What follows belongs to an exercise in optimizing a design on an open flow for small area, a short achievable clock period and few clock cycles per item; a production flow would make more cautious choices.
RTL that was checked went through simulation tests only; none was proved equivalent to the original.
The series may have gaps, and a smaller design here may also do less where the tests do not look.
Function not checked in runs 2 to 9 and 11: the RTL went through the layout flow alone.

**flow/design.v**
```verilog
module simd_arr#(parameter width = 4, parameter operand_width = 32) (  
    opcode,  
    i_in1,  
    i_in2, 
    o_res
); 
    localparam ow = operand_width; 
    localparam w = width;
    localparam op_add = 2'b00 ; 
    localparam op_sub = 2'b01 ; 
    localparam op_mul = 2'b10 ; 
    input  logic [(w*ow-1):0] i_in1 ; 
    input  logic [(w*ow-1):0] i_in2 ;    
    input  logic [1:0] opcode;   
    output logic [(w*ow-1):0] o_res ;  
    logic signed [ow-1:0] w_adder_out [w-1:0];  
    logic signed [ow-1:0] w_mul_out   [w-1:0]; 
    logic signed [ow-1:0] operands_0 [w-1:0];  
    logic signed [ow-1:0] operands_1 [w-1:0]; 
    generate  
        for (genvar i = w-1 ;  i>=0; i--) begin 
            assign operands_0[i] = i_in1[((i+1)*ow-1):((i)*ow)] ;
            assign operands_1[i] = i_in2[((i+1)*ow-1):((i)*ow)] ;
        end
    endgenerate
    generate 
        for (genvar i = 0 ; i < w ; i++)begin 
            always_comb begin 
                if (opcode == op_add) begin 
                    w_adder_out[i] = operands_0[i] + operands_1[i]; 
                end else begin 
                    w_adder_out[i] = operands_0[i] - operands_1[i]; 
                end 
            end
        end
    endgenerate 
    assign w_mul_out[3]   = i_in1[(w*ow-1):((w-1)*ow)]     * i_in2[(w*ow-1):((w-1)*ow)]     ;  
    assign w_mul_out[2]   = i_in1[((w-1)*ow-1):((w-2)*ow)] * i_in2[((w-1)*ow-1):((w-2)*ow)] ; 
    assign w_mul_out[1]   = i_in1[((w-2)*ow-1):((w-3)*ow)] * i_in2[((w-2)*ow-1):((w-3)*ow)] ; 
    assign w_mul_out[0]   = i_in1[((w-3)*ow-1):((w-4)*ow)] * i_in2[((w-3)*ow-1):((w-4)*ow)] ; 
    assign o_res = (opcode==op_mul) ? {w_mul_out[3], w_mul_out[2], w_mul_out[1], w_mul_out[0]} : 
                                    {w_adder_out[3], w_adder_out[2], w_adder_out[1], w_adder_out[0]} ;   
endmodule 
module proc(
    i_clk    ,
    i_rstn   ,
    i_en     ,
    i_grant_rd  ,
    i_grant_wr  ,
    i_valid  ,
    i_instr ,
    i_data ,
    o_addr  ,
    o_finish ,
    o_req_rd,
    o_req_wr,
    o_ack    ,
    o_data   ,
    o_wr_size ,
    o_busy
);
    localparam IDLE      = 4'd0;
    localparam LD1       = 4'd1;
    localparam LD2       = 4'd2;
    localparam SET_INFO  = 4'd3 ;
    localparam STORE     = 4'd4;
    localparam FETCH1    = 4'd5;
    localparam FETCH2    = 4'd6;
    localparam WRITE     = 4'd7;
    localparam FINISHED  = 4'd8;
    localparam INSTR_LD    = 2'd0;
    localparam INSTR_INFO  = 2'd1;
    localparam INSTR_STORE = 2'd2;
    input  [25:0] i_instr;
    input i_clk  ;
    input i_rstn ;
    input i_en   ;
    input i_grant_rd ;
    input i_grant_wr ;
    input i_valid ;  
    output o_finish;
    output logic o_req_rd;
    output logic o_req_wr;
    output o_busy;
    output logic o_ack ;
    output logic [23:0] o_addr ;  
    output logic[2:0] o_wr_size;
    input logic [127:0] i_data  ;  
    output logic [127:0]  o_data;
logic [3:0] state ;
logic [23:0] addr_0 , addr_1 , next_addr_0 ,next_addr_1 , next_wr_addr , wr_addr ;
wire  [1:0]  instr_opcode  = i_instr[25:24];
wire  [23:0] instr_payload = i_instr[23:0];
logic [127:0] reg0 , reg1 ;
logic [21:0] info_count ;
logic [1:0]  info_op ;
simd_arr u_simd_arr (
    .i_in1                   ( reg0    ),
    .i_in2                   ( reg1 ),
    .opcode                  ( info_op  ),
    .o_res                   ( o_data )
);
always_comb begin
    next_addr_0  = addr_0 + 128 ;
    next_addr_1  = addr_1 + 128 ;
    next_wr_addr = wr_addr + 128 ;
end
    always_ff @(posedge i_clk or negedge i_rstn) begin
        if (!i_rstn) begin
            state <= IDLE;
            o_ack <= 0 ;
        end else begin
            case (state)
            IDLE: begin
                if (i_en) begin
                    state <= LD1 ;
                end
                o_ack <= 0 ;
            end
            LD1: begin
                if (instr_opcode == INSTR_LD && i_valid) begin
                    state <= LD2 ;
                    o_ack <= 1;
                end
                else  begin
                    state <= LD1;
                end
            end
            LD2: begin
                if (instr_opcode == INSTR_LD && i_valid) begin
                    state <= SET_INFO;
                    o_ack <= 1 ;
                end
                else begin
                    o_ack <= 0 ;
                    state <= LD2;
                end
            end
            SET_INFO: begin
                if (instr_opcode == INSTR_INFO && i_valid) begin
                    state <= STORE;
                    o_ack <= 1 ;
                end
                else begin
                    o_ack <= 0 ;
                    state <= SET_INFO;
                end
            end
            STORE: begin
                if(instr_opcode == INSTR_STORE && i_valid) begin
                    state <= FETCH1 ;
                    o_ack <= 1 ;
                end else begin
                    o_ack <= 0 ;
                    state <= STORE;
                end
            end
            FETCH1: begin
                if(i_grant_rd) begin
                        state <= FETCH2 ;
                end
            end
            FETCH2: begin
                    state <= WRITE;
            end
            WRITE: begin
                if (i_grant_wr)   begin
                        if(info_count <= 4) begin   
                            state <= FINISHED ;
                        end else  begin
                            state <= FETCH1;
                        end
                end
            end
            FINISHED: begin
                 if (i_valid) begin
                    state <= IDLE ;
                 end
            end
            default:
                state <= IDLE ;
            endcase
        end
    end
    always_ff @(posedge i_clk) begin
        if (i_rstn) begin
            case (state)
            LD1: begin
                if (instr_opcode == INSTR_LD && i_valid) begin
                    addr_0 <= instr_payload ;
                end
            end
            LD2: begin
                if (instr_opcode == INSTR_LD && i_valid) begin
                    addr_1 <= instr_payload ;
                end
            end
            SET_INFO: begin
                if (instr_opcode == INSTR_INFO && i_valid) begin
                    {info_count, info_op} <= instr_payload;
                end
            end
            STORE: begin
                if(instr_opcode == INSTR_STORE && i_valid) begin
                    wr_addr <= instr_payload;
                end
            end
            FETCH1: begin
                if(i_grant_rd) begin
                        reg0 <= i_data ;
                end
            end
            FETCH2: begin
                    reg1 <= i_data ;
            end
            WRITE: begin
                if (i_grant_wr)   begin
                        addr_0  <= next_addr_0;  
                        addr_1  <= next_addr_1;
                        wr_addr <= next_wr_addr;
                        if(info_count > 4) begin
                            info_count <= info_count - 4 ;  
                        end
                end
            end
            default: ;
            endcase
        end
    end
    assign o_addr   =  (state==FETCH1) ? addr_0 : ((state==FETCH2) ? addr_1 : wr_addr);
    assign o_req_rd =  ((state==FETCH1)|| (state==FETCH2) ) ? 1 : 0 ;
    assign o_req_wr =  (state==WRITE) ? 1 : 0 ;
    assign o_busy   =  (state==IDLE) ? 0 : 1 ;
    assign o_finish =  (state==FINISHED) ? 1 : 0 ;
    assign o_wr_size=  (info_count <= 4 ) ? info_count[2:0] : 3'd4;
endmodule
```
**flow/constraint.sdc**
```tcl
create_clock -name core_clock -period 11.0 [get_ports {i_clk}]
set_input_delay 2.2000 -clock core_clock [delete_from_list [all_inputs] [get_ports {i_clk}]]
set_output_delay 2.2000 -clock core_clock [all_outputs]
set_load 0.01 [all_outputs]
```
**flow/config.mk**
```make
export PLATFORM = sky130hd
export DESIGN_NAME = proc
export DESIGN_NICKNAME = proc
export VERILOG_FILES = /design/flow/design.v
export SDC_FILE = /design/flow/constraint.sdc
export NUM_CORES = 4
export LEC_CHECK = 0
export CAP_MARGIN = 20
export CORE_MARGIN = 2
export CORE_UTILIZATION = 40
export SLEW_MARGIN = 20
```
**flow/run.sh**
```bash
#!/bin/bash
# synth_recipe.tcl (not shown) runs the flow's synth.tcl, then flattens the netlist and writes it again
# the make line also repeats each setting of config.mk as NAME=value (left out here)
make -C /OpenROAD-flow-scripts/flow DESIGN_CONFIG=/design/flow/config.mk WORK_HOME=/design/flow/orfs CLKGATE_MAP_FILE= SYNTH_SCRIPT=/design/flow/synth_recipe.tcl finish
```
==> results.py, run 1 <==
metrics = {
    "worst_setup_path": {
        "critPathLaunchType": "flip-flop",
        "critPathMaxStageDelay_ns": 0.67,
        "crit_arrival_ns": 8.63,
        "crit_buf_inv": 5,
        "r2r_cells": 5,
        "cp_common_cell": "fa_1",
        "r2r_end": "reg0[2]",
        "crit_type": "reg -> out",
        "crit_fanout": 11,
        "cp_num_cells": 23,
        "crit_chain": "buf_4 -> and2_1 -> fa_1 -> fa_1 -> inv_1 -> fa_1 -> fa_1 -> fa_1 -> inv_1 -> fa_1 -> fa_1 -> fa_1 -> ha_1 -> a21o_1 -> a21o_1 -> nor3_2 -> o211ai_1 -> a31oi_2 -> buf_4 -> xnor2_1 -> nand2_1 -> o21ai_1 -> clkdlybuf4s50_1",
    },
    "timing": {
        "post-route-period-util": 0.985,
        "hold_viol_final": 0,
        "worstMarginPinSlew_ns": 1.02,
        "max-slew-margin-rel": 0.319,
    },
    "detailed_routing": {
        "top_layer": "met5",
        "wl_met1_um": 115000,
        "drtIter0Drc": 4737,
        "drcViolationCount": 0,
    },
    "synthesis": {
        "ys_top_cells_by_count": "1636 x fa_1, 1593 x inv_1, 1229 x nand2_1",
        "synthCells": 9233,
        "synth_edf_count": 352,
        "seq_area_frac_synth": 0.125,
        "synth_area_leaders": "fa_1 38%, edfxtp_1 12%, ha_1 9.2%, and2_1 8.7%, inv_1 7.0%",
    },
    "worst_hold_path": {
        "hold_path_class": "reg -> reg",
        "whs_endpoint": "o_ack",
    },
    "clock_network": {
        "clockBufferDepth": 3,
        "root_buffer": "clkbuf_16",
        "path_clk_slew_ns": 0.07,
        "cts_htree_levels": 2,
    },
    "die": {
        "core_mm2": 0.212,
        "start_util": 0.402,
        "die_h_um": 466,
    },
    "outcome": {
        "status": "no timing/DRC/antenna violations",
    },
    "global_routing": {
        "grt_use_total": 0.267,
        "grt_max_degree": 99,
        "antenna_found_initial": 23,
    },
    "place": {
        "placed_area_mm2": 0.0922,
        "finalWeightedCongestion": 0.944,
        "dp_slack_ns": 0.317,
    },
    "final_layout": {
        "final_common_cell": "fa_1",
        "layout_common_cells": "1636 x fa_1, 1592 x inv_1, 1229 x nand2_1, 1181 x and2_1, 621 x ha_1",
        "nNetsFinal": 12000,
    },
}
Testbench counts for the RTL of run 1, summed over its fixed seeds: cycles 18,765, items 15,905.
run 1: state kept, by name, indices dropped and copies added (netlist names):
name        cells
wr_addr        24
addr_0         24
state           4
o_ack           1
addr_1         24
info_op         2
reg1          128
info_count     22
reg0          128
run 1: cells by family (layout without fill, tap and decap cells):
kind of cell             Yosys count  after routing  share of synthesized area
flip-flops                       357            357                      0.125
XOR/XNOR                         619            619                     0.0636
multiplexers                       7              7                   0.000851
adder cells (fa/ha/maj)         2261           2261                      0.476
AND/OR/NAND/NOR                 2989           2989                      0.176
AO/OA/AOI/OAI                    924            924                     0.0673
buffers and inverters           2076           2489                     0.0916
other                              0             15                          0
run 1: cell type report:
cell class,instances,area (um^2)
Timing Repair Buffer,804,7310
Sequential cell,357,10700
Tap cell,2821,3530
Clock buffer,55,1290
Clock inverter,37,494
Antenna cell,15,37.5
Inverter,1593,5980
Multi-Input combinational cell,6800,67000
Fill cell,20300,116000
Figure 1. Signal wires on met4 (run 1).
Supply wires on this layer in gray.
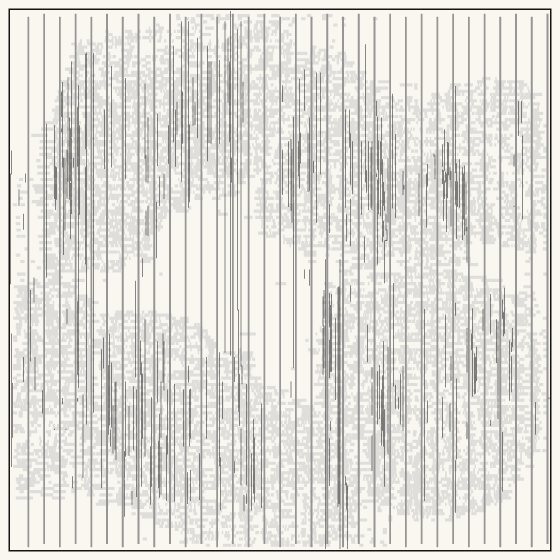
- nets with wire on the layer: 227
- wire length on this layer: 15500 um
via count: 66100
routed wire length: 286000 um

Figure 2. Clock routing (run 1).
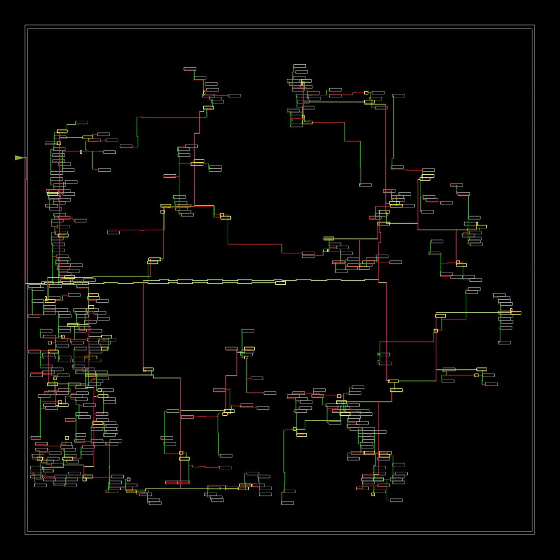
# clk buffers: 55

Figure 3. Signal wires on met2 (run 1).
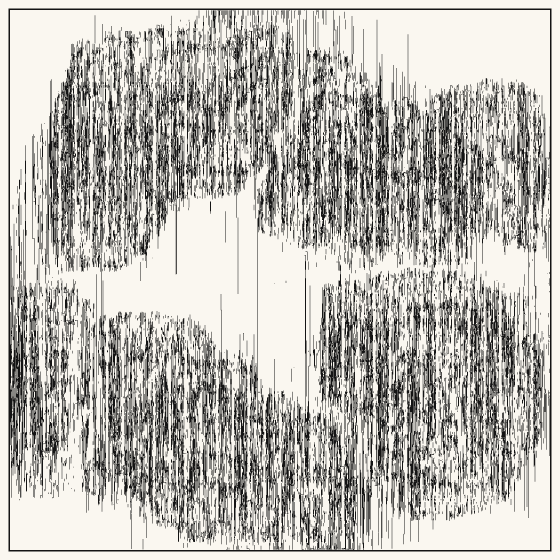
- nets with wire on the layer: 10353
- main direction: vertical
GR Layer Usage met2: 0.458

Figure 4. Metal 3 (run 1).
The bar under the picture is 100 um long.
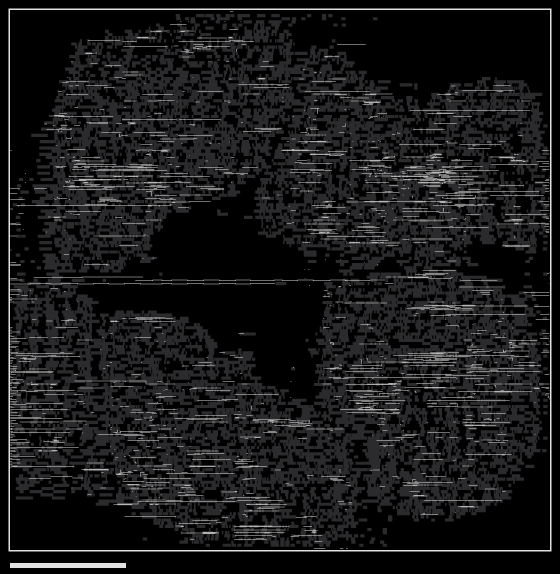
- wire length on this layer: 15700 um
- main direction: horizontal
met3 GRT Util: 0.0262

--- run 2: outline of the changes from run 1 ---
flow/design.v: 236 -> 1515 lines; modules unchanged: 0
  mul_tree: new, 1301 lines
  fa: new, 4 lines
  bpp: new, 3 lines
  ha: new, 4 lines
  proc: edited, 193 -> 203 lines
  removed: simd_arr
==> module proc as of run 2 <==
module proc(
    i_clk    ,
    i_rstn   ,
    i_en     ,
    i_grant_rd  ,
    i_grant_wr  ,
    i_valid  ,
    i_instr ,
    i_data ,
    o_addr  ,
    o_finish ,
    o_req_rd,
    o_req_wr,
    o_ack    ,
    o_data   ,
    o_wr_size ,
    o_busy
);
    input  [25:0] i_instr;
    input i_clk  ;
    input i_rstn ;
    input i_en   ;
    input i_grant_rd ;
    input i_grant_wr ;
    input i_valid ;
    output o_finish;
    output o_req_rd;
    output o_req_wr;
    output o_busy;
    output o_ack ;
    output [23:0] o_addr ;
    output [2:0] o_wr_size;
    input  [127:0] i_data  ;
    output [127:0] o_data;
    localparam INSTR_LD    = 2'd0;
    localparam INSTR_INFO  = 2'd1;
    localparam INSTR_STORE = 2'd2;
    wire [1:0]  opc     = i_instr[25:24];
    wire [23:0] payload = i_instr[23:0];
    reg busy_r, fin_r, ack_r;
    reg s_ld1, s_ld2, s_info, s_store;    
    reg run;                              
    reg rq_rd, rq_wr;                     
    reg rb;                               
    reg rdperm;                           
    reg rd_done;                          
    reg [1:0] inflight;                   
    reg rfull;                            
    reg seq_act;                          
    reg [1:0] seq_lane;                   
    reg s1_v;                             
    reg [1:0] s1_lane;
    reg [23:0] addr_a, addr_b, addr_w;
    reg [19:0] rcnt;                      
    reg        rfrac;                     
    reg [2:0]  wsz_last;                  
    reg [1:0]  op;
    reg [127:0] areg, breg, rreg;
    reg [31:0]  ahold3;
    reg [31:0]  s1_r0, s1_r1;
    wire is_mul = (op == 2'd2);
    wire is_sub = op[0];
    wire acc_ld1   = s_ld1   & i_valid & (opc == INSTR_LD);
    wire acc_ld2   = s_ld2   & i_valid & (opc == INSTR_LD);
    wire acc_info  = s_info  & i_valid & (opc == INSTR_INFO);
    wire acc_store = s_store & i_valid & (opc == INSTR_STORE);
    wire rd_g = rq_rd & i_grant_rd;
    wire wr_g = rq_wr & i_grant_wr;
    wire commit  = s1_v & ~(s1_lane == 2'd0 & rfull & ~wr_g);
    wire rewind  = s1_v & ~commit;
    wire commit0 = commit & (s1_lane == 2'd0);
    wire commit3 = commit & (s1_lane == 2'd3);
    wire complete   = (rb & ~is_mul) | commit3;
    wire rfull_nx   = (rfull & ~wr_g) | complete;
    wire rdperm_nx  = (rdperm & ~rd_g) | (is_mul ? commit0 : wr_g);
    wire rz = (rcnt == 20'd0);
    wire r1 = (rcnt == 20'd1);
    wire rlast = rfrac ? rz : (rz | r1);              
    wire rd_done_nx = rd_done | (rb & rlast);
    wire wlast = rd_done & (inflight == 2'd1);        
    wire fin_now = wr_g & wlast;
    wire wr_nx = run & ~fin_now & rfull_nx & ~rd_g;
    wire rd_nx = run & ~fin_now & ~wr_nx & ~rd_done_nx & rdperm_nx & ~rd_g;
    always @(posedge i_clk or negedge i_rstn) begin
        if (!i_rstn) begin
            busy_r <= 1'b0; fin_r <= 1'b0; ack_r <= 1'b0;
            s_ld1 <= 1'b0; s_ld2 <= 1'b0; s_info <= 1'b0; s_store <= 1'b0;
            run <= 1'b0; rq_rd <= 1'b0; rq_wr <= 1'b0; rb <= 1'b0;
            rdperm <= 1'b0; rd_done <= 1'b0; inflight <= 2'd0; rfull <= 1'b0;
            seq_act <= 1'b0; seq_lane <= 2'd0; s1_v <= 1'b0; s1_lane <= 2'd0;
        end else begin
            ack_r <= acc_ld1 | acc_ld2 | acc_info | acc_store;
            if (!busy_r) begin
                if (i_en) begin
                    busy_r <= 1'b1;
                    s_ld1  <= 1'b1;
                end
            end
            if (acc_ld1)  begin s_ld1  <= 1'b0; s_ld2   <= 1'b1; end
            if (acc_ld2)  begin s_ld2  <= 1'b0; s_info  <= 1'b1; end
            if (acc_info) begin s_info <= 1'b0; s_store <= 1'b1; end
            if (acc_store) begin
                s_store  <= 1'b0;
                run      <= 1'b1;
                rq_rd    <= 1'b1;
                rdperm   <= 1'b1;
                rd_done  <= 1'b0;
                inflight <= 2'd0;
                rfull    <= 1'b0;
            end
            if (run) begin
                rq_rd    <= rd_nx;
                rq_wr    <= wr_nx;
                rb       <= rd_g;
                rdperm   <= rdperm_nx;
                rd_done  <= rd_done_nx;
                rfull    <= rfull_nx;
                inflight <= inflight + {1'b0, rb} - {1'b0, wr_g};
                if (fin_now) begin
                    run   <= 1'b0;
                    fin_r <= 1'b1;
                end
            end
            if (fin_r & i_valid) begin
                fin_r  <= 1'b0;
                busy_r <= 1'b0;
            end
            s1_v    <= seq_act & ~rewind;
            s1_lane <= seq_lane;
            if (rb & is_mul) begin
                seq_act  <= 1'b1;
                seq_lane <= 2'd0;
            end else if (rewind) begin
                seq_lane <= 2'd0;
            end else if (seq_act) begin
                seq_lane <= seq_lane + 2'd1;
                if (seq_lane == 2'd3) seq_act <= 1'b0;
            end
        end
    end
    reg [31:0] mul_a, mul_b;
    always @(*) begin
        case (seq_lane)
            2'd0: begin mul_a = areg[31:0];  mul_b = breg[31:0];   end
            2'd1: begin mul_a = areg[63:32]; mul_b = breg[63:32];  end
            2'd2: begin mul_a = areg[95:64]; mul_b = breg[95:64];  end
            default: begin mul_a = ahold3;   mul_b = breg[127:96]; end
        endcase
    end
    wire [31:0] t_r0, t_r1;
    mul_tree u_mul (.a(mul_a), .b(mul_b), .r0(t_r0), .r1(t_r1));
    wire [31:0] prod = s1_r0 + s1_r1;
    wire [127:0] addsub;
    genvar gi;
    generate
        for (gi = 0; gi < 4; gi = gi + 1) begin : g_as
            assign addsub[32*gi +: 32] = is_sub ? (areg[32*gi +: 32] - i_data[32*gi +: 32])
                                                : (areg[32*gi +: 32] + i_data[32*gi +: 32]);
        end
    endgenerate
    always @(posedge i_clk) begin
        if (s_ld1)   addr_a <= payload;
        if (s_ld2)   addr_b <= payload;
        if (s_info) begin
            rcnt     <= payload[23:4];
            rfrac    <= |payload[3:2];
            wsz_last <= (payload[3:2] != 2'd0) ? {1'b0, payload[3:2]}
                                               : ((payload[23:4] == 20'd0) ? 3'd0 : 3'd4);
            op       <= payload[1:0];
        end
        if (s_store) addr_w <= payload;
        if (run) begin
            if (rb) begin
                addr_a <= addr_a + 24'd128;
                addr_b <= addr_b + 24'd128;
                rcnt   <= rcnt - 20'd1;
            end
            if (wr_g) addr_w <= addr_w + 24'd128;
        end
        if (rq_rd) areg <= i_data;
        if (rb)    breg <= i_data;
        ahold3 <= areg[127:96];
        s1_r0 <= t_r0;
        s1_r1 <= t_r1;
        if (rb & ~is_mul) rreg <= addsub;
        else if (commit) begin
            case (s1_lane)
                2'd0: rreg[31:0]   <= prod;
                2'd1: rreg[63:32]  <= prod;
                2'd2: rreg[95:64]  <= prod;
                default: rreg[127:96] <= prod;
            endcase
        end
    end
    assign o_busy    = busy_r;
    assign o_finish  = fin_r;
    assign o_ack     = ack_r;
    assign o_req_rd  = rq_rd;
    assign o_req_wr  = rq_wr;
    assign o_data    = rreg;
    assign o_addr    = rb ? addr_b : (rq_wr ? addr_w : addr_a);
    assign o_wr_size = wlast ? wsz_last : 3'd4;
endmodule
==> module bpp as of run 2 <==
module bpp(input a1, input a0, input one, input two, input neg, output p);
  assign p = ((one & a1) | (two & a0)) ^ neg;
endmodule
==> module fa as of run 2 <==
module fa(input a, input b, input c, output s, output co);
  assign s = a ^ b ^ c;
  assign co = (a & b) | (a & c) | (b & c);
endmodule
==> module ha as of run 2 <==
module ha(input a, input b, output s, output co);
  assign s = a ^ b;
  assign co = a & b;
endmodule
--- a/flow/config.mk
+++ b/flow/config.mk
@@ -6,6 +6,8 @@
 export NUM_CORES = 4
 export LEC_CHECK = 0
+export ABC_CLOCK_PERIOD_IN_PS = 4000
 export CAP_MARGIN = 20
 export CORE_MARGIN = 2
-export CORE_UTILIZATION = 40
+export CORE_UTILIZATION = 50
 export SLEW_MARGIN = 20
+export SYNTH_HIERARCHICAL = 1
==> results.py, run 2 <==
metrics = {
    "synthesis": {
        "synthCells": 4067,
        "synth_area_leaders": "edfxtp_1 28%, xnor2_1 9.6%, fa_1 9.1%, a22oi_2 7.7%, dfxtp_1 7.6%",
        "seq_area_frac_synth": 0.368,
    },
    "final_layout": {
        "layout_common_cells": "484 x xnor2_1, 411 x edfxtp_1, 319 x clkdlybuf4s50_1, 273 x nor2_1, 272 x a22oi_2",
        "fill_cells": 7486,
        "register_area_mm2": 0.0162,
        "clock_buffers": 94,
        "inv_count": 159,
        "largestRegisters": "areg x128, breg x128, rreg x128",
        "multi_input_gates": 3142,
        "multi_input_area_share": 0.523,
        "buffer_area_frac": 0.0763,
        "final_common_cell": "xnor2_1",
        "seq_share": 0.315,
    },
    "worst_setup_path": {
        "cp_common_cell": "fa_1",
        "crit_arrival_ns": 8.16,
        "crit_buf_inv": 4,
        "crit_type": "reg -> reg",
        "crit_fanout": 34,
    },
    "global_routing": {
        "antenna_found_initial": 13,
    },
    "clock_network": {
        "path_clk_slew_ns": 0.06,
        "cts_htree_levels": 3,
        "root_buffer": "clkbuf_16",
        "clockBufferDepth": 3,
    },
    "outcome": {
        "status": "no timing/DRC/antenna violations",
    },
    "timing": {
        "worstMarginPinSlew_ns": 1.21,
        "hold_viol_final": 0,
    },
    "detailed_routing": {
        "top_layer": "met5",
        "drcViolationCount": 0,
    },
    "die": {
        "nWellTaps": 1155,
    },
    "worst_hold_path": {
        "hold_path_class": "reg -> reg",
    },
}
## run 2: worst paths after layout
check	end	slack, ns	depth (start not counted)
worst max register to register	s1_r1[31]	3.34	20
min in group asynchronous	run	1.96	2
max in group asynchronous	rq_rd	8.75	2
worst min register to register	ahold3[10]	0.38	0
worst max-delay path	s1_r1[31]	3.34	20
worst min-delay path	ahold3[10]	0.38	0
## run 2: logic make-up (layout without fill, tap and decap cells)
| group | after synthesis | after routing | synth area share |
|---|---|---|---|
| multiplexers | 127 | 127 | 0.0290 |
| other | 1 | 24 | 0.0000851 |
| flip-flops | 600 | 600 | 0.368 |
| AO/OA/AOI/OAI | 1198 | 1198 | 0.215 |
| AND/OR/NAND/NOR | 845 | 845 | 0.0932 |
| buffers and inverters | 341 | 708 | 0.0345 |
| adder cells (fa/ha/maj) | 400 | 400 | 0.148 |
| XOR/XNOR | 555 | 555 | 0.111 |
Figure 5. Metal 3 (run 2).
The bar under the picture is 100 um long.
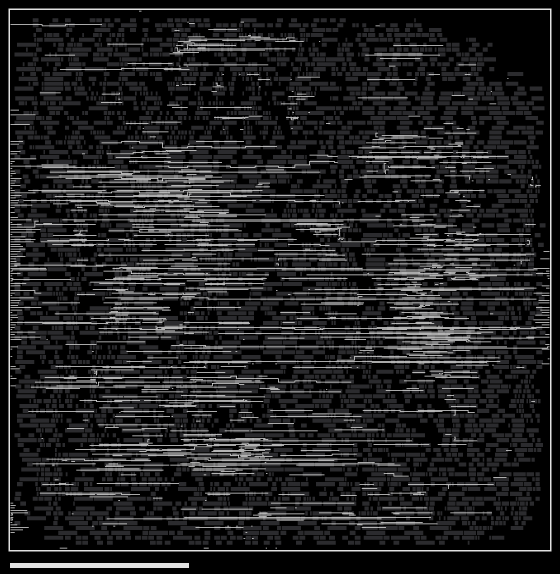
- longest straight run: 207 um
- main direction: horizontal
- nets with wire on the layer: 616
via count: 35200
routed wire length: 155000 um
met3 GRT Util: 0.0835

Figure 6. Clock routing (run 2).
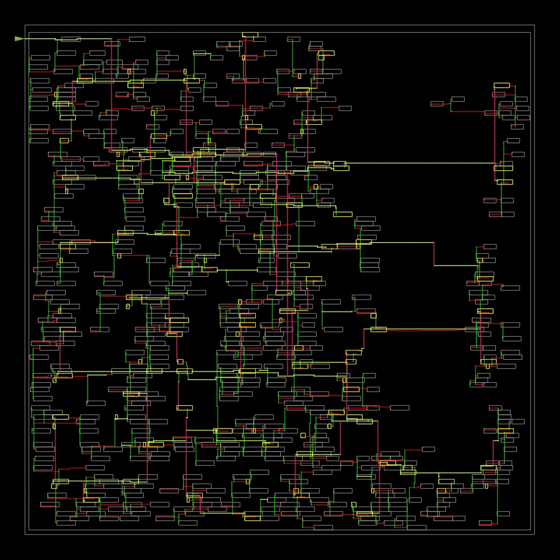
Worst Skew: 0.0428 ns
clk latency of the worst-skew pair: 0.64 ns
CTS Buf Count: 72

Figure 7. Signal wires on met2 (run 2).
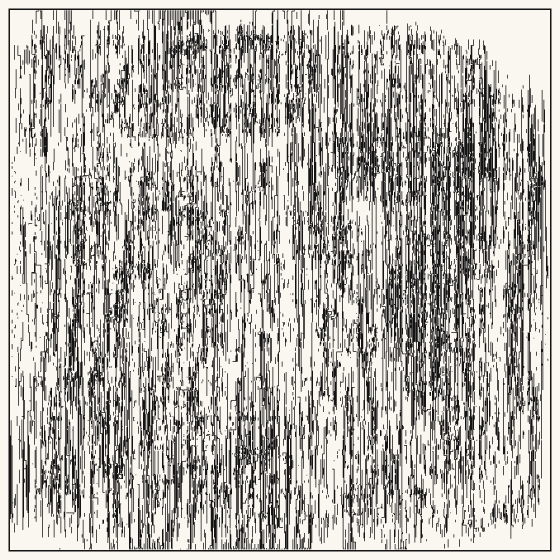
- nets with wire on the layer: 4157
- longest straight run: 119 um
GR Layer Usage met2: 0.498

--- run 3 (diff from run 2) ---
--- a/flow/config.mk
+++ b/flow/config.mk
@@ -11,2 +11,3 @@
 export CORE_UTILIZATION = 50
+export SETUP_SLACK_MARGIN = 5
 export SLEW_MARGIN = 20
Figure 8. Clock routing (run 3).
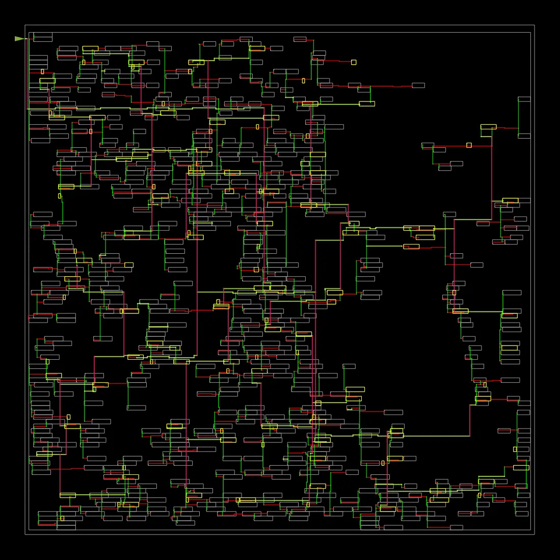
FFs & Latches: 600
Worst Skew: 0.0292 ns
# clk buffers: 97

Figure 9. Signal wires on met2 (run 3).
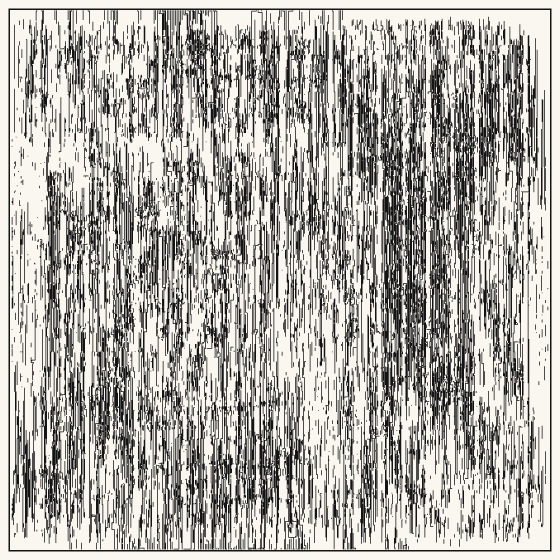
- nets with wire on the layer: 4328
- wire length on this layer: 72.3 mm
- main direction: vertical
GR Layer Usage met2: 0.525
routed wire length: 165000 um

==> results.py, run 3 <==
metrics = {
    "worst_hold_path": {
        "hold_path_class": "reg -> reg",
    },
    "global_routing": {
        "antenna_found_initial": 14,
    },
    "place": {
        "finalWeightedCongestion": 0.927,
        "placed_area_mm2": 0.0492,
        "dp_slack_ns": 3.24,
    },
    "worst_setup_path": {
        "crit_arrival_ns": 6.97,
        "crit_buf_inv": 5,
        "crit_fanout": 7,
        "cp_common_cell": "fa_1",
        "critPathMaxStageDelay_ns": 1.01,
        "critPathLaunchType": "flip-flop",
        "crit_type": "reg -> reg",
        "crit_chain": "inv_4 -> ha_4 -> buf_12 -> a222oi_1 -> mux2i_4 -> buf_12 -> nand3b_1 -> o21ai_2 -> buf_12 -> buf_4 -> a22oi_2 -> xnor2_1 -> fa_1 -> fa_1 -> fa_1 -> fa_1 -> fa_2 -> xor2_1 -> xnor2_1 -> xnor2_1 -> xnor3_1",
    },
    "clock_network": {
        "root_buffer": "clkbuf_16",
        "cts_buffers": 71,
        "cts_htree_levels": 3,
        "clockBufferDepth": 3,
        "clock_latency_ns": 0.64,
        "path_clk_slew_ns": 0.06,
    },
    "final_layout": {
        "fill_cells": 7164,
        "buffer_area_frac": 0.106,
        "inv_count": 159,
        "multi_input_area_share": 0.516,
        "multi_input_gates": 3142,
        "seq_share": 0.299,
        "register_area_mm2": 0.0162,
        "largestRegisters": "areg x128, breg x128, rreg x128",
        "multi_input_area_mm2": 0.0281,
        "layout_common_cells": "458 x xnor2_1, 411 x edfxtp_1, 285 x clkdlybuf4s50_1, 272 x a22oi_2, 263 x nor2_1",
        "nNetsFinal": 5080,
        "final_common_cell": "xnor2_1",
    },
    "die": {
        "die_h_um": 301,
        "core_mm2": 0.0870,
        "nWellTaps": 1155,
    },
    "synthesis": {
        "synth_xor_area_frac": 0.111,
        "seq_area_frac_synth": 0.368,
        "yosys.area_share.simple": 0.0932,
        "ys_top_cells_by_count": "484 x xnor2_1, 411 x edfxtp_1, 273 x nor2_1",
        "synthAdderAreaFrac": 0.148,
        "synth_edf_count": 411,
        "synth.area.mux_share": 0.0290,
        "synth_top_family_by_area": "compound AO/OA/AOI/OAI gates",
    },
    "detailed_routing": {
        "top_layer": "met5",
        "drtIter0Drc": 4627,
    },
    "timing": {
        "worstMarginPinSlew_ns": 1.26,
        "post-route-period-util": 0.587,
        "max-slew-margin-rel": 0.139,
    },
    "outcome": {
        "status": "no timing/DRC/antenna violations",
    },
}
Figure 10. Met1 routing (run 3).
The bar under the picture is 100 um long. Supply wires on this layer in gray.
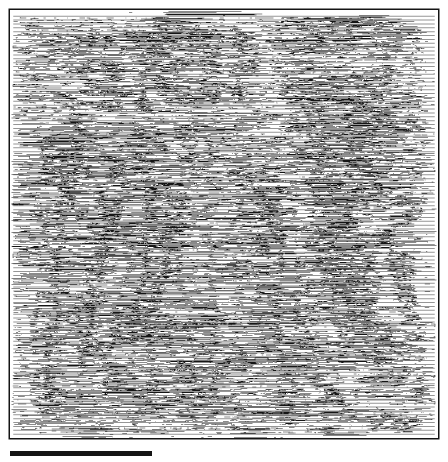
- longest straight run: 116 um
- wire length on this layer: 69.0 mm
- nets with wire on the layer: 4749
via count: 36400
grt met1 use: 0.503

==> run 3: modules after synthesis, one instance, submodules excluded <==
module,flops+latches,cells
proc,600,3145
ha,0,1
fa,0,1
mul_tree,0,153
bpp,0,2
==> run 3: path summary, 6_finish.rpt <==
check                                 end  slack, ns  cells past startpoint
min in group asynchronous           rq_rd       1.94                      2
max in group asynchronous              rb       8.77                      2
worst min-delay path            ahold3[5]       0.38                      0
worst min register to register  ahold3[5]       0.38                      0
worst max-delay path            s1_r1[31]       4.54                     21
worst max register to register  s1_r1[31]       4.54                     21
==> run 3: what timing repair did <==
action,in CTS,in global routing
buffers inserted,75,46
gates cloned,7,10
pin swaps,33,97
hold buffers,0,0
setup endpoints to repair,82,67
gates resized for setup,150,173
==> run 3: routing by layer <==
layer  GRT usage  up-vias
met5           0        -
met4       0.126       12
met3      0.0802      325
met2       0.525     2042
met1       0.503    18000
li1            -    16000
--- run 4: outline of the changes from run 3 ---
flow/design.v: 1515 -> 1449 lines; modules unchanged: 3
  mul_tree: edited, 1301 -> 1213 lines
  proc: edited, 203 -> 225 lines
==> module proc as of run 4 <==
module proc(
    i_clk    ,
    i_rstn   ,
    i_en     ,
    i_grant_rd  ,
    i_grant_wr  ,
    i_valid  ,
    i_instr ,
    i_data ,
    o_addr  ,
    o_finish ,
    o_req_rd,
    o_req_wr,
    o_ack    ,
    o_data   ,
    o_wr_size ,
    o_busy
);
    input  [25:0] i_instr;
    input i_clk  ;
    input i_rstn ;
    input i_en   ;
    input i_grant_rd ;
    input i_grant_wr ;
    input i_valid ;
    output o_finish;
    output o_req_rd;
    output o_req_wr;
    output o_busy;
    output o_ack ;
    output [23:0] o_addr ;
    output [2:0] o_wr_size;
    input  [127:0] i_data  ;
    output [127:0] o_data;
    localparam INSTR_LD    = 2'd0;
    localparam INSTR_INFO  = 2'd1;
    localparam INSTR_STORE = 2'd2;
    wire [1:0]  opc     = i_instr[25:24];
    wire [23:0] payload = i_instr[23:0];
    reg busy_r, fin_r, ack_r;
    reg s_ld1, s_ld2, s_info, s_store;    
    reg run;                              
    reg rq_rd, rq_wr;                     
    reg rb;                               
    reg rdperm;                           
    reg rd_done;                          
    reg [1:0] inflight;                   
    reg rfull;                            
    reg seq_act;                          
    reg [1:0] seq_lane;                   
    reg s0_v, s1_v;                       
    reg [1:0] s0_lane, s1_lane;
    reg [23:0] addr_a, addr_b, addr_w;
    reg [19:0] rcnt;                      
    reg        rfrac;                     
    reg [2:0]  wsz_last;                  
    reg [1:0]  op;
    reg [127:0] areg, breg, rreg;
    reg [31:0]  s0_a;                     
    reg [15:0]  s0_one, s0_two, s0_neg;   
    reg [31:0]  s1_r0, s1_r1, s1_r2;
    wire is_mul = (op == 2'd2);
    wire is_sub = op[0];
    wire acc_ld1   = s_ld1   & i_valid & (opc == INSTR_LD);
    wire acc_ld2   = s_ld2   & i_valid & (opc == INSTR_LD);
    wire acc_info  = s_info  & i_valid & (opc == INSTR_INFO);
    wire acc_store = s_store & i_valid & (opc == INSTR_STORE);
    wire rd_g = rq_rd & i_grant_rd;
    wire wr_g = rq_wr & i_grant_wr;
    wire commit  = s1_v & ~(s1_lane == 2'd0 & rfull & ~wr_g);
    wire rewind  = s1_v & ~commit;
    wire commit0 = commit & (s1_lane == 2'd0);
    wire commit3 = commit & (s1_lane == 2'd3);
    wire complete   = (rb & ~is_mul) | commit3;
    wire rfull_nx   = (rfull & ~wr_g) | complete;
    wire rdperm_nx  = (rdperm & ~rd_g) | (is_mul ? commit0 : wr_g);
    wire rz = (rcnt == 20'd0);
    wire r1 = (rcnt == 20'd1);
    wire rlast = rfrac ? rz : (rz | r1);              
    wire rd_done_nx = rd_done | (rb & rlast);
    wire wlast = rd_done & (inflight == 2'd1);        
    wire fin_now = wr_g & wlast;
    wire wr_nx = run & ~fin_now & rfull_nx & ~rd_g;
    wire rd_nx = run & ~fin_now & ~wr_nx & ~rd_done_nx & rdperm_nx & ~rd_g;
    always @(posedge i_clk or negedge i_rstn) begin
        if (!i_rstn) begin
            busy_r <= 1'b0; fin_r <= 1'b0; ack_r <= 1'b0;
            s_ld1 <= 1'b0; s_ld2 <= 1'b0; s_info <= 1'b0; s_store <= 1'b0;
            run <= 1'b0; rq_rd <= 1'b0; rq_wr <= 1'b0; rb <= 1'b0;
            rdperm <= 1'b0; rd_done <= 1'b0; inflight <= 2'd0; rfull <= 1'b0;
            seq_act <= 1'b0; seq_lane <= 2'd0; s1_v <= 1'b0; s1_lane <= 2'd0;
            s0_v <= 1'b0; s0_lane <= 2'd0;
        end else begin
            ack_r <= acc_ld1 | acc_ld2 | acc_info | acc_store;
            if (!busy_r) begin
                if (i_en) begin
                    busy_r <= 1'b1;
                    s_ld1  <= 1'b1;
                end
            end
            if (acc_ld1)  begin s_ld1  <= 1'b0; s_ld2   <= 1'b1; end
            if (acc_ld2)  begin s_ld2  <= 1'b0; s_info  <= 1'b1; end
            if (acc_info) begin s_info <= 1'b0; s_store <= 1'b1; end
            if (acc_store) begin
                s_store  <= 1'b0;
                run      <= 1'b1;
                rq_rd    <= 1'b1;
                rdperm   <= 1'b1;
                rd_done  <= 1'b0;
                inflight <= 2'd0;
                rfull    <= 1'b0;
            end
            if (run) begin
                rq_rd    <= rd_nx;
                rq_wr    <= wr_nx;
                rb       <= rd_g;
                rdperm   <= rdperm_nx;
                rd_done  <= rd_done_nx;
                rfull    <= rfull_nx;
                inflight <= inflight + {1'b0, rb} - {1'b0, wr_g};
                if (fin_now) begin
                    run   <= 1'b0;
                    fin_r <= 1'b1;
                end
            end
            if (fin_r & i_valid) begin
                fin_r  <= 1'b0;
                busy_r <= 1'b0;
            end
            s1_v    <= s0_v & ~rewind;
            s1_lane <= s0_lane;
            if (rb & is_mul) begin
                s0_v <= 1'b1; s0_lane <= 2'd0;
                seq_act <= 1'b1; seq_lane <= 2'd1;
            end else if (rewind) begin
                s0_v <= 1'b1; s0_lane <= 2'd0;
                seq_act <= 1'b1; seq_lane <= 2'd1;
            end else if (seq_act) begin
                s0_v <= 1'b1; s0_lane <= seq_lane;
                seq_lane <= seq_lane + 2'd1;
                if (seq_lane == 2'd3) seq_act <= 1'b0;
            end else begin
                s0_v <= 1'b0;
            end
        end
    end
    wire [1:0] ld_lane = (rb | rewind) ? 2'd0 : seq_lane;
    reg [31:0] ld_a, ld_b;
    always @(*) begin
        case (ld_lane)
            2'd0: begin ld_a = areg[31:0];   ld_b = breg[31:0];   end
            2'd1: begin ld_a = areg[63:32];  ld_b = breg[63:32];  end
            2'd2: begin ld_a = areg[95:64];  ld_b = breg[95:64];  end
            default: begin ld_a = areg[127:96]; ld_b = breg[127:96]; end
        endcase
        if (rb) ld_b = i_data[31:0];
    end
    wire [32:0] bx = {ld_b, 1'b0};
    reg [15:0] enc_one, enc_two, enc_neg;
    integer ej;
    always @(*) begin
        for (ej = 0; ej < 16; ej = ej + 1) begin
            enc_one[ej] = bx[2*ej+1] ^ bx[2*ej];
            enc_two[ej] = (bx[2*ej+2] & ~bx[2*ej+1] & ~bx[2*ej]) | (~bx[2*ej+2] & bx[2*ej+1] & bx[2*ej]);
            enc_neg[ej] = bx[2*ej+2];
        end
    end
    wire [31:0] t_r0, t_r1, t_r2;
    mul_tree u_mul (.a(s0_a), .one(s0_one), .two(s0_two), .neg(s0_neg), .r0(t_r0), .r1(t_r1), .r2(t_r2));
    wire [31:0] prod = s1_r0 + s1_r1 + s1_r2;
    wire [127:0] addsub;
    genvar gi;
    generate
        for (gi = 0; gi < 4; gi = gi + 1) begin : g_as
            assign addsub[32*gi +: 32] = is_sub ? (areg[32*gi +: 32] - i_data[32*gi +: 32])
                                                : (areg[32*gi +: 32] + i_data[32*gi +: 32]);
        end
    endgenerate
    always @(posedge i_clk) begin
        if (s_ld1)   addr_a <= payload;
        if (s_ld2)   addr_b <= payload;
        if (s_info) begin
            rcnt     <= payload[23:4];
            rfrac    <= |payload[3:2];
            wsz_last <= (payload[3:2] != 2'd0) ? {1'b0, payload[3:2]}
                                               : ((payload[23:4] == 20'd0) ? 3'd0 : 3'd4);
            op       <= payload[1:0];
        end
        if (s_store) addr_w <= payload;
        if (run) begin
            if (rb) begin
                addr_a <= addr_a + 24'd128;
                addr_b <= addr_b + 24'd128;
                rcnt   <= rcnt - 20'd1;
            end
            if (wr_g) addr_w <= addr_w + 24'd128;
        end
        if (rq_rd) areg <= i_data;
        if (rb)    breg <= i_data;
        s0_a   <= ld_a;
        s0_one <= enc_one;
        s0_two <= enc_two;
        s0_neg <= enc_neg;
        s1_r0 <= t_r0;
        s1_r1 <= t_r1;
        s1_r2 <= t_r2;
        if (rb & ~is_mul) rreg <= addsub;
        else if (commit) begin
            case (s1_lane)
                2'd0: rreg[31:0]   <= prod;
                2'd1: rreg[63:32]  <= prod;
                2'd2: rreg[95:64]  <= prod;
                default: rreg[127:96] <= prod;
            endcase
        end
    end
    assign o_busy    = busy_r;
    assign o_finish  = fin_r;
    assign o_ack     = ack_r;
    assign o_req_rd  = rq_rd;
    assign o_req_wr  = rq_wr;
    assign o_data    = rreg;
    assign o_addr    = rb ? addr_b : (rq_wr ? addr_w : addr_a);
    assign o_wr_size = wlast ? wsz_last : 3'd4;
endmodule
--- a/flow/config.mk
+++ b/flow/config.mk
@@ -6,9 +6,8 @@
 export NUM_CORES = 4
 export LEC_CHECK = 0
-export ABC_CLOCK_PERIOD_IN_PS = 4000
+export ABC_CLOCK_PERIOD_IN_PS = 3500
 export CAP_MARGIN = 20
 export CORE_MARGIN = 2
-export CORE_UTILIZATION = 50
-export SETUP_SLACK_MARGIN = 5
+export CORE_UTILIZATION = 55
 export SLEW_MARGIN = 20
 export SYNTH_HIERARCHICAL = 1
Figure 11. Signal wires on met2 (run 4).
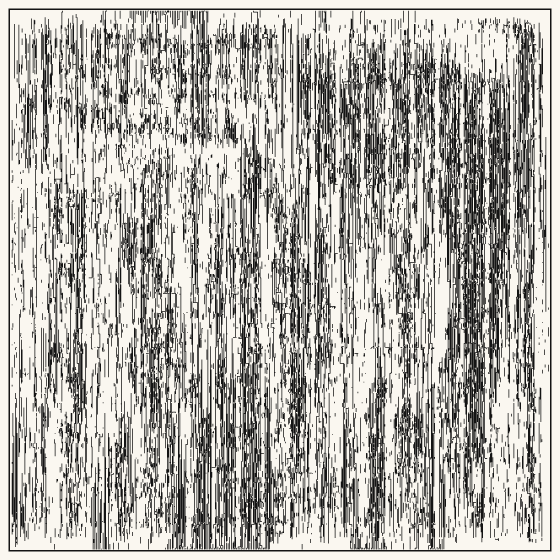
- share of all routed wire: 43%
- main direction: vertical
routed wire length: 155000 um
GR Layer Usage met2: 0.513
via count: 36500

Figure 12. Signal wires on met4 (run 4).
Supply wires on this layer in gray.
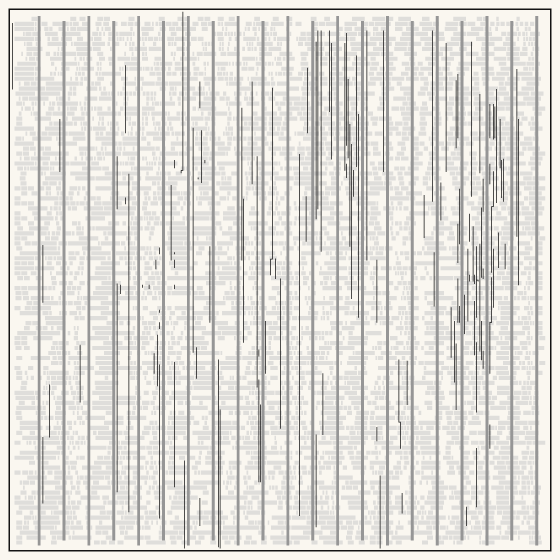
- main direction: vertical
- share of all routed wire: 3.4%
- wire length on this layer: 5280 um
- longest straight run: 197 um

Figure 13. Metal 3 (run 4).
The bar under the picture is 100 um long.
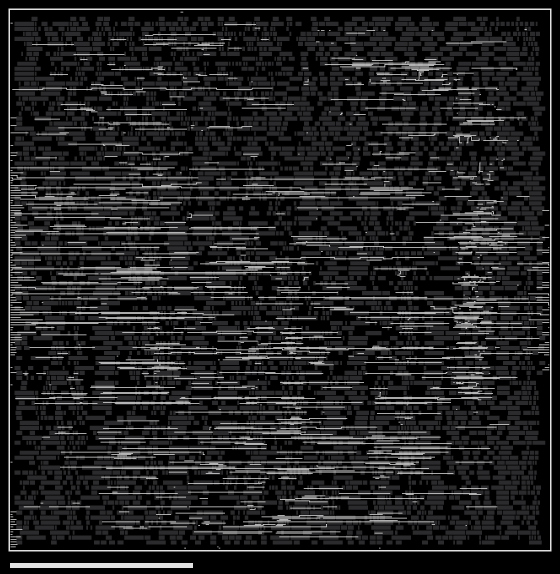
- longest straight run: 173 um
- nets with wire on the layer: 641
- share of all routed wire: 10%
- wire length on this layer: 15500 um
- main direction: horizontal
met3 GRT Util: 0.0763

==> results.py, run 4 <==
metrics = {
    "final_layout": {
        "largestRegisters": "areg x128, breg x128, rreg x128",
        "nNetsFinal": 5188,
        "final_common_cell": "xnor2_1",
    },
    "synthesis": {
        "synth_edf_count": 411,
        "synthCells": 4356,
        "seq_area_frac_synth": 0.386,
        "ys_top_cells_by_count": "478 x xnor2_1, 411 x edfxtp_1, 317 x nand2_1",
        "yosysWarnings": 7,
        "synth_area_leaders": "edfxtp_1 27%, dfxtp_1 11%, xnor2_1 9.0%, fa_1 8.8%, a22oi_2 7.3%",
    },
    "detailed_routing": {
        "drcViolationCount": 0,
        "wl_met1_um": 68200,
        "drtIter0Drc": 3753,
        "top_layer": "met5",
    },
    "die": {
        "core_mm2": 0.0836,
        "die_h_um": 295,
        "start_util": 0.556,
    },
    "clock_network": {
        "path_clk_slew_ns": 0.06,
        "cts_hold_buf": 0,
        "cts_htree_levels": 3,
        "clockBufferDepth": 3,
        "root_buffer": "clkbuf_16",
        "cts_buffers": 78,
        "cts_resized": 0,
    },
    "worst_setup_path": {
        "crit_type": "in -> reg",
        "crit_end": "rreg[63]",
        "r2r_cells": 7,
        "r2r_end": "rreg[15]",
        "crit_fanout": 6,
        "rrSetupSlack_ns": 5.64,
        "crit_arrival_ns": 6.99,
    },
    "global_routing": {
        "met1_usage": 0.520,
        "busiest_layer": "met1",
        "grt_max_degree": 126,
        "grt_use_total": 0.354,
        "antenna_found_initial": 19,
    },
    "timing": {
        "worstMarginPinSlew_ns": 1.27,
        "post-route-period-util": 0.600,
        "hold_viol_final": 0,
        "finClkSkew_ns": 0.0224,
    },
    "outcome": {
        "status": "no timing/DRC/antenna violations",
    },
    "place": {
        "finalWeightedCongestion": 0.994,
        "placed_area_mm2": 0.0505,
    },
    "worst_hold_path": {
        "whs_endpoint": "s1_lane[0]",
        "hold_path_class": "reg -> reg",
    },
}
## run 4: kinds of logic (layout without fill, tap and decap cells)
logic type / after synthesis / after routing / share of synthesized area
simple gates: 1036 / 1036 / 0.106
mux: 94 / 94 / 0.0206
flops: 683 / 683 / 0.386
compound gates: 1269 / 1269 / 0.206
buf+inv: 308 / 624 / 0.0330
fa+ha+maj: 398 / 398 / 0.140
xor+xnor: 567 / 567 / 0.108
other cells: 1 / 32 / 0.0000808
## run 4: final cells by class
type	instances	area [um^2]	share of cell area
multi-input cells	3384	27100	0.510
flip-flops and latches	683	17900	0.338
repair buffers	400	3810	0.0718
clock buffers	110	2270	0.0427
well taps	1080	1350	0.0254
clock inverters	31	313	0.00589
inverters	83	312	0.00587
diodes	12	30.0	0.000565
## run 4: worst max-delay path: stages
cell	delay, ns
clkdlybuf4s50_1	0.55
or4_4	0.61
or4_4	0.48
nor2_2	0.17
nand4_1	0.17
nor3b_1	0.51
a21oi_1	0.16
xnor2_1	0.16
ha_1	0.37
a2111oi_0	0.45
o21ai_0	0.22
a41o_1	0.27
a31oi_1	0.23
o21ai_0	0.16
xnor2_1	0.21
o21ai_2	0.07
Figure 14. Met1 routing (run 4).
The bar under the picture is 100 um long. Supply wires on this layer in gray.
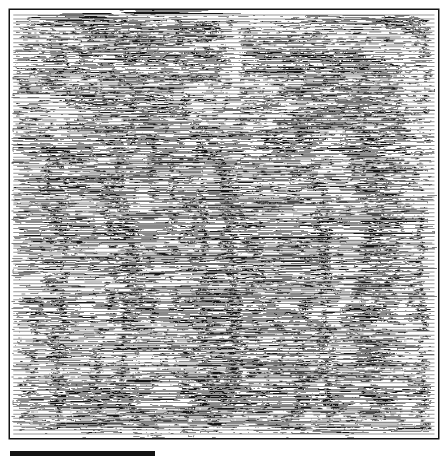

--- run 5 (diff from run 4) ---
--- a/flow/config.mk
+++ b/flow/config.mk
@@ -11,2 +11,3 @@
 export CORE_UTILIZATION = 55
+export SETUP_SLACK_MARGIN = 5
 export SLEW_MARGIN = 20
Figure 15. Met1 routing (run 5).
The bar under the picture is 100 um long. Supply wires on this layer in gray.
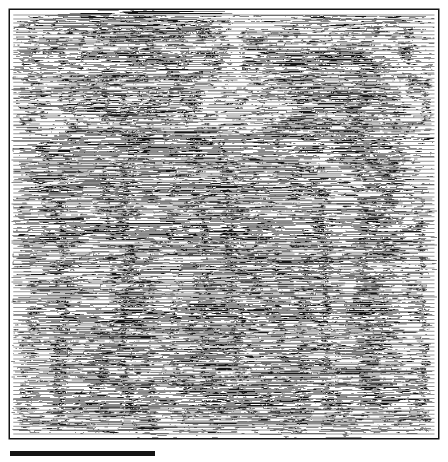
- share of all routed wire: 44%
- main direction: horizontal
- nets with wire on the layer: 4828
via count: 36900
routed wire length: 155000 um
grt met1 use: 0.530

Figure 16. Clock routing (run 5).
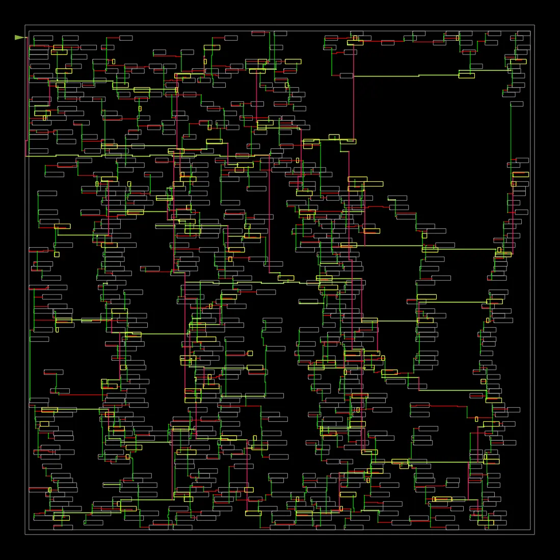
# clk buffers: 105
FFs & Latches: 683
clk latency of the worst-skew pair: 0.65 ns

==> results.py, run 5 <==
metrics = {
    "outcome": {
        "status": "no timing/DRC/antenna violations",
    },
    "final_layout": {
        "largestRegisters": "areg x128, breg x128, rreg x128",
        "final_common_cell": "xnor2_1",
        "nNetsFinal": 5210,
        "fill_cells": 6792,
    },
    "global_routing": {
        "antenna_found_initial": 28,
        "grt_max_degree": 126,
    },
    "worst_setup_path": {
        "r2r_end": "rreg[127]",
        "cp_num_cells": 20,
        "crit_arrival_ns": 6.30,
    },
    "place": {
        "dp_slack_ns": 3.81,
    },
    "clock_network": {
        "clockBufferDepth": 3,
        "root_buffer": "clkbuf_16",
        "cts_htree_levels": 3,
    },
    "detailed_routing": {
        "wl_met1_um": 68700,
        "top_layer": "met5",
        "drtIter0Drc": 4136,
    },
    "timing": {
        "hold_viol_final": 0,
        "max-slew-margin-rel": 0.213,
    },
    "synthesis": {
        "synth_area_leaders": "edfxtp_1 27%, dfxtp_1 11%, xnor2_1 9.0%, fa_1 8.8%, a22oi_2 7.3%",
        "synth_edf_count": 411,
    },
}
Figure 17. Metal 3 (run 5).
The bar under the picture is 100 um long.
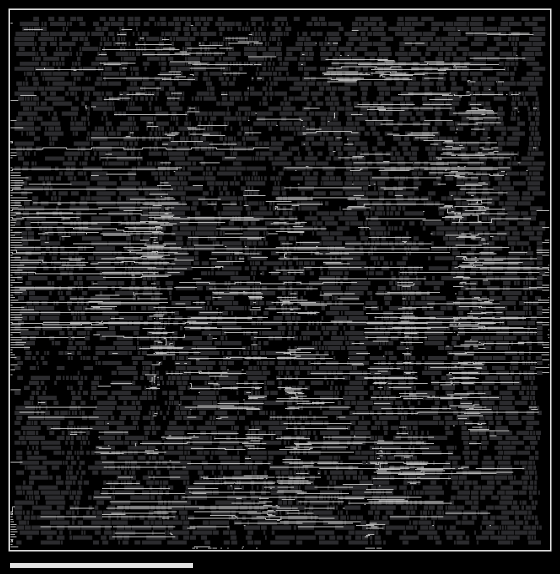
- main direction: horizontal
- nets with wire on the layer: 692
met3 GRT Util: 0.0680

==> run 5: cell counts after synthesis <==
No cell type changed its count.
==> run 5: cell type report <==
| cell class | count | area share |
|---|---|---|
| multi-input cells | 3384 | 0.511 |
| flip-flops and latches | 683 | 0.334 |
| repair buffers | 422 | 0.0745 |
| clock buffers | 105 | 0.0410 |
| well taps | 1080 | 0.0251 |
| clock inverters | 40 | 0.00812 |
| inverters | 83 | 0.00579 |
| diodes | 16 | 0.000745 |
==> run 5: what timing repair did <==
action | 4_1_cts | 5_1_grt
gates resized for setup | 52 | 72
setup endpoints to repair | 33 | 39
buffers inserted | 15 | 9
pin swaps | 19 | 26
cloned | 0 | 0
endpoints found under the hold margin | 0 | 0
==> run 5: cells by family (layout without fill, tap and decap cells) <==
group | Yosys count | count (layout) | share of synthesized area
AOI/OAI and AO/OA | 1269 | 1269 | 0.206
xor gates and xnor gates | 567 | 567 | 0.108
adders and majority gates | 398 | 398 | 0.140
buffers and inverters | 308 | 650 | 0.0330
DFF | 683 | 683 | 0.386
muxes | 94 | 94 | 0.0206
other | 1 | 36 | 0.0000808
and+or+nand+nor | 1036 | 1036 | 0.106
--- run 6 (diff from run 5) ---
--- a/flow/design.v
+++ b/flow/design.v
@@ -1,2 +1,2 @@
-module mul_tree(input [31:0] a, input [15:0] one, input [15:0] two, input [15:0] neg, output [31:0] r0, r1, r2);
+module mul_tree(input [31:0] a, input [15:0] one, input [15:0] two, input [15:0] neg, output [31:0] r0, r1, r2, r3);
 wire p1;
@@ -678,3 +678,2 @@
 wire x677;
-wire x678;
 wire one0 = one[0];
@@ -1154,3 +1153,3 @@
 fa u_s581(.a(s575), .b(c556), .c(s577), .s(s581), .co(c582));
-ha u_s583(.a(c558), .b(s579), .s(s583), .co(c584));
+ha u_s583(.a(s579), .b(c558), .s(s583), .co(c584));
 fa u_s585(.a(neg14), .b(p113), .c(p137), .s(s585), .co(c586));
@@ -1208,6 +1207,6 @@
 assign x677 = x675 ^ c658 ^ x676;
-assign x678 = c660 ^ x677;
-assign r0 = {c662, c636, c608, c584, s581, s557, s533, s511, s489, s469, s449, c414, c400, s397, s381, s367, c344, c330, c322, s319, c304, c294, c290, s285, c278, c276, p64, p5, p34, neg1, p2, neg0};
-assign r1 = {c664, s661, s633, s609, c560, c536, c514, c492, c472, c452, c434, s431, s415, c384, c370, c356, s353, s341, s331, c312, s309, s301, s295, s287, s281, s279, c274, p63, p4, p3, 1'b0, p1};
-assign r2 = {x678, s663, s635, s607, s583, s559, s535, s513, s491, s471, s451, s433, s413, s399, s383, s369, s355, s343, s329, s321, s311, s303, s293, s289, s283, s277, s275, s273, 1'b0, p33, 1'b0, 1'b0};
+assign r0 = {c660, c636, c608, c584, s581, s557, s533, s511, s489, s469, s449, c414, c400, s397, s381, s367, c344, c330, c322, s319, c304, c294, c290, s285, c278, c276, p64, p5, p34, neg1, p2, neg0};
+assign r1 = {x677, s661, s633, s609, c560, c536, c514, c492, c472, c452, c434, s431, s415, c384, c370, c356, s353, s341, s331, c312, s309, s301, s295, s287, s281, s279, c274, p63, p4, p3, 1'b0, p1};
+assign r2 = {c662, s663, s635, s607, s583, s559, s535, s513, s491, s471, s451, s433, s413, s399, s383, s369, s355, s343, s329, s321, s311, s303, s293, s289, s283, s277, s275, s273, 1'b0, p33, 1'b0, 1'b0};
+assign r3 = {c664, 1'b0, 1'b0, 1'b0, 1'b0, 1'b0, 1'b0, 1'b0, 1'b0, 1'b0, 1'b0, 1'b0, 1'b0, 1'b0, 1'b0, 1'b0, 1'b0, 1'b0, 1'b0, 1'b0, 1'b0, 1'b0, 1'b0, 1'b0, 1'b0, 1'b0, 1'b0, 1'b0, 1'b0, 1'b0, 1'b0, 1'b0};
 endmodule
@@ -1217,5 +1216,2 @@
 endmodule
-module bpp(input a1, input a0, input one, input two, input neg, output p);
-  assign p = ((one & a1) | (two & a0)) ^ neg;
-endmodule
 module ha(input a, input b, output s, output co);
@@ -1224,2 +1220,5 @@
 endmodule
+module bpp(input a1, input a0, input one, input two, input neg, output p);
+  assign p = ((one & a1) | (two & a0)) ^ neg;
+endmodule
 module proc(
@@ -1268,2 +1267,3 @@
     reg rb;                               
+    reg rb_o;                             
     reg rdperm;                           
@@ -1285,2 +1285,3 @@
     reg [31:0]  s1_r0, s1_r1, s1_r2;
+    reg         s1_r3;
     wire is_mul = (op == 2'd2);
@@ -1312,3 +1313,3 @@
             s_ld1 <= 1'b0; s_ld2 <= 1'b0; s_info <= 1'b0; s_store <= 1'b0;
-            run <= 1'b0; rq_rd <= 1'b0; rq_wr <= 1'b0; rb <= 1'b0;
+            run <= 1'b0; rq_rd <= 1'b0; rq_wr <= 1'b0; rb <= 1'b0; rb_o <= 1'b0;
             rdperm <= 1'b0; rd_done <= 1'b0; inflight <= 2'd0; rfull <= 1'b0;
@@ -1340,2 +1341,3 @@
                 rb       <= rd_g;
+                rb_o     <= rd_g & run;
                 rdperm   <= rdperm_nx;
@@ -1359,4 +1361,4 @@
             end else if (rewind) begin
-                s0_v <= 1'b1; s0_lane <= 2'd0;
-                seq_act <= 1'b1; seq_lane <= 2'd1;
+                s0_v <= 1'b0;
+                seq_act <= 1'b1; seq_lane <= 2'd0;
             end else if (seq_act) begin
@@ -1370,3 +1372,3 @@
     end
-    wire [1:0] ld_lane = (rb | rewind) ? 2'd0 : seq_lane;
+    wire [1:0] ld_lane = rb ? 2'd0 : seq_lane;
     reg [31:0] ld_a, ld_b;
@@ -1391,5 +1393,6 @@
     end
-    wire [31:0] t_r0, t_r1, t_r2;
-    mul_tree u_mul (.a(s0_a), .one(s0_one), .two(s0_two), .neg(s0_neg), .r0(t_r0), .r1(t_r1), .r2(t_r2));
-    wire [31:0] prod = s1_r0 + s1_r1 + s1_r2;
+    wire [31:0] t_r0, t_r1, t_r2, t_r3;
+    mul_tree u_mul (.a(s0_a), .one(s0_one), .two(s0_two), .neg(s0_neg), .r0(t_r0), .r1(t_r1), .r2(t_r2),
+                    .r3(t_r3));
+    wire [31:0] prod = s1_r0 + s1_r1 + s1_r2 + {s1_r3, 31'd0};
     wire [127:0] addsub;
@@ -1398,4 +1401,4 @@
         for (gi = 0; gi < 4; gi = gi + 1) begin : g_as
-            assign addsub[32*gi +: 32] = is_sub ? (areg[32*gi +: 32] - i_data[32*gi +: 32])
-                                                : (areg[32*gi +: 32] + i_data[32*gi +: 32]);
+            addsub32 u_as (.a(areg[32*gi +: 32]), .b(i_data[32*gi +: 32]), .sub(is_sub),
+                           .y(addsub[32*gi +: 32]));
         end
@@ -1430,2 +1433,3 @@
         s1_r2 <= t_r2;
+        s1_r3 <= t_r3[31];
         if (rb & ~is_mul) rreg <= addsub;
@@ -1446,4 +1450,28 @@
     assign o_data    = rreg;
-    assign o_addr    = rb ? addr_b : (rq_wr ? addr_w : addr_a);
+    assign o_addr    = rb_o ? addr_b : (rq_wr ? addr_w : addr_a);
     assign o_wr_size = wlast ? wsz_last : 3'd4;
 endmodule
+module addsub32(input [31:0] a, input [31:0] b, input sub, output [31:0] y);
+    wire [31:0] bx = b ^ {32{sub}};
+    wire [31:0] p0 = a ^ bx;
+    wire [31:0] g [0:5];
+    wire [31:0] p [0:5];
+    assign g[0] = {a[30:0] & bx[30:0], sub};
+    assign p[0] = {p0[30:0], 1'b0};
+    genvar l, q;
+    generate
+        for (l = 0; l < 5; l = l + 1) begin : g_lvl
+            for (q = 0; q < 32; q = q + 1) begin : g_pos
+                if ((q >> l) & 1) begin : g_join
+                    localparam integer J = ((q >> l) << l) - 1;
+                    assign g[l+1][q] = g[l][q] | (p[l][q] & g[l][J]);
+                    assign p[l+1][q] = p[l][q] & p[l][J];
+                end else begin : g_pass
+                    assign g[l+1][q] = g[l][q];
+                    assign p[l+1][q] = p[l][q];
+                end
+            end
+        end
+    endgenerate
+    assign y = p0 ^ g[5];
+endmodule
==> flow/flow/run.sh (new file) <==
#!/bin/bash
# Own flow: the standard ORFS flow (standard.sh, unchanged synthesis), with
#  - the port buffers made as sky130_fd_sc_hd__buf_1 instead of the default delay buffer,
#  - timing repair (floorplan, CTS, global route) aiming at extra setup slack.
# The make output goes to make.log; ORFS writes each step's log under orfs/logs/.
set -euo pipefail
export BUFFER_PORTS_ARGS="-buffer_cell sky130_fd_sc_hd__buf_1"
export SETUP_SLACK_MARGIN=7
bash standard.sh > make.log 2>&1
==> flow/standard.sh (new file) <==
#!/bin/bash
# synth_recipe.tcl (not shown) runs the flow's synth.tcl, then flattens the netlist and writes it again
# the make line also repeats each setting of config.mk as NAME=value (left out here)
make -C /OpenROAD-flow-scripts/flow DESIGN_CONFIG=/design/flow/config.mk WORK_HOME=/design/flow/orfs CLKGATE_MAP_FILE= SYNTH_SCRIPT=/design/flow/synth_recipe.tcl "${@:-finish}"
--- a/flow/config.mk
+++ b/flow/config.mk
@@ -11,3 +11,2 @@
 export CORE_UTILIZATION = 55
-export SETUP_SLACK_MARGIN = 5
 export SLEW_MARGIN = 20
removed: flow/run.sh
Figure 18. Signal wires on met2 (run 6).
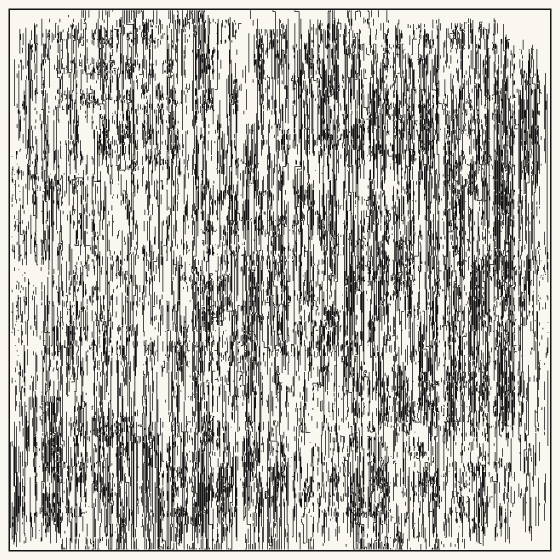
- main direction: vertical
- wire length on this layer: 67.8 mm
- longest straight run: 94.9 um
GR Layer Usage met2: 0.526
via count: 34500

Figure 19. Met1 routing (run 6).
The bar under the picture is 100 um long. Supply wires on this layer in gray.
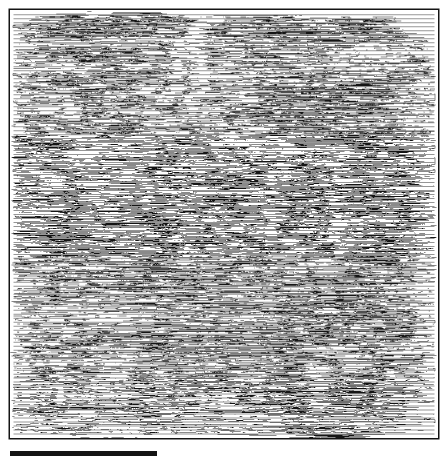
- share of all routed wire: 43%
- main direction: horizontal
- nets with wire on the layer: 4644
grt met1 use: 0.523
routed wire length: 155000 um

==> results.py, run 6 <==
metrics = {
    "die": {
        "die_h_um": 292,
        "start_util": 0.555,
    },
    "clock_network": {
        "cts_hold_buf": 0,
        "cts_setup_buffers": 96,
        "cts_htree_levels": 3,
        "root_buffer": "clkbuf_16",
        "cts_resized": 267,
    },
    "timing": {
        "hold_viol_final": 0,
        "worstMarginPinSlew_ns": 1.20,
        "max-slew-margin-rel": 0.193,
    },
    "worst_setup_path": {
        "crit_arrival_ns": 4.91,
        "rrSetupSlack_ns": 6.68,
        "crit_type": "in -> reg",
    },
    "place": {
        "dp_slack_ns": 5.70,
        "finalWeightedCongestion": 0.968,
    },
    "final_layout": {
        "fill_cells": 6530,
        "nNetsFinal": 4996,
    },
    "synthesis": {
        "synthCells": 3973,
    },
    "detailed_routing": {
        "drtIter0Drc": 3472,
    },
    "worst_hold_path": {
        "worstHoldPathCells": 0,
        "hold_path_class": "reg -> reg",
    },
    "outcome": {
        "status": "no timing/DRC/antenna violations",
    },
    "global_routing": {
        "grt_max_degree": 68,
        "grt_use_total": 0.358,
    },
}
Figure 20. Clock routing (run 6).
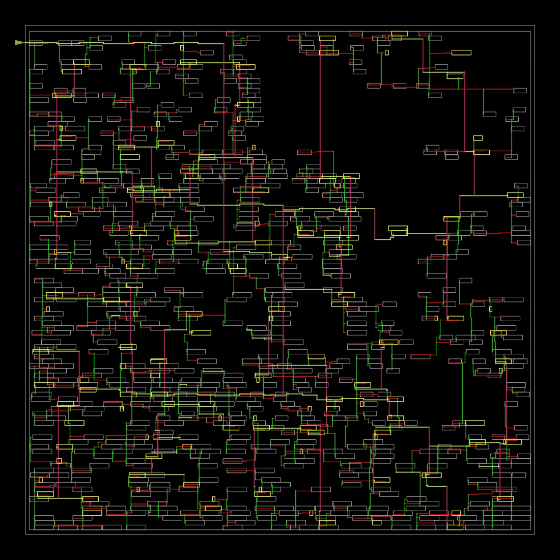
CTS Buf Count: 78
CTS Sinks: 685

run 6: critical path: stages:
cell and delay, ns:
buf_6 0.09, xor2_1 0.14, ha_1 0.36, a21o_1 0.19, a32o_2 0.33, a21oi_4 0.26, o21a_4 0.25, inv_6 0.06
a311oi_4 0.41, buf_4 0.18, o21ai_1 0.07, xnor2_1 0.16, o22ai_1 0.16, nor2_1 0.05
run 6: per-layer routing:
| layer | global-route usage | share of wire | wire [um] | up-vias |
|---|---|---|---|---|
| met2 | 0.526 | 0.44 | 67800 | 1723 |
| met3 | 0.0808 | 0.096 | 14900 | 303 |
| met4 | 0.122 | 0.033 | 5140 | 32 |
| li1 | - | - | - | 15200 |
| met5 | 0 | 0.0013 | 199 | - |
| met1 | 0.523 | 0.43 | 67000 | 17300 |
run 6: cell type report:
type / instances / area, um^2 / share of cell area
Sequential cell: 685 / 18000 / 0.337
Clock inverter: 43 / 537 / 0.0100
Timing Repair Buffer: 546 / 3410 / 0.0639
Tap cell: 1070 / 1340 / 0.0250
Antenna cell: 15 / 37.5 / 0.000702
Multi-Input combinational cell: 2866 / 27100 / 0.507
Inverter: 227 / 867 / 0.0162
Clock buffer: 103 / 2180 / 0.0408
Figure 21. Metal 3 (run 6).
The bar under the picture is 100 um long.
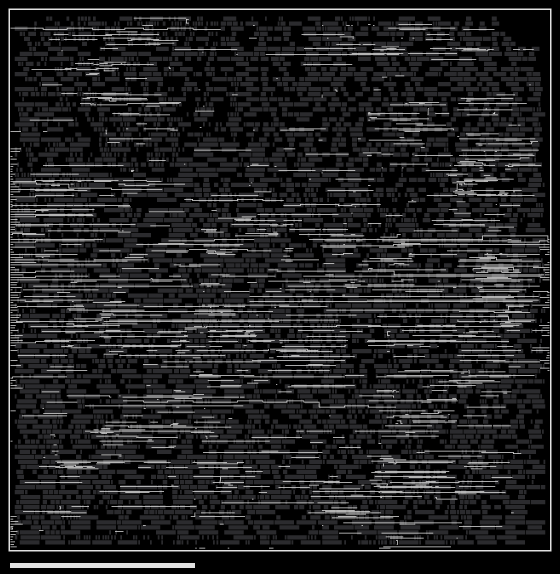

--- run 7 (diff from run 6) ---
==> flow/run.sh (new file) <==
#!/bin/bash
# synth_recipe.tcl (not shown) runs the flow's synth.tcl, then flattens the netlist and writes it again
# the make line also repeats each setting of config.mk as NAME=value (left out here)
make -C /OpenROAD-flow-scripts/flow DESIGN_CONFIG=/design/flow/config.mk WORK_HOME=/design/flow/orfs CLKGATE_MAP_FILE= SYNTH_SCRIPT=/design/flow/synth_recipe.tcl finish
--- a/flow/config.mk
+++ b/flow/config.mk
@@ -11,2 +11,3 @@
 export CORE_UTILIZATION = 55
+export SETUP_SLACK_MARGIN = 5
 export SLEW_MARGIN = 20
removed: flow/flow/run.sh
removed: flow/standard.sh
Figure 22. Metal 3 (run 7).
The bar under the picture is 100 um long.
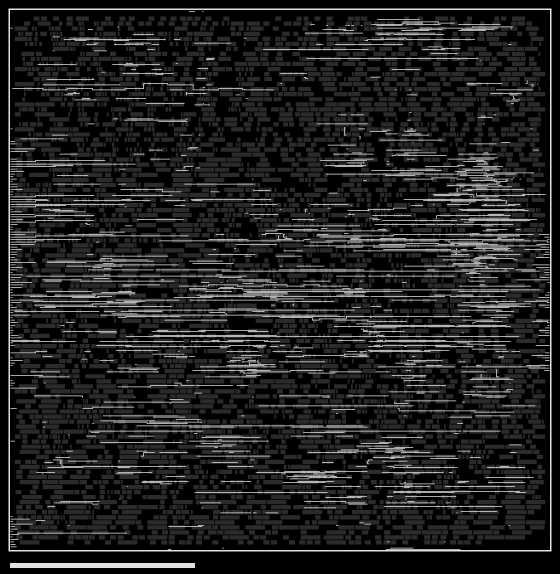
- nets with wire on the layer: 604
- main direction: horizontal
routed wire length: 150000 um
via count: 33700
met3 GRT Util: 0.0782

Figure 23. Clock routing (run 7).
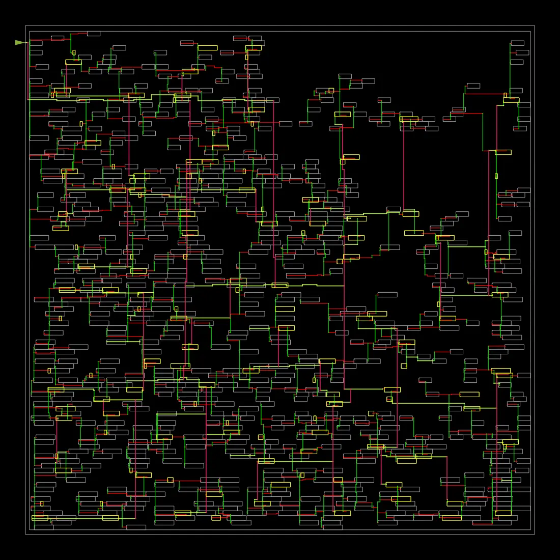
Worst Skew: 0.0611 ns
FFs & Latches: 685
clk latency of the worst-skew pair: 0.66 ns

Figure 24. Signal wires on met2 (run 7).
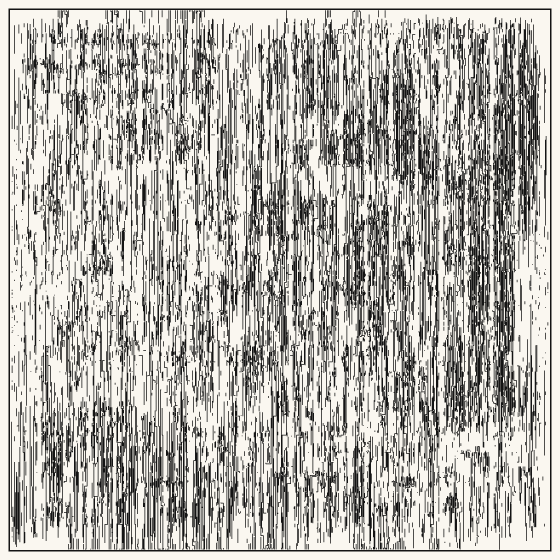
- main direction: vertical
- share of all routed wire: 43%
GR Layer Usage met2: 0.512

==> results.py, run 7 <==
metrics = {
    "outcome": {
        "status": "no timing/DRC/antenna violations",
    },
    "global_routing": {
        "grt_use_total": 0.351,
        "grt_max_degree": 150,
        "antenna_found_initial": 20,
    },
    "final_layout": {
        "largestRegisters": "areg x128, breg x128, rreg x128",
        "fill_cells": 6675,
        "layout_common_cells": "411 x edfxtp_1, 378 x xnor2_1, 319 x clkdlybuf4s50_1, 272 x a22oi_2, 253 x nand2_1",
        "register_area_mm2": 0.0180,
        "nNetsFinal": 4841,
        "final_common_cell": "edfxtp_1",
        "multi_input_area_mm2": 0.0255,
        "area_delta_synth_final_pct": 14.6,
    },
    "timing": {
        "worstMarginPinSlew_ns": 1.14,
        "post-route-period-util": 0.473,
        "hold_viol_final": 0,
        "tns_ns": 0,
        "max-slew-margin-rel": 0.237,
    },
    "worst_setup_path": {
        "critPathMaxStageDelay_ns": 0.51,
        "crit_arrival_ns": 5.67,
        "crit_fanout": 4,
        "rrSetupSlack_ns": 6.13,
        "crit_type": "in -> reg",
        "slowest_stage": "clkdlybuf4s50_1",
        "crit_chain": "clkdlybuf4s50_1 -> xor2_1 -> ha_1 -> a21oi_1 -> o21bai_1 -> a311oi_1 -> o21a_2 -> inv_2 -> a311oi_4 -> o21ai_0 -> xnor2_1 -> o22ai_1 -> nor2_1",
        "crit_buf_inv": 2,
        "critPathLaunchType": "input port",
        "r2r_cells": 15,
        "crit_family": "compound AO/OA/AOI/OAI gates",
        "r2r_end": "rreg[29]",
    },
    "clock_network": {
        "path_clk_slew_ns": 0.06,
        "cts_resized": 0,
        "cts_setup_buffers": 0,
        "cts_hold_buf": 0,
        "clock_sinks": 685,
        "cts_htree_levels": 3,
    },
    "place": {
        "dp_slack_ns": 5.24,
        "finalWeightedCongestion": 0.983,
        "placed_area_mm2": 0.0495,
    },
    "detailed_routing": {
        "drcViolationCount": 0,
        "antenna_left": 0,
        "drtIter0Drc": 3434,
    },
    "worst_hold_path": {
        "worstHoldPathCells": 0,
        "whs_endpoint": "s1_lane[1]",
        "hold_path_class": "reg -> reg",
    },
    "synthesis": {
        "yosysWarnings": 8,
        "synthCells": 3973,
    },
    "die": {
        "start_util": 0.555,
        "core_mm2": 0.0820,
    },
}
[run 7: final cells by class]
cell class | instances | share of cell area
Multi-Input combinational cell | 2866 | 0.490
Sequential cell | 685 | 0.345
Timing Repair Buffer | 391 | 0.0720
Clock buffer | 105 | 0.0400
Tap cell | 1070 | 0.0257
Inverter | 227 | 0.0163
Clock inverter | 41 | 0.0108
Antenna cell | 8 | 0.000384
[run 7: worst max-delay path by stage]
stage	end	depth (start not counted)
floorplan	rreg[64]	5
global placement	rreg[26]	13
detailed placement	rreg[20]	14
CTS	rreg[30]	14
global route	rreg[85]	14
finish	rreg[95]	13
[run 7: routing by layer]
layer  up-vias  track usage  wire length [um]
met5         -            0               114
met4        18        0.121              5180
met3       300       0.0782             14800
met2      1712        0.512             64300
met1     16800        0.515             65300
li1      14800            -                 -
[run 7: through the flow]
stage	cells	util
after floorplan	3992	-
final	5393	0.636
after global routing	5393	0.636
after detailed placement	5238	0.603
after CTS	5384	0.636
after global placement	5238	0.603
Figure 25. Signal wires on met4 (run 7).
Supply wires on this layer in gray.
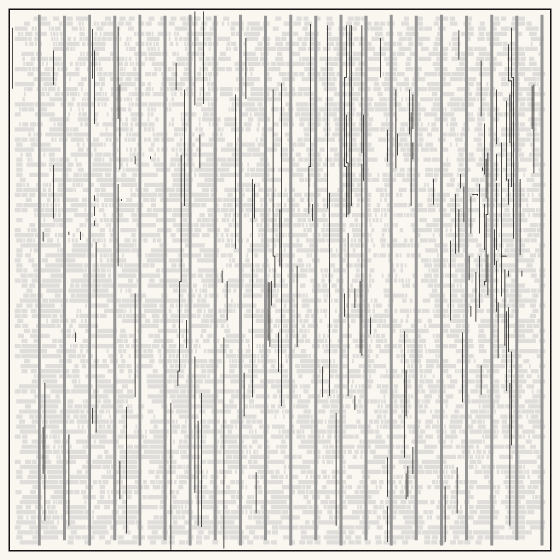

--- run 8 (diff from run 7) ---
--- a/flow/design.v
+++ b/flow/design.v
@@ -1267,3 +1267,3 @@
     reg rb;                               
-    reg rb_o;                             
+    reg hold_a;                           
     reg rdperm;                           
@@ -1277,2 +1277,4 @@
     reg [23:0] addr_a, addr_b, addr_w;
+    reg [23:0] oaddr;                     
+    reg [2:0]  wsz;                       
     reg [19:0] rcnt;                      
@@ -1281,7 +1283,8 @@
     reg [1:0]  op;
-    reg [127:0] areg, breg, rreg;
+    reg [127:0] areg, rreg;
+    reg [127:32] breg;                    
     reg [31:0]  s0_a;                     
     reg [15:0]  s0_one, s0_two, s0_neg;   
-    reg [31:0]  s1_r0, s1_r1, s1_r2;
-    reg         s1_r3;
+    reg [31:0]  s1_r0, s1_r1, s1_r2;      
+    reg         s1_r3;                    
     wire is_mul = (op == 2'd2);
@@ -1295,16 +1298,19 @@
     wire commit  = s1_v & ~(s1_lane == 2'd0 & rfull & ~wr_g);
-    wire rewind  = s1_v & ~commit;
+    wire replay  = s1_v & ~commit;
     wire commit0 = commit & (s1_lane == 2'd0);
     wire commit3 = commit & (s1_lane == 2'd3);
-    wire complete   = (rb & ~is_mul) | commit3;
+    wire confirm    = is_mul ? commit0 : rb;           
+    wire complete   = (rb & ~is_mul) | commit3;        
     wire rfull_nx   = (rfull & ~wr_g) | complete;
-    wire rdperm_nx  = (rdperm & ~rd_g) | (is_mul ? commit0 : wr_g);
+    wire rdperm_nx  = (rdperm & ~rd_g) | (is_mul ? (commit0 | replay) : wr_g);
     wire rz = (rcnt == 20'd0);
     wire r1 = (rcnt == 20'd1);
-    wire rlast = rfrac ? rz : (rz | r1);              
-    wire rd_done_nx = rd_done | (rb & rlast);
-    wire wlast = rd_done & (inflight == 2'd1);        
+    wire rlast = rfrac ? rz : (rz | r1);               
+    wire rd_done_nx = rd_done | (confirm & rlast);
+    wire [1:0] inflight_nx = inflight + {1'b0, confirm} - {1'b0, wr_g};
+    wire wlast = rd_done & (inflight == 2'd1);         
     wire fin_now = wr_g & wlast;
-    wire wr_nx = run & ~fin_now & rfull_nx & ~rd_g;
-    wire rd_nx = run & ~fin_now & ~wr_nx & ~rd_done_nx & rdperm_nx & ~rd_g;
+    wire wr_nx = ~fin_now & rfull_nx & ~rd_g;
+    wire rd_nx = ~fin_now & ~wr_nx & ~rd_done_nx & rdperm_nx & ~rd_g;
+    wire hold_a_nx = rd_g | (hold_a & ~((rb & ~is_mul) | (seq_act & seq_lane == 2'd2) | replay));
     always @(posedge i_clk or negedge i_rstn) begin
@@ -1313,13 +1319,11 @@
             s_ld1 <= 1'b0; s_ld2 <= 1'b0; s_info <= 1'b0; s_store <= 1'b0;
-            run <= 1'b0; rq_rd <= 1'b0; rq_wr <= 1'b0; rb <= 1'b0; rb_o <= 1'b0;
+            run <= 1'b0; rq_rd <= 1'b0; rq_wr <= 1'b0; rb <= 1'b0; hold_a <= 1'b0;
             rdperm <= 1'b0; rd_done <= 1'b0; inflight <= 2'd0; rfull <= 1'b0;
-            seq_act <= 1'b0; seq_lane <= 2'd0; s1_v <= 1'b0; s1_lane <= 2'd0;
-            s0_v <= 1'b0; s0_lane <= 2'd0;
+            seq_act <= 1'b0; seq_lane <= 2'd0;
+            s0_v <= 1'b0; s0_lane <= 2'd0; s1_v <= 1'b0; s1_lane <= 2'd0;
         end else begin
             ack_r <= acc_ld1 | acc_ld2 | acc_info | acc_store;
-            if (!busy_r) begin
-                if (i_en) begin
-                    busy_r <= 1'b1;
-                    s_ld1  <= 1'b1;
-                end
+            if (!busy_r && i_en) begin
+                busy_r <= 1'b1;
+                s_ld1  <= 1'b1;
             end
@@ -1336,2 +1340,3 @@
                 rfull    <= 1'b0;
+                hold_a   <= 1'b0;
             end
@@ -1341,3 +1346,3 @@
                 rb       <= rd_g;
-                rb_o     <= rd_g & run;
+                hold_a   <= hold_a_nx;
                 rdperm   <= rdperm_nx;
@@ -1345,3 +1350,3 @@
                 rfull    <= rfull_nx;
-                inflight <= inflight + {1'b0, rb} - {1'b0, wr_g};
+                inflight <= inflight_nx;
                 if (fin_now) begin
@@ -1355,10 +1360,10 @@
             end
-            s1_v    <= s0_v & ~rewind;
+            s1_v    <= s0_v & ~replay;
             s1_lane <= s0_lane;
-            if (rb & is_mul) begin
+            if (replay) begin
+                s0_v <= 1'b0;
+                seq_act <= 1'b0;
+            end else if (rb & is_mul) begin
                 s0_v <= 1'b1; s0_lane <= 2'd0;
                 seq_act <= 1'b1; seq_lane <= 2'd1;
-            end else if (rewind) begin
-                s0_v <= 1'b0;
-                seq_act <= 1'b1; seq_lane <= 2'd0;
             end else if (seq_act) begin
@@ -1372,10 +1377,14 @@
     end
-    wire [1:0] ld_lane = rb ? 2'd0 : seq_lane;
     reg [31:0] ld_a, ld_b;
     always @(*) begin
-        case (ld_lane)
-            2'd0: begin ld_a = areg[31:0];   ld_b = breg[31:0];   end
-            2'd1: begin ld_a = areg[63:32];  ld_b = breg[63:32];  end
-            2'd2: begin ld_a = areg[95:64];  ld_b = breg[95:64];  end
-            default: begin ld_a = areg[127:96]; ld_b = breg[127:96]; end
+        case (rb ? 2'd0 : seq_lane)
+            2'd0: ld_a = areg[31:0];
+            2'd1: ld_a = areg[63:32];
+            2'd2: ld_a = areg[95:64];
+            default: ld_a = areg[127:96];
+        endcase
+        case (seq_lane)
+            2'd2: ld_b = breg[95:64];
+            2'd3: ld_b = breg[127:96];
+            default: ld_b = breg[63:32];
         endcase
@@ -1405,4 +1414,11 @@
     endgenerate
+    wire [23:0] addr_a_nx = confirm ? addr_a + 24'd128 : addr_a;
+    wire [23:0] addr_w_nx = wr_g ? addr_w + 24'd128 : addr_w;
+    wire [23:0] oaddr_nx  = rd_g ? addr_b : (wr_nx ? addr_w_nx : addr_a_nx);
+    wire [2:0]  wsz_nx    = (rd_done_nx & inflight_nx == 2'd1) ? wsz_last : 3'd4;
     always @(posedge i_clk) begin
-        if (s_ld1)   addr_a <= payload;
+        if (s_ld1) begin
+            addr_a <= payload;
+            oaddr  <= payload;
+        end
         if (s_ld2)   addr_b <= payload;
@@ -1417,4 +1433,7 @@
         if (run) begin
-            if (rb) begin
-                addr_a <= addr_a + 24'd128;
+            addr_a <= addr_a_nx;
+            addr_w <= addr_w_nx;
+            oaddr  <= oaddr_nx;
+            wsz    <= wsz_nx;
+            if (confirm) begin
                 addr_b <= addr_b + 24'd128;
@@ -1422,6 +1441,5 @@
             end
-            if (wr_g) addr_w <= addr_w + 24'd128;
         end
-        if (rq_rd) areg <= i_data;
-        if (rb)    breg <= i_data;
+        if (!hold_a) areg <= i_data;
+        if (rb)      breg <= i_data[127:32];
         s0_a   <= ld_a;
@@ -1450,11 +1468,14 @@
     assign o_data    = rreg;
-    assign o_addr    = rb_o ? addr_b : (rq_wr ? addr_w : addr_a);
-    assign o_wr_size = wlast ? wsz_last : 3'd4;
+    assign o_addr    = oaddr;
+    assign o_wr_size = wsz;
 endmodule
 module addsub32(input [31:0] a, input [31:0] b, input sub, output [31:0] y);
-    wire [31:0] bx = b ^ {32{sub}};
-    wire [31:0] p0 = a ^ bx;
+    wire [31:0] as = a ^ {32{sub}};
+    wire [31:0] ga = a & {32{~sub}};       
+    wire [31:0] gb = a & {32{sub}};        
+    wire [31:0] p0 = as ^ b;               
+    wire [31:0] g0 = (b & ga) | (~b & gb);  
     wire [31:0] g [0:5];
     wire [31:0] p [0:5];
-    assign g[0] = {a[30:0] & bx[30:0], sub};
+    assign g[0] = {g0[30:0], sub};
     assign p[0] = {p0[30:0], 1'b0};
==> flow/flow/run.sh (new file) <==
#!/bin/bash
# Own flow: the standard ORFS flow (standard.sh, unchanged synthesis), with
#  - the port buffers made as sky130_fd_sc_hd__buf_1 instead of the default delay buffer,
#  - timing repair (floorplan, CTS, global route) aiming at extra setup slack.
# The make output goes to make.log; ORFS writes each step's log under orfs/logs/.
set -euo pipefail
export BUFFER_PORTS_ARGS="-buffer_cell sky130_fd_sc_hd__buf_1"
export SETUP_SLACK_MARGIN=7
bash standard.sh > make.log 2>&1
==> flow/standard.sh (new file) <==
#!/bin/bash
# synth_recipe.tcl (not shown) runs the flow's synth.tcl, then flattens the netlist and writes it again
# the make line also repeats each setting of config.mk as NAME=value (left out here)
make -C /OpenROAD-flow-scripts/flow DESIGN_CONFIG=/design/flow/config.mk WORK_HOME=/design/flow/orfs CLKGATE_MAP_FILE= SYNTH_SCRIPT=/design/flow/synth_recipe.tcl "${@:-finish}"
--- a/flow/config.mk
+++ b/flow/config.mk
@@ -11,3 +11,3 @@
 export CORE_UTILIZATION = 55
-export SETUP_SLACK_MARGIN = 5
+export CTS_BUF_LIST = sky130_fd_sc_hd__clkbuf_4 sky130_fd_sc_hd__clkbuf_8
 export SLEW_MARGIN = 20
removed: flow/run.sh
Figure 26. Signal wires on met4 (run 8).
Supply wires on this layer in gray.
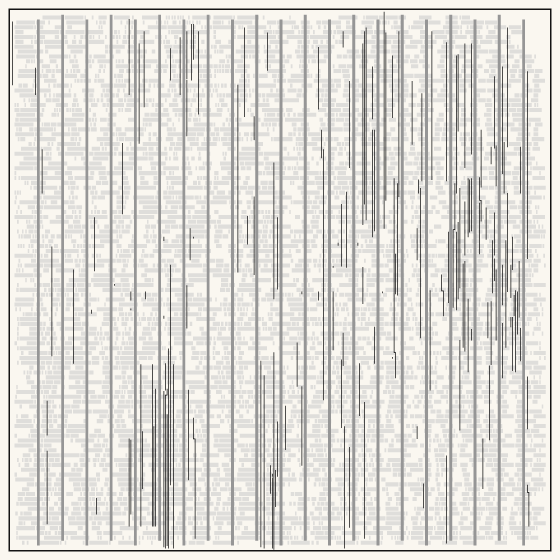
- longest straight run: 140 um
- main direction: vertical
- share of all routed wire: 4.1%
- nets with wire on the layer: 107
- wire length on this layer: 6870 um
via count: 37900
routed wire length: 167000 um

Figure 27. Met1 routing (run 8).
The bar under the picture is 100 um long. Supply wires on this layer in gray.
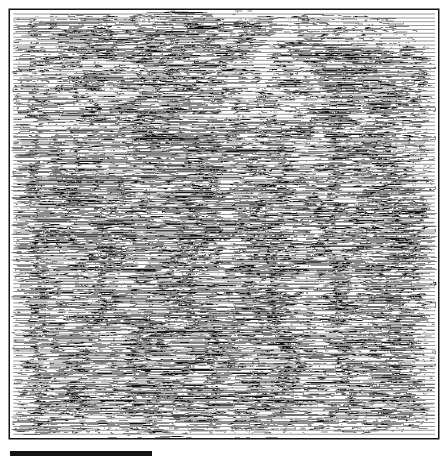
- share of all routed wire: 43%
- wire length on this layer: 72.0 mm
- main direction: horizontal
- longest straight run: 147 um
grt met1 use: 0.516

==> results.py, run 8 <==
metrics = {
    "outcome": {
        "status": "no timing/DRC/antenna violations",
    },
    "synthesis": {
        "yosysWarnings": 8,
        "synthCells": 4469,
    },
    "global_routing": {
        "busiest_layer": "met2",
        "met2_usage": 0.518,
        "grt_use_total": 0.358,
        "met3_usage": 0.0883,
        "antenna_found_initial": 30,
    },
    "die": {
        "die_h_um": 302,
        "core_mm2": 0.0882,
        "start_util": 0.554,
        "boundaryPins": 320,
    },
    "clock_network": {
        "cts_hold_buf": 0,
        "clockBufferDepth": 3,
        "path_clk_slew_ns": 0.06,
        "cts_htree_levels": 3,
        "cts_resized": 73,
        "cts_setup_buffers": 21,
        "root_buffer": "clkbuf_8",
    },
    "final_layout": {
        "layout_common_cells": "440 x edfxtp_1, 439 x xnor2_1, 336 x ha_1, 310 x nand2_1, 273 x a22oi_2",
        "utilization": 0.638,
        "register_area_mm2": 0.0182,
        "largestRegisters": "areg x128, rreg x128, breg x96",
        "area_delta_synth_final_pct": 15.3,
        "multi_input_area_mm2": 0.0305,
        "final_common_cell": "edfxtp_1",
        "nNetsFinal": 5584,
    },
    "worst_setup_path": {
        "crit_arrival_ns": 4.59,
        "crit_type": "in -> reg",
        "r2r_cells": 13,
        "r2r_end": "rreg[76]",
        "crit_fanout": 4,
        "critPathLaunchType": "input port",
        "crit_end": "rreg[31]",
    },
    "place": {
        "dp_slack_ns": 5.69,
        "placed_area_mm2": 0.0518,
        "place_inst": 5855,
    },
    "timing": {
        "tns_ns": 0,
        "worstMarginPinSlew_ns": 1.13,
        "hold_viol_final": 0,
    },
    "detailed_routing": {
        "antenna_left": 0,
        "wl_met1_um": 72000,
        "top_layer": "met5",
        "wl_per_cell_um": 27.1,
        "drcViolationCount": 0,
        "wl_met3_um": 16600,
    },
    "worst_hold_path": {
        "hold_path_class": "reg -> reg",
    },
}
Figure 28. Clock routing (run 8).
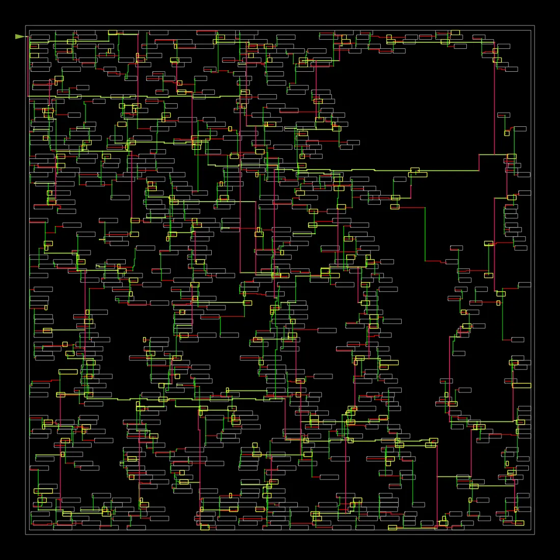
CTS Buf Count: 120
Worst Skew: 0.0636 ns

-- run 8: final cells by class --
| cell class | count | area share |
|---|---|---|
| clock inverters | 58 | 0.00835 |
| clock buffers | 171 | 0.0380 |
| diodes | 13 | 0.000578 |
| flip-flops and latches | 680 | 0.323 |
| well taps | 1165 | 0.0259 |
| repair buffers | 458 | 0.0467 |
| inverters | 241 | 0.0164 |
| multi-input cells | 3370 | 0.541 |
-- run 8: worst max-delay path, cell delays in order --
cell,delay (ns)
buf_8,0.11
xor2_4,0.15
or2_4,0.24
or4_4,0.57
nor3_4,0.23
a32oi_4,0.19
a211oi_4,0.37
a21oi_2,0.10
xnor2_1,0.13
a211o_1,0.29
-- run 8: how the worst min path moves through the flow --
stage / start / to / slack [ns] / cells after the start
4_1_cts: s0_lane[0] / s1_lane[0] / 0.38 / 0
3_5_place_dp: s0_lane[0] / s1_lane[0] / 0.36 / 0
3_3_place_gp: s0_lane[0] / s1_lane[0] / 0.36 / 0
6_report: s0_lane[0] / s1_lane[0] / 0.38 / 0
2_1_floorplan: s0_lane[0] / s1_lane[0] / 0.35 / 0
5_1_grt: s0_lane[0] / s1_lane[0] / 0.38 / 0
--- run 9 (diff from run 8) ---
--- a/flow/config.mk
+++ b/flow/config.mk
@@ -11,3 +11,2 @@
 export CORE_UTILIZATION = 55
-export CTS_BUF_LIST = sky130_fd_sc_hd__clkbuf_4 sky130_fd_sc_hd__clkbuf_8
 export SLEW_MARGIN = 20
Figure 29. Signal wires on met2 (run 9).
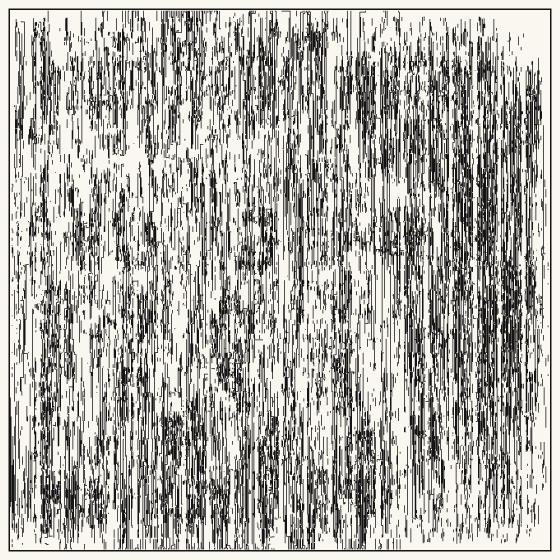
- wire length on this layer: 72.0 mm
- main direction: vertical
- share of all routed wire: 43%
- longest straight run: 118 um
- nets with wire on the layer: 4583
via count: 38000
routed wire length: 168000 um

Figure 30. Signal wires on met4 (run 9).
Supply wires on this layer in gray.
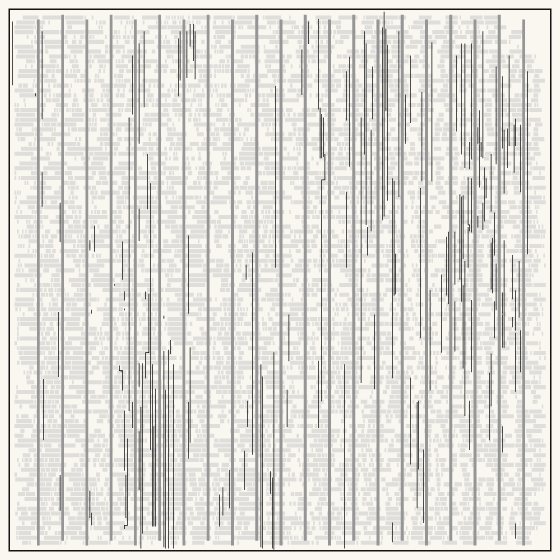
- main direction: vertical
- longest straight run: 164 um
- nets with wire on the layer: 109
- share of all routed wire: 4.1%

Figure 31. Met1 routing (run 9).
The bar under the picture is 100 um long. Supply wires on this layer in gray.
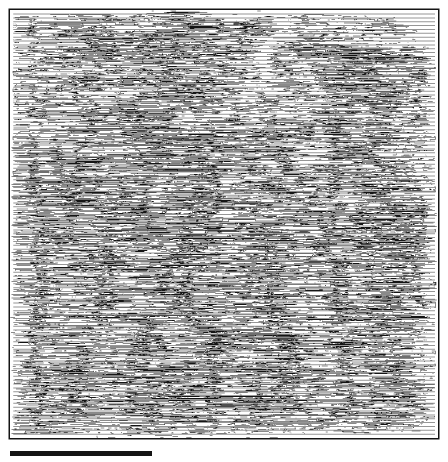
- nets with wire on the layer: 5072
- main direction: horizontal
- share of all routed wire: 43%
grt met1 use: 0.516

==> results.py, run 9 <==
metrics = {
    "timing": {
        "finClkSkew_ns": 0.0332,
        "worstMarginPinSlew_ns": 1.13,
        "tns_ns": 0,
        "post-route-period-util": 0.379,
    },
    "final_layout": {
        "final_common_cell": "edfxtp_1",
        "largestRegisters": "areg x128, rreg x128, breg x96",
        "layout_common_cells": "440 x edfxtp_1, 429 x xnor2_1, 335 x ha_1, 304 x nand2_1, 273 x a22oi_2",
    },
    "detailed_routing": {
        "antenna_left": 0,
        "drtIter0Drc": 4118,
    },
    "die": {
        "boundaryPins": 320,
        "die_h_um": 302,
    },
    "worst_setup_path": {
        "slowest_stage": "mux2i_1",
        "crit_chain": "buf_1 -> mux2i_1 -> a2111oi_0 -> a21oi_1 -> o221ai_1 -> nand2_1 -> o211ai_1 -> a21oi_2 -> xnor2_1 -> a211o_1",
        "crit_type": "in -> reg",
        "crit_fanout": 4,
    },
    "global_routing": {
        "grt_use_total": 0.360,
        "antenna_found_initial": 29,
    },
    "clock_network": {
        "clock_latency_ns": 0.67,
        "cts_hold_buf": 0,
        "cts_buffers": 79,
        "path_clk_slew_ns": 0.07,
    },
    "outcome": {
        "status": "no timing/DRC/antenna violations",
    },
    "worst_hold_path": {
        "worstHoldPathCells": 0,
    },
    "place": {
        "place_inst": 5855,
        "dp_slack_ns": 5.69,
    },
}
run 9: final timing paths:
| path | start | end | slack [ns] |
|---|---|---|---|
| setup / recovery | i_data[87] | rreg[95] | 6.83 |
| hold / removal | s0_lane[0] | s1_lane[0] | 0.38 |
| setup reg to reg | s0_a[1] | s1_r1[31] | 7.02 |
| hold reg to reg | s0_lane[0] | s1_lane[0] | 0.38 |
| max in group asynchronous | i_rstn | rb | 9.14 |
| min in group asynchronous | i_rstn | rq_wr | 1.55 |
run 9: routing by layer:
metal | vias to the layer above | GRT usage | routed length, um
met1 | 18900 | 0.516 | 71400
li1 | 16900 | - | -
met2 | 1805 | 0.520 | 72000
met5 | - | 0 | 93
met3 | 369 | 0.0884 | 17100
met4 | 14 | 0.145 | 6930
run 9: area by class of cell:
cell class / count / area (um^2) / area share
clock inverters: 39 / 367 / 0.00641
diodes: 12 / 30.0 / 0.000525
inverters: 241 / 916 / 0.0160
multi-input cells: 3370 / 31000 / 0.541
flip-flops and latches: 680 / 18200 / 0.318
repair buffers: 487 / 3060 / 0.0535
well taps: 1165 / 1460 / 0.0255
clock buffers: 106 / 2230 / 0.0391
Figure 32. Metal 3 (run 9).
The bar under the picture is 100 um long.
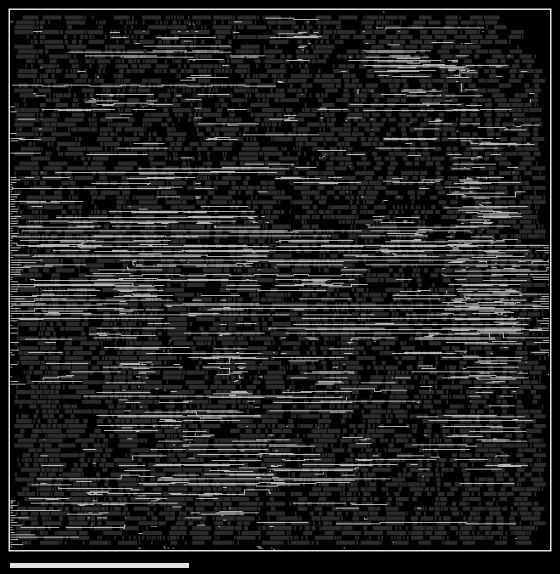

--- run 10 (diff from run 9) ---
--- a/flow/design.v
+++ b/flow/design.v
@@ -1069,3 +1069,3 @@
 fa u_s413(.a(s407), .b(s409), .c(c396), .s(s413), .co(c414));
-ha u_s415(.a(c398), .b(s411), .s(s415), .co(c416));
+ha u_s415(.a(s411), .b(c398), .s(s415), .co(c416));
 fa u_s417(.a(neg10), .b(p105), .c(p129), .s(s417), .co(c418));
@@ -1117,3 +1117,3 @@
 fa u_s509(.a(s501), .b(s503), .c(s505), .s(s509), .co(c510));
-fa u_s511(.a(c486), .b(c488), .c(s507), .s(s511), .co(c512));
+fa u_s511(.a(c486), .b(s507), .c(c488), .s(s511), .co(c512));
 ha u_s513(.a(s509), .b(c490), .s(s513), .co(c514));
@@ -1128,3 +1128,3 @@
 fa u_s531(.a(s523), .b(s525), .c(s527), .s(s531), .co(c532));
-fa u_s533(.a(c508), .b(c510), .c(s529), .s(s533), .co(c534));
+fa u_s533(.a(c508), .b(s529), .c(c510), .s(s533), .co(c534));
 ha u_s535(.a(s531), .b(c512), .s(s535), .co(c536));
@@ -1140,3 +1140,3 @@
 fa u_s555(.a(s547), .b(s549), .c(s551), .s(s555), .co(c556));
-fa u_s557(.a(c530), .b(c532), .c(s553), .s(s557), .co(c558));
+fa u_s557(.a(c530), .b(s553), .c(c532), .s(s557), .co(c558));
 ha u_s559(.a(s555), .b(c534), .s(s559), .co(c560));
@@ -1152,3 +1152,3 @@
 fa u_s579(.a(s571), .b(s573), .c(c554), .s(s579), .co(c580));
-fa u_s581(.a(s575), .b(c556), .c(s577), .s(s581), .co(c582));
+fa u_s581(.a(s575), .b(s577), .c(c556), .s(s581), .co(c582));
 ha u_s583(.a(s579), .b(c558), .s(s583), .co(c584));
@@ -1166,3 +1166,3 @@
 fa u_s607(.a(s601), .b(s603), .c(c580), .s(s607), .co(c608));
-ha u_s609(.a(c582), .b(s605), .s(s609), .co(c610));
+ha u_s609(.a(s605), .b(c582), .s(s609), .co(c610));
 fa u_s611(.a(p114), .b(p138), .c(p160), .s(s611), .co(c612));
@@ -1177,4 +1177,4 @@
 fa u_s629(.a(c600), .b(s621), .c(s623), .s(s629), .co(c630));
-fa u_s631(.a(s625), .b(c602), .c(c604), .s(s631), .co(c632));
-fa u_s633(.a(s627), .b(s629), .c(c606), .s(s633), .co(c634));
+fa u_s631(.a(s625), .b(c602), .c(s627), .s(s631), .co(c632));
+fa u_s633(.a(c604), .b(s629), .c(c606), .s(s633), .co(c634));
 ha u_s635(.a(s631), .b(c610), .s(s635), .co(c636));
@@ -1191,4 +1191,4 @@
 fa u_s657(.a(s647), .b(s649), .c(s651), .s(s657), .co(c658));
-fa u_s659(.a(s653), .b(c628), .c(c630), .s(s659), .co(c660));
-fa u_s661(.a(s655), .b(s657), .c(c632), .s(s661), .co(c662));
+fa u_s659(.a(s653), .b(c628), .c(s655), .s(s659), .co(c660));
+fa u_s661(.a(c630), .b(s657), .c(c632), .s(s661), .co(c662));
 ha u_s663(.a(s659), .b(c634), .s(s663), .co(c664));
@@ -1221,3 +1221,8 @@
 module bpp(input a1, input a0, input one, input two, input neg, output p);
-  assign p = ((one & a1) | (two & a0)) ^ neg;
+  wire s;
+  ao22 u_s(.a(one), .b(a1), .c(two), .d(a0), .y(s));
+  assign p = s ^ neg;
+endmodule
+module ao22(input a, input b, input c, input d, output y);
+  assign y = (a & b) | (c & d);
 endmodule
@@ -1472,10 +1477,7 @@
 module addsub32(input [31:0] a, input [31:0] b, input sub, output [31:0] y);
-    wire [31:0] as = a ^ {32{sub}};
-    wire [31:0] ga = a & {32{~sub}};       
-    wire [31:0] gb = a & {32{sub}};        
-    wire [31:0] p0 = as ^ b;               
-    wire [31:0] g0 = (b & ga) | (~b & gb);  
+    wire [31:0] bx = b ^ {32{sub}};
+    wire [31:0] p0 = a ^ bx;
     wire [31:0] g [0:5];
     wire [31:0] p [0:5];
-    assign g[0] = {g0[30:0], sub};
+    assign g[0] = {a[30:0] & bx[30:0], sub};
     assign p[0] = {p0[30:0], 1'b0};
--- a/flow/flow/run.sh
+++ b/flow/flow/run.sh
@@ -7,3 +7,3 @@
 export BUFFER_PORTS_ARGS="-buffer_cell sky130_fd_sc_hd__buf_1"
-export SETUP_SLACK_MARGIN=7
+export SETUP_SLACK_MARGIN=7.3
 bash standard.sh > make.log 2>&1
--- a/flow/config.mk
+++ b/flow/config.mk
@@ -7,6 +7,6 @@
 export LEC_CHECK = 0
-export ABC_CLOCK_PERIOD_IN_PS = 3500
 export CAP_MARGIN = 20
 export CORE_MARGIN = 2
-export CORE_UTILIZATION = 55
+export CORE_UTILIZATION = 65
+export CTS_BUF_LIST = sky130_fd_sc_hd__clkbuf_4 sky130_fd_sc_hd__clkbuf_8
 export SLEW_MARGIN = 20
Figure 33. Metal 3 (run 10).
The bar under the picture is 100 um long.
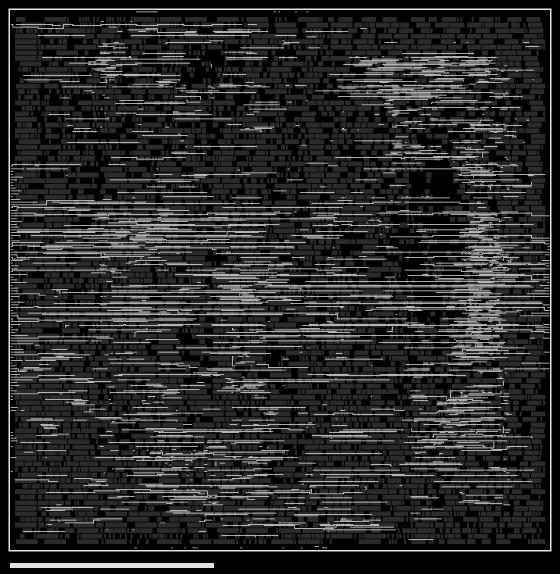
- nets with wire on the layer: 781
- wire length on this layer: 19200 um
- main direction: horizontal
via count: 35400
routed wire length: 148000 um

Figure 34. Signal wires on met4 (run 10).
Supply wires on this layer in gray.
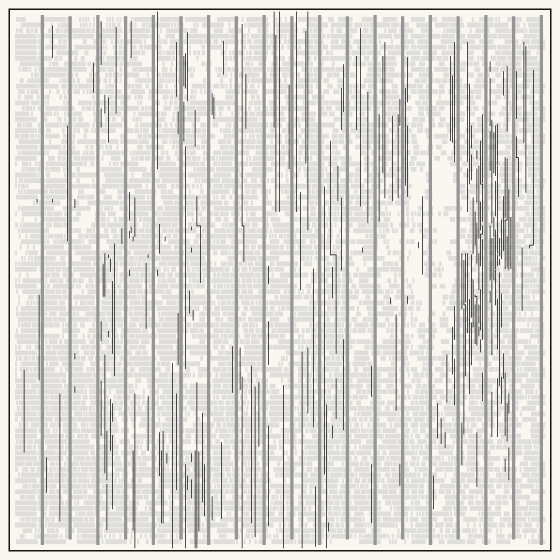
- wire length on this layer: 7070 um
- share of all routed wire: 4.8%
- main direction: vertical
- longest straight run: 141 um
- nets with wire on the layer: 151

Figure 35. Signal wires on met2 (run 10).
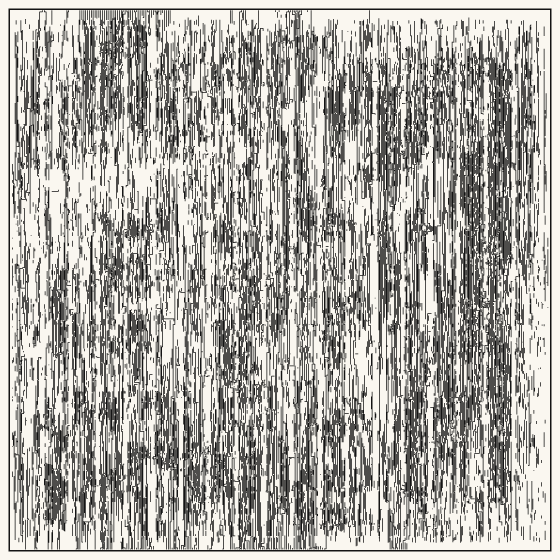
- share of all routed wire: 44%
- wire length on this layer: 64.7 mm
- longest straight run: 97.2 um
GR Layer Usage met2: 0.594

==> results.py, run 10 <==
metrics = {
    "worst_hold_path": {
        "hold_path_class": "reg -> reg",
        "worstHoldPathCells": 0,
        "whs_endpoint": "s1_lane[0]",
    },
    "detailed_routing": {
        "drtIter0Drc": 4803,
        "antenna_left": 0,
        "route.met2.wl_um": 64700,
    },
    "clock_network": {
        "clock_latency_ns": 0.76,
        "cts_hold_buf": 0,
        "root_buffer": "clkbuf_8",
        "clockBufferDepth": 3,
        "path_clk_slew_ns": 0.06,
    },
    "final_layout": {
        "nNetsFinal": 5051,
        "area_delta_synth_final_pct": 18.0,
        "clk_share": 0.0454,
        "fill_cells": 4366,
        "buffer_area_frac": 0.0718,
        "dominant_cells": "multi-input gates",
        "largestRegisters": "areg x128, rreg x128, breg x96",
        "clock_buffers": 160,
        "buffers": 552,
        "register_area_mm2": 0.0182,
        "diodes": 17,
        "final_common_cell": "edfxtp_1",
        "seq_cell_count": 680,
        "utilization": 0.775,
        "multi_input_area_share": 0.495,
        "seq_share": 0.350,
        "instances_no_fill": 5442,
    },
    "die": {
        "start_util": 0.656,
        "die_h_um": 264,
        "boundaryPins": 320,
    },
    "global_routing": {
        "met1_usage": 0.569,
        "antenna_found_initial": 30,
        "grt_max_degree": 126,
        "grt_use_total": 0.405,
    },
    "timing": {
        "tns_ns": 0,
        "worstMarginPinSlew_ns": 1.23,
        "max-slew-margin-rel": 0.171,
        "hold_viol_final": 0,
        "post-route-period-util": 0.381,
    },
    "synthesis": {
        "yosysWarnings": 8,
    },
    "place": {
        "dp_slack_ns": 5.88,
        "finalWeightedCongestion": 0.986,
    },
    "worst_setup_path": {
        "crit_type": "in -> reg",
        "reg2reg_from": "op[0]",
        "r2r_cells": 16,
        "r2r_end": "rreg[31]",
        "rrSetupSlack_ns": 7.01,
    },
    "outcome": {
        "status": "no timing/DRC/antenna violations",
    },
}
Testbench counts for the RTL of run 10, summed over its fixed seeds: cycles 21,430, items 15,905.
==> run 10: critical path, stage by stage <==
cell	delay (ns)
buf_1	0.15
xor2_1	0.23
ha_1	0.34
a21oi_2	0.16
a21oi_1	0.12
a311oi_2	0.31
o21a_4	0.21
inv_4	0.05
a311oi_4	0.29
buf_4	0.18
o21ai_2	0.06
xnor2_1	0.13
a21oi_1	0.12
nand2_1	0.08
==> run 10: repair_timing <==
action	4_1_cts	5_1_grt
resized for setup	255	284
buffers inserted	96	62
pin swaps	144	144
cloned	1	2
endpoints found under the setup margin	291	130
==> run 10: worst max-delay path by stage <==
| stage | from | end | cells after the start |
|---|---|---|---|
| 2_1_floorplan | i_data[10] | rreg[30] | 13 |
| 3_3_place_gp | i_data[97] | rreg[126] | 14 |
| 3_5_place_dp | i_data[104] | rreg[126] | 14 |
| 4_1_cts | i_data[16] | rreg[30] | 13 |
| 5_1_grt | i_data[13] | rreg[28] | 15 |
| 6_report | i_data[13] | rreg[31] | 14 |
==> run 10: through the flow <==
step	cell area (um^2)	hold WS (ns)
global placement	46100	0.363
detailed placement	46100	0.365
floorplan	44400	0.354
CTS	50200	0.392
global route	52000	0.402
finish	52000	0.389
--- run 11 (diff from run 10) ---
--- a/flow/design.v
+++ b/flow/design.v
@@ -1,2 +1,2 @@
-module mul_tree(input [31:0] a, input [15:0] one, input [15:0] two, input [15:0] neg, output [31:0] r0, r1, r2, r3);
+module mul_tree(input [31:0] a, input [15:0] one, input [15:0] two, input [15:0] neg, output [31:0] r0, r1, r2, r3, r4, r5);
 wire p1;
@@ -677,3 +677,2 @@
 wire x676;
-wire x677;
 wire one0 = one[0];
@@ -1206,7 +1205,8 @@
 assign x676 = x673 ^ x674 ^ c656;
-assign x677 = x675 ^ c658 ^ x676;
-assign r0 = {c660, c636, c608, c584, s581, s557, s533, s511, s489, s469, s449, c414, c400, s397, s381, s367, c344, c330, c322, s319, c304, c294, c290, s285, c278, c276, p64, p5, p34, neg1, p2, neg0};
-assign r1 = {x677, s661, s633, s609, c560, c536, c514, c492, c472, c452, c434, s431, s415, c384, c370, c356, s353, s341, s331, c312, s309, s301, s295, s287, s281, s279, c274, p63, p4, p3, 1'b0, p1};
-assign r2 = {c662, s663, s635, s607, s583, s559, s535, s513, s491, s471, s451, s433, s413, s399, s383, s369, s355, s343, s329, s321, s311, s303, s293, s289, s283, s277, s275, s273, 1'b0, p33, 1'b0, 1'b0};
-assign r3 = {c664, 1'b0, 1'b0, 1'b0, 1'b0, 1'b0, 1'b0, 1'b0, 1'b0, 1'b0, 1'b0, 1'b0, 1'b0, 1'b0, 1'b0, 1'b0, 1'b0, 1'b0, 1'b0, 1'b0, 1'b0, 1'b0, 1'b0, 1'b0, 1'b0, 1'b0, 1'b0, 1'b0, 1'b0, 1'b0, 1'b0, 1'b0};
+assign r0 = {x675, c636, c608, c584, s581, s557, s533, s511, s489, s469, s449, c414, c400, s397, s381, s367, c344, c330, c322, s319, c304, c294, c290, s285, c278, c276, p64, p5, p34, neg1, p2, neg0};
+assign r1 = {c658, s661, s633, s609, c560, c536, c514, c492, c472, c452, c434, s431, s415, c384, c370, c356, s353, s341, s331, c312, s309, s301, s295, s287, s281, s279, c274, p63, p4, p3, 1'b0, p1};
+assign r2 = {x676, s663, s635, s607, s583, s559, s535, s513, s491, s471, s451, s433, s413, s399, s383, s369, s355, s343, s329, s321, s311, s303, s293, s289, s283, s277, s275, s273, 1'b0, p33, 1'b0, 1'b0};
+assign r3 = {c660, 1'b0, 1'b0, 1'b0, 1'b0, 1'b0, 1'b0, 1'b0, 1'b0, 1'b0, 1'b0, 1'b0, 1'b0, 1'b0, 1'b0, 1'b0, 1'b0, 1'b0, 1'b0, 1'b0, 1'b0, 1'b0, 1'b0, 1'b0, 1'b0, 1'b0, 1'b0, 1'b0, 1'b0, 1'b0, 1'b0, 1'b0};
+assign r4 = {c662, 1'b0, 1'b0, 1'b0, 1'b0, 1'b0, 1'b0, 1'b0, 1'b0, 1'b0, 1'b0, 1'b0, 1'b0, 1'b0, 1'b0, 1'b0, 1'b0, 1'b0, 1'b0, 1'b0, 1'b0, 1'b0, 1'b0, 1'b0, 1'b0, 1'b0, 1'b0, 1'b0, 1'b0, 1'b0, 1'b0, 1'b0};
+assign r5 = {c664, 1'b0, 1'b0, 1'b0, 1'b0, 1'b0, 1'b0, 1'b0, 1'b0, 1'b0, 1'b0, 1'b0, 1'b0, 1'b0, 1'b0, 1'b0, 1'b0, 1'b0, 1'b0, 1'b0, 1'b0, 1'b0, 1'b0, 1'b0, 1'b0, 1'b0, 1'b0, 1'b0, 1'b0, 1'b0, 1'b0, 1'b0};
 endmodule
@@ -1293,3 +1293,3 @@
     reg [31:0]  s1_r0, s1_r1, s1_r2;      
-    reg         s1_r3;                    
+    reg [2:0]   s1_r3;                    
     wire is_mul = (op == 2'd2);
@@ -1407,6 +1407,6 @@
     end
-    wire [31:0] t_r0, t_r1, t_r2, t_r3;
+    wire [31:0] t_r0, t_r1, t_r2, t_r3, t_r4, t_r5;
     mul_tree u_mul (.a(s0_a), .one(s0_one), .two(s0_two), .neg(s0_neg), .r0(t_r0), .r1(t_r1), .r2(t_r2),
-                    .r3(t_r3));
-    wire [31:0] prod = s1_r0 + s1_r1 + s1_r2 + {s1_r3, 31'd0};
+                    .r3(t_r3), .r4(t_r4), .r5(t_r5));
+    wire [31:0] prod = s1_r0 + s1_r1 + s1_r2 + {^s1_r3, 31'd0};
     wire [127:0] addsub;
@@ -1456,3 +1456,3 @@
         s1_r2 <= t_r2;
-        s1_r3 <= t_r3[31];
+        s1_r3 <= {t_r5[31], t_r4[31], t_r3[31]};
         if (rb & ~is_mul) rreg <= addsub;
@@ -1477,8 +1477,9 @@
 module addsub32(input [31:0] a, input [31:0] b, input sub, output [31:0] y);
-    wire [31:0] bx = b ^ {32{sub}};
-    wire [31:0] p0 = a ^ bx;
+    wire [31:0] ap = a ^ {32{sub}};
+    wire [31:0] p0 = ap ^ b;
+    wire [31:0] q0 = p0 ^ {32{sub}};       
     wire [31:0] g [0:5];
     wire [31:0] p [0:5];
-    assign g[0] = {a[30:0] & bx[30:0], sub};
-    assign p[0] = {p0[30:0], 1'b0};
+    assign g[0] = ap & b;
+    assign p[0] = p0;
     genvar l, q;
@@ -1498,3 +1499,3 @@
     endgenerate
-    assign y = p0 ^ g[5];
+    assign y = q0 ^ {g[5][30:0], 1'b0};
 endmodule
--- a/flow/config.mk
+++ b/flow/config.mk
@@ -9,3 +9,3 @@
 export CORE_MARGIN = 2
-export CORE_UTILIZATION = 65
+export CORE_UTILIZATION = 55
 export CTS_BUF_LIST = sky130_fd_sc_hd__clkbuf_4 sky130_fd_sc_hd__clkbuf_8
==> results.py, run 11 <==
metrics = {
    "clock_network": {
        "cts_hold_buf": 0,
        "clock_sinks": 682,
        "clock_latency_ns": 0.80,
        "cts_buffers": 119,
        "path_clk_slew_ns": 0.06,
    },
    "worst_setup_path": {
        "crit_buf_inv": 2,
        "critPathLaunchType": "input port",
        "crit_family": "compound AO/OA/AOI/OAI gates",
        "crit_arrival_ns": 4.34,
    },
    "global_routing": {
        "met3_usage": 0.106,
        "busiest_layer": "met1",
        "grt_max_degree": 81,
    },
    "final_layout": {
        "layout_common_cells": "498 x xor2_1, 440 x edfxtp_1, 288 x nand2_1, 273 x a22o_1, 262 x buf_1",
        "instances_no_fill": 5721,
        "largestRegisters": "areg x128, rreg x128, breg x96",
        "final_area_mm2": 0.0530,
    },
    "detailed_routing": {
        "route.met2.wl_um": 62800,
        "wl_per_cell_um": 26.6,
        "wl_met1_um": 65600,
        "wl_met3_um": 17500,
        "top_layer": "met5",
    },
    "synthesis": {
        "synthCells": 4144,
    },
    "place": {
        "placed_area_mm2": 0.0478,
        "place_inst": 5401,
        "finalWeightedCongestion": 0.941,
    },
    "die": {
        "boundaryPins": 320,
        "start_util": 0.554,
        "core_mm2": 0.0817,
    },
    "outcome": {
        "status": "no timing/DRC/antenna violations",
    },
    "timing": {
        "hold_ws_ns": 0.385,
    },
}
==> run 11: worst paths after layout <==
| kind | startpoint | end | slack [ns] | cells past startpoint |
|---|---|---|---|---|
| setup / recovery | i_data[20] | rreg[31] | 7.17 | 12 |
| hold / removal | s0_lane[1] | s1_lane[1] | 0.39 | 0 |
| setup reg to reg | op[0] | rreg[121] | 7.25 | 15 |
| hold reg to reg | s0_lane[1] | s1_lane[1] | 0.39 | 0 |
| max in group asynchronous | i_rstn | rb | 9.29 | 2 |
| min in group asynchronous | i_rstn | run | 1.40 | 2 |
==> run 11: cell type report <==
class | instances | area (um^2)
multi-input cells | 3066 | 27000
fillers | 6711 | 28700
inverters | 187 | 714
clock inverters | 53 | 495
clock buffers | 171 | 2150
flip-flops and latches | 682 | 18200
well taps | 1070 | 1340
diodes | 15 | 37.5
repair buffers | 477 | 3000
==> run 11: repair_timing <==
action | 4_1_cts | 5_1_grt
buffers inserted | 43 | 32
gates resized for setup | 138 | 278
cloned | 3 | 3
endpoints found under the setup margin | 135 | 114
pin swaps | 62 | 87
Figure 36. Signal wires on met4 (run 11).
Supply wires on this layer in gray.
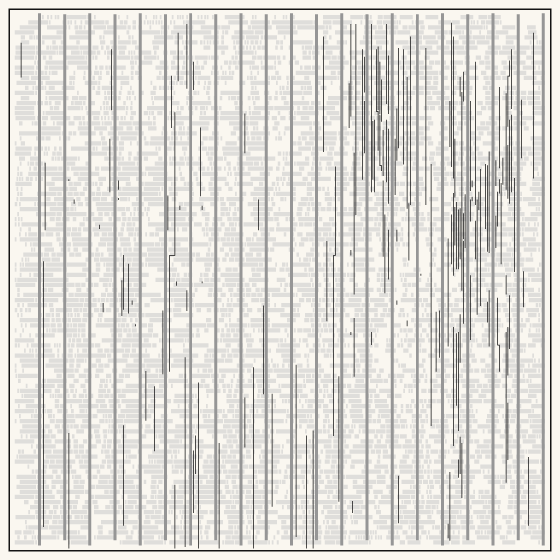
- longest straight run: 143 um
- share of all routed wire: 4.0%
routed wire length: 152000 um
via count: 34900

Figure 37. Signal wires on met2 (run 11).
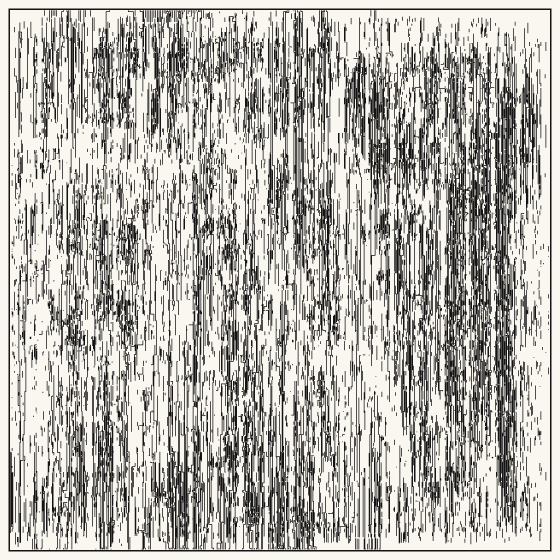
- main direction: vertical
- nets with wire on the layer: 4182
- wire length on this layer: 62.8 mm
- longest straight run: 78.0 um
- share of all routed wire: 41%
GR Layer Usage met2: 0.482

Figure 38. Met1 routing (run 11).
The bar under the picture is 100 um long. Supply wires on this layer in gray.
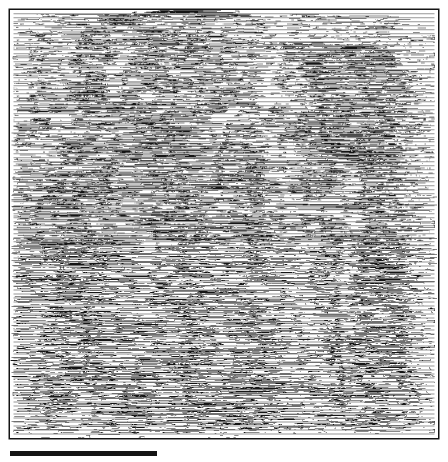
- share of all routed wire: 43%
- main direction: horizontal
- nets with wire on the layer: 4831
- wire length on this layer: 65.6 mm
- longest straight run: 117 um
grt met1 use: 0.507


## Gallery

Met1 routing.
The bar under the picture is 100 um long. Supply wires on this layer in gray.
(a)
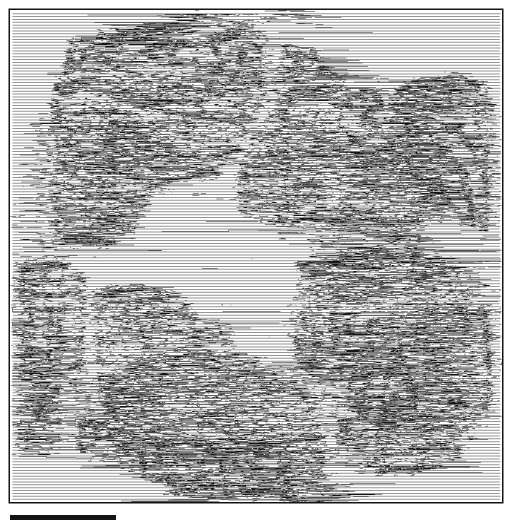
(b)
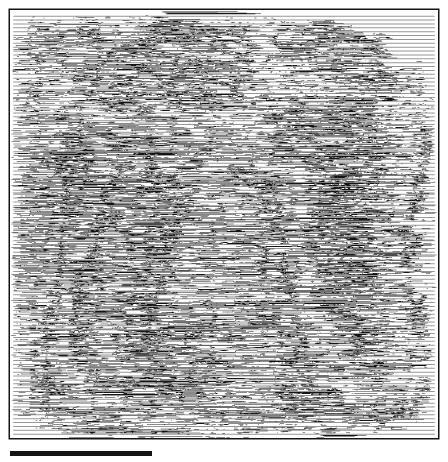
Of these, largest die: (a)
Run 1 is (a).
Run 2 is (b).

==> separate check: timing with driven ports <==
How much do the figures lean on ideal ports? The routed layouts below were timed once more, with nothing changed but the port constraints.
Step 1: set_driving_cell puts a clkbuf_16 on i_clk and a buf_2 on each other input, an assumption about the parent block.
Step 2 moves the port delays by t, midway between the first and last clock arrival at a register: inputs arrive t later, outputs are due t later. That takes back most of the time a late clock gives input paths.
Slacks: no drivers / after step 1 / after step 2; pairs: no drivers / after step 1.
run	t (ns)	setup slack, ns	latest minus earliest clock arrival (ns)
run 1	0.756	0.168 / 0.100 / 0.856	0.101 / 0.100
run 2	0.693	3.337 / 3.337 / 3.199	0.043 / 0.043
run 3	0.702	4.543 / 4.543 / 4.427	0.030 / 0.030
run 4	0.713	4.397 / 4.443 / 3.730	0.026 / 0.026
run 5	0.704	5.035 / 5.081 / 4.377	0.043 / 0.043
run 6	0.714	6.477 / 6.513 / 5.799	0.041 / 0.041
run 7	0.708	5.795 / 5.840 / 5.133	0.061 / 0.061
run 8	0.880	6.963 / 6.951 / 6.071	0.064 / 0.064
run 9	0.726	6.826 / 6.874 / 6.149	0.033 / 0.033
run 10	0.802	6.812 / 6.785 / 5.983	0.055 / 0.056
run 11	0.843	7.168 / 7.126 / 6.283	0.040 / 0.040
After both steps every run listed still meets setup and hold. For run 8, which loses most, drivers alone change the setup slack by -0.012 ns; drivers and shift together by -0.892 ns.
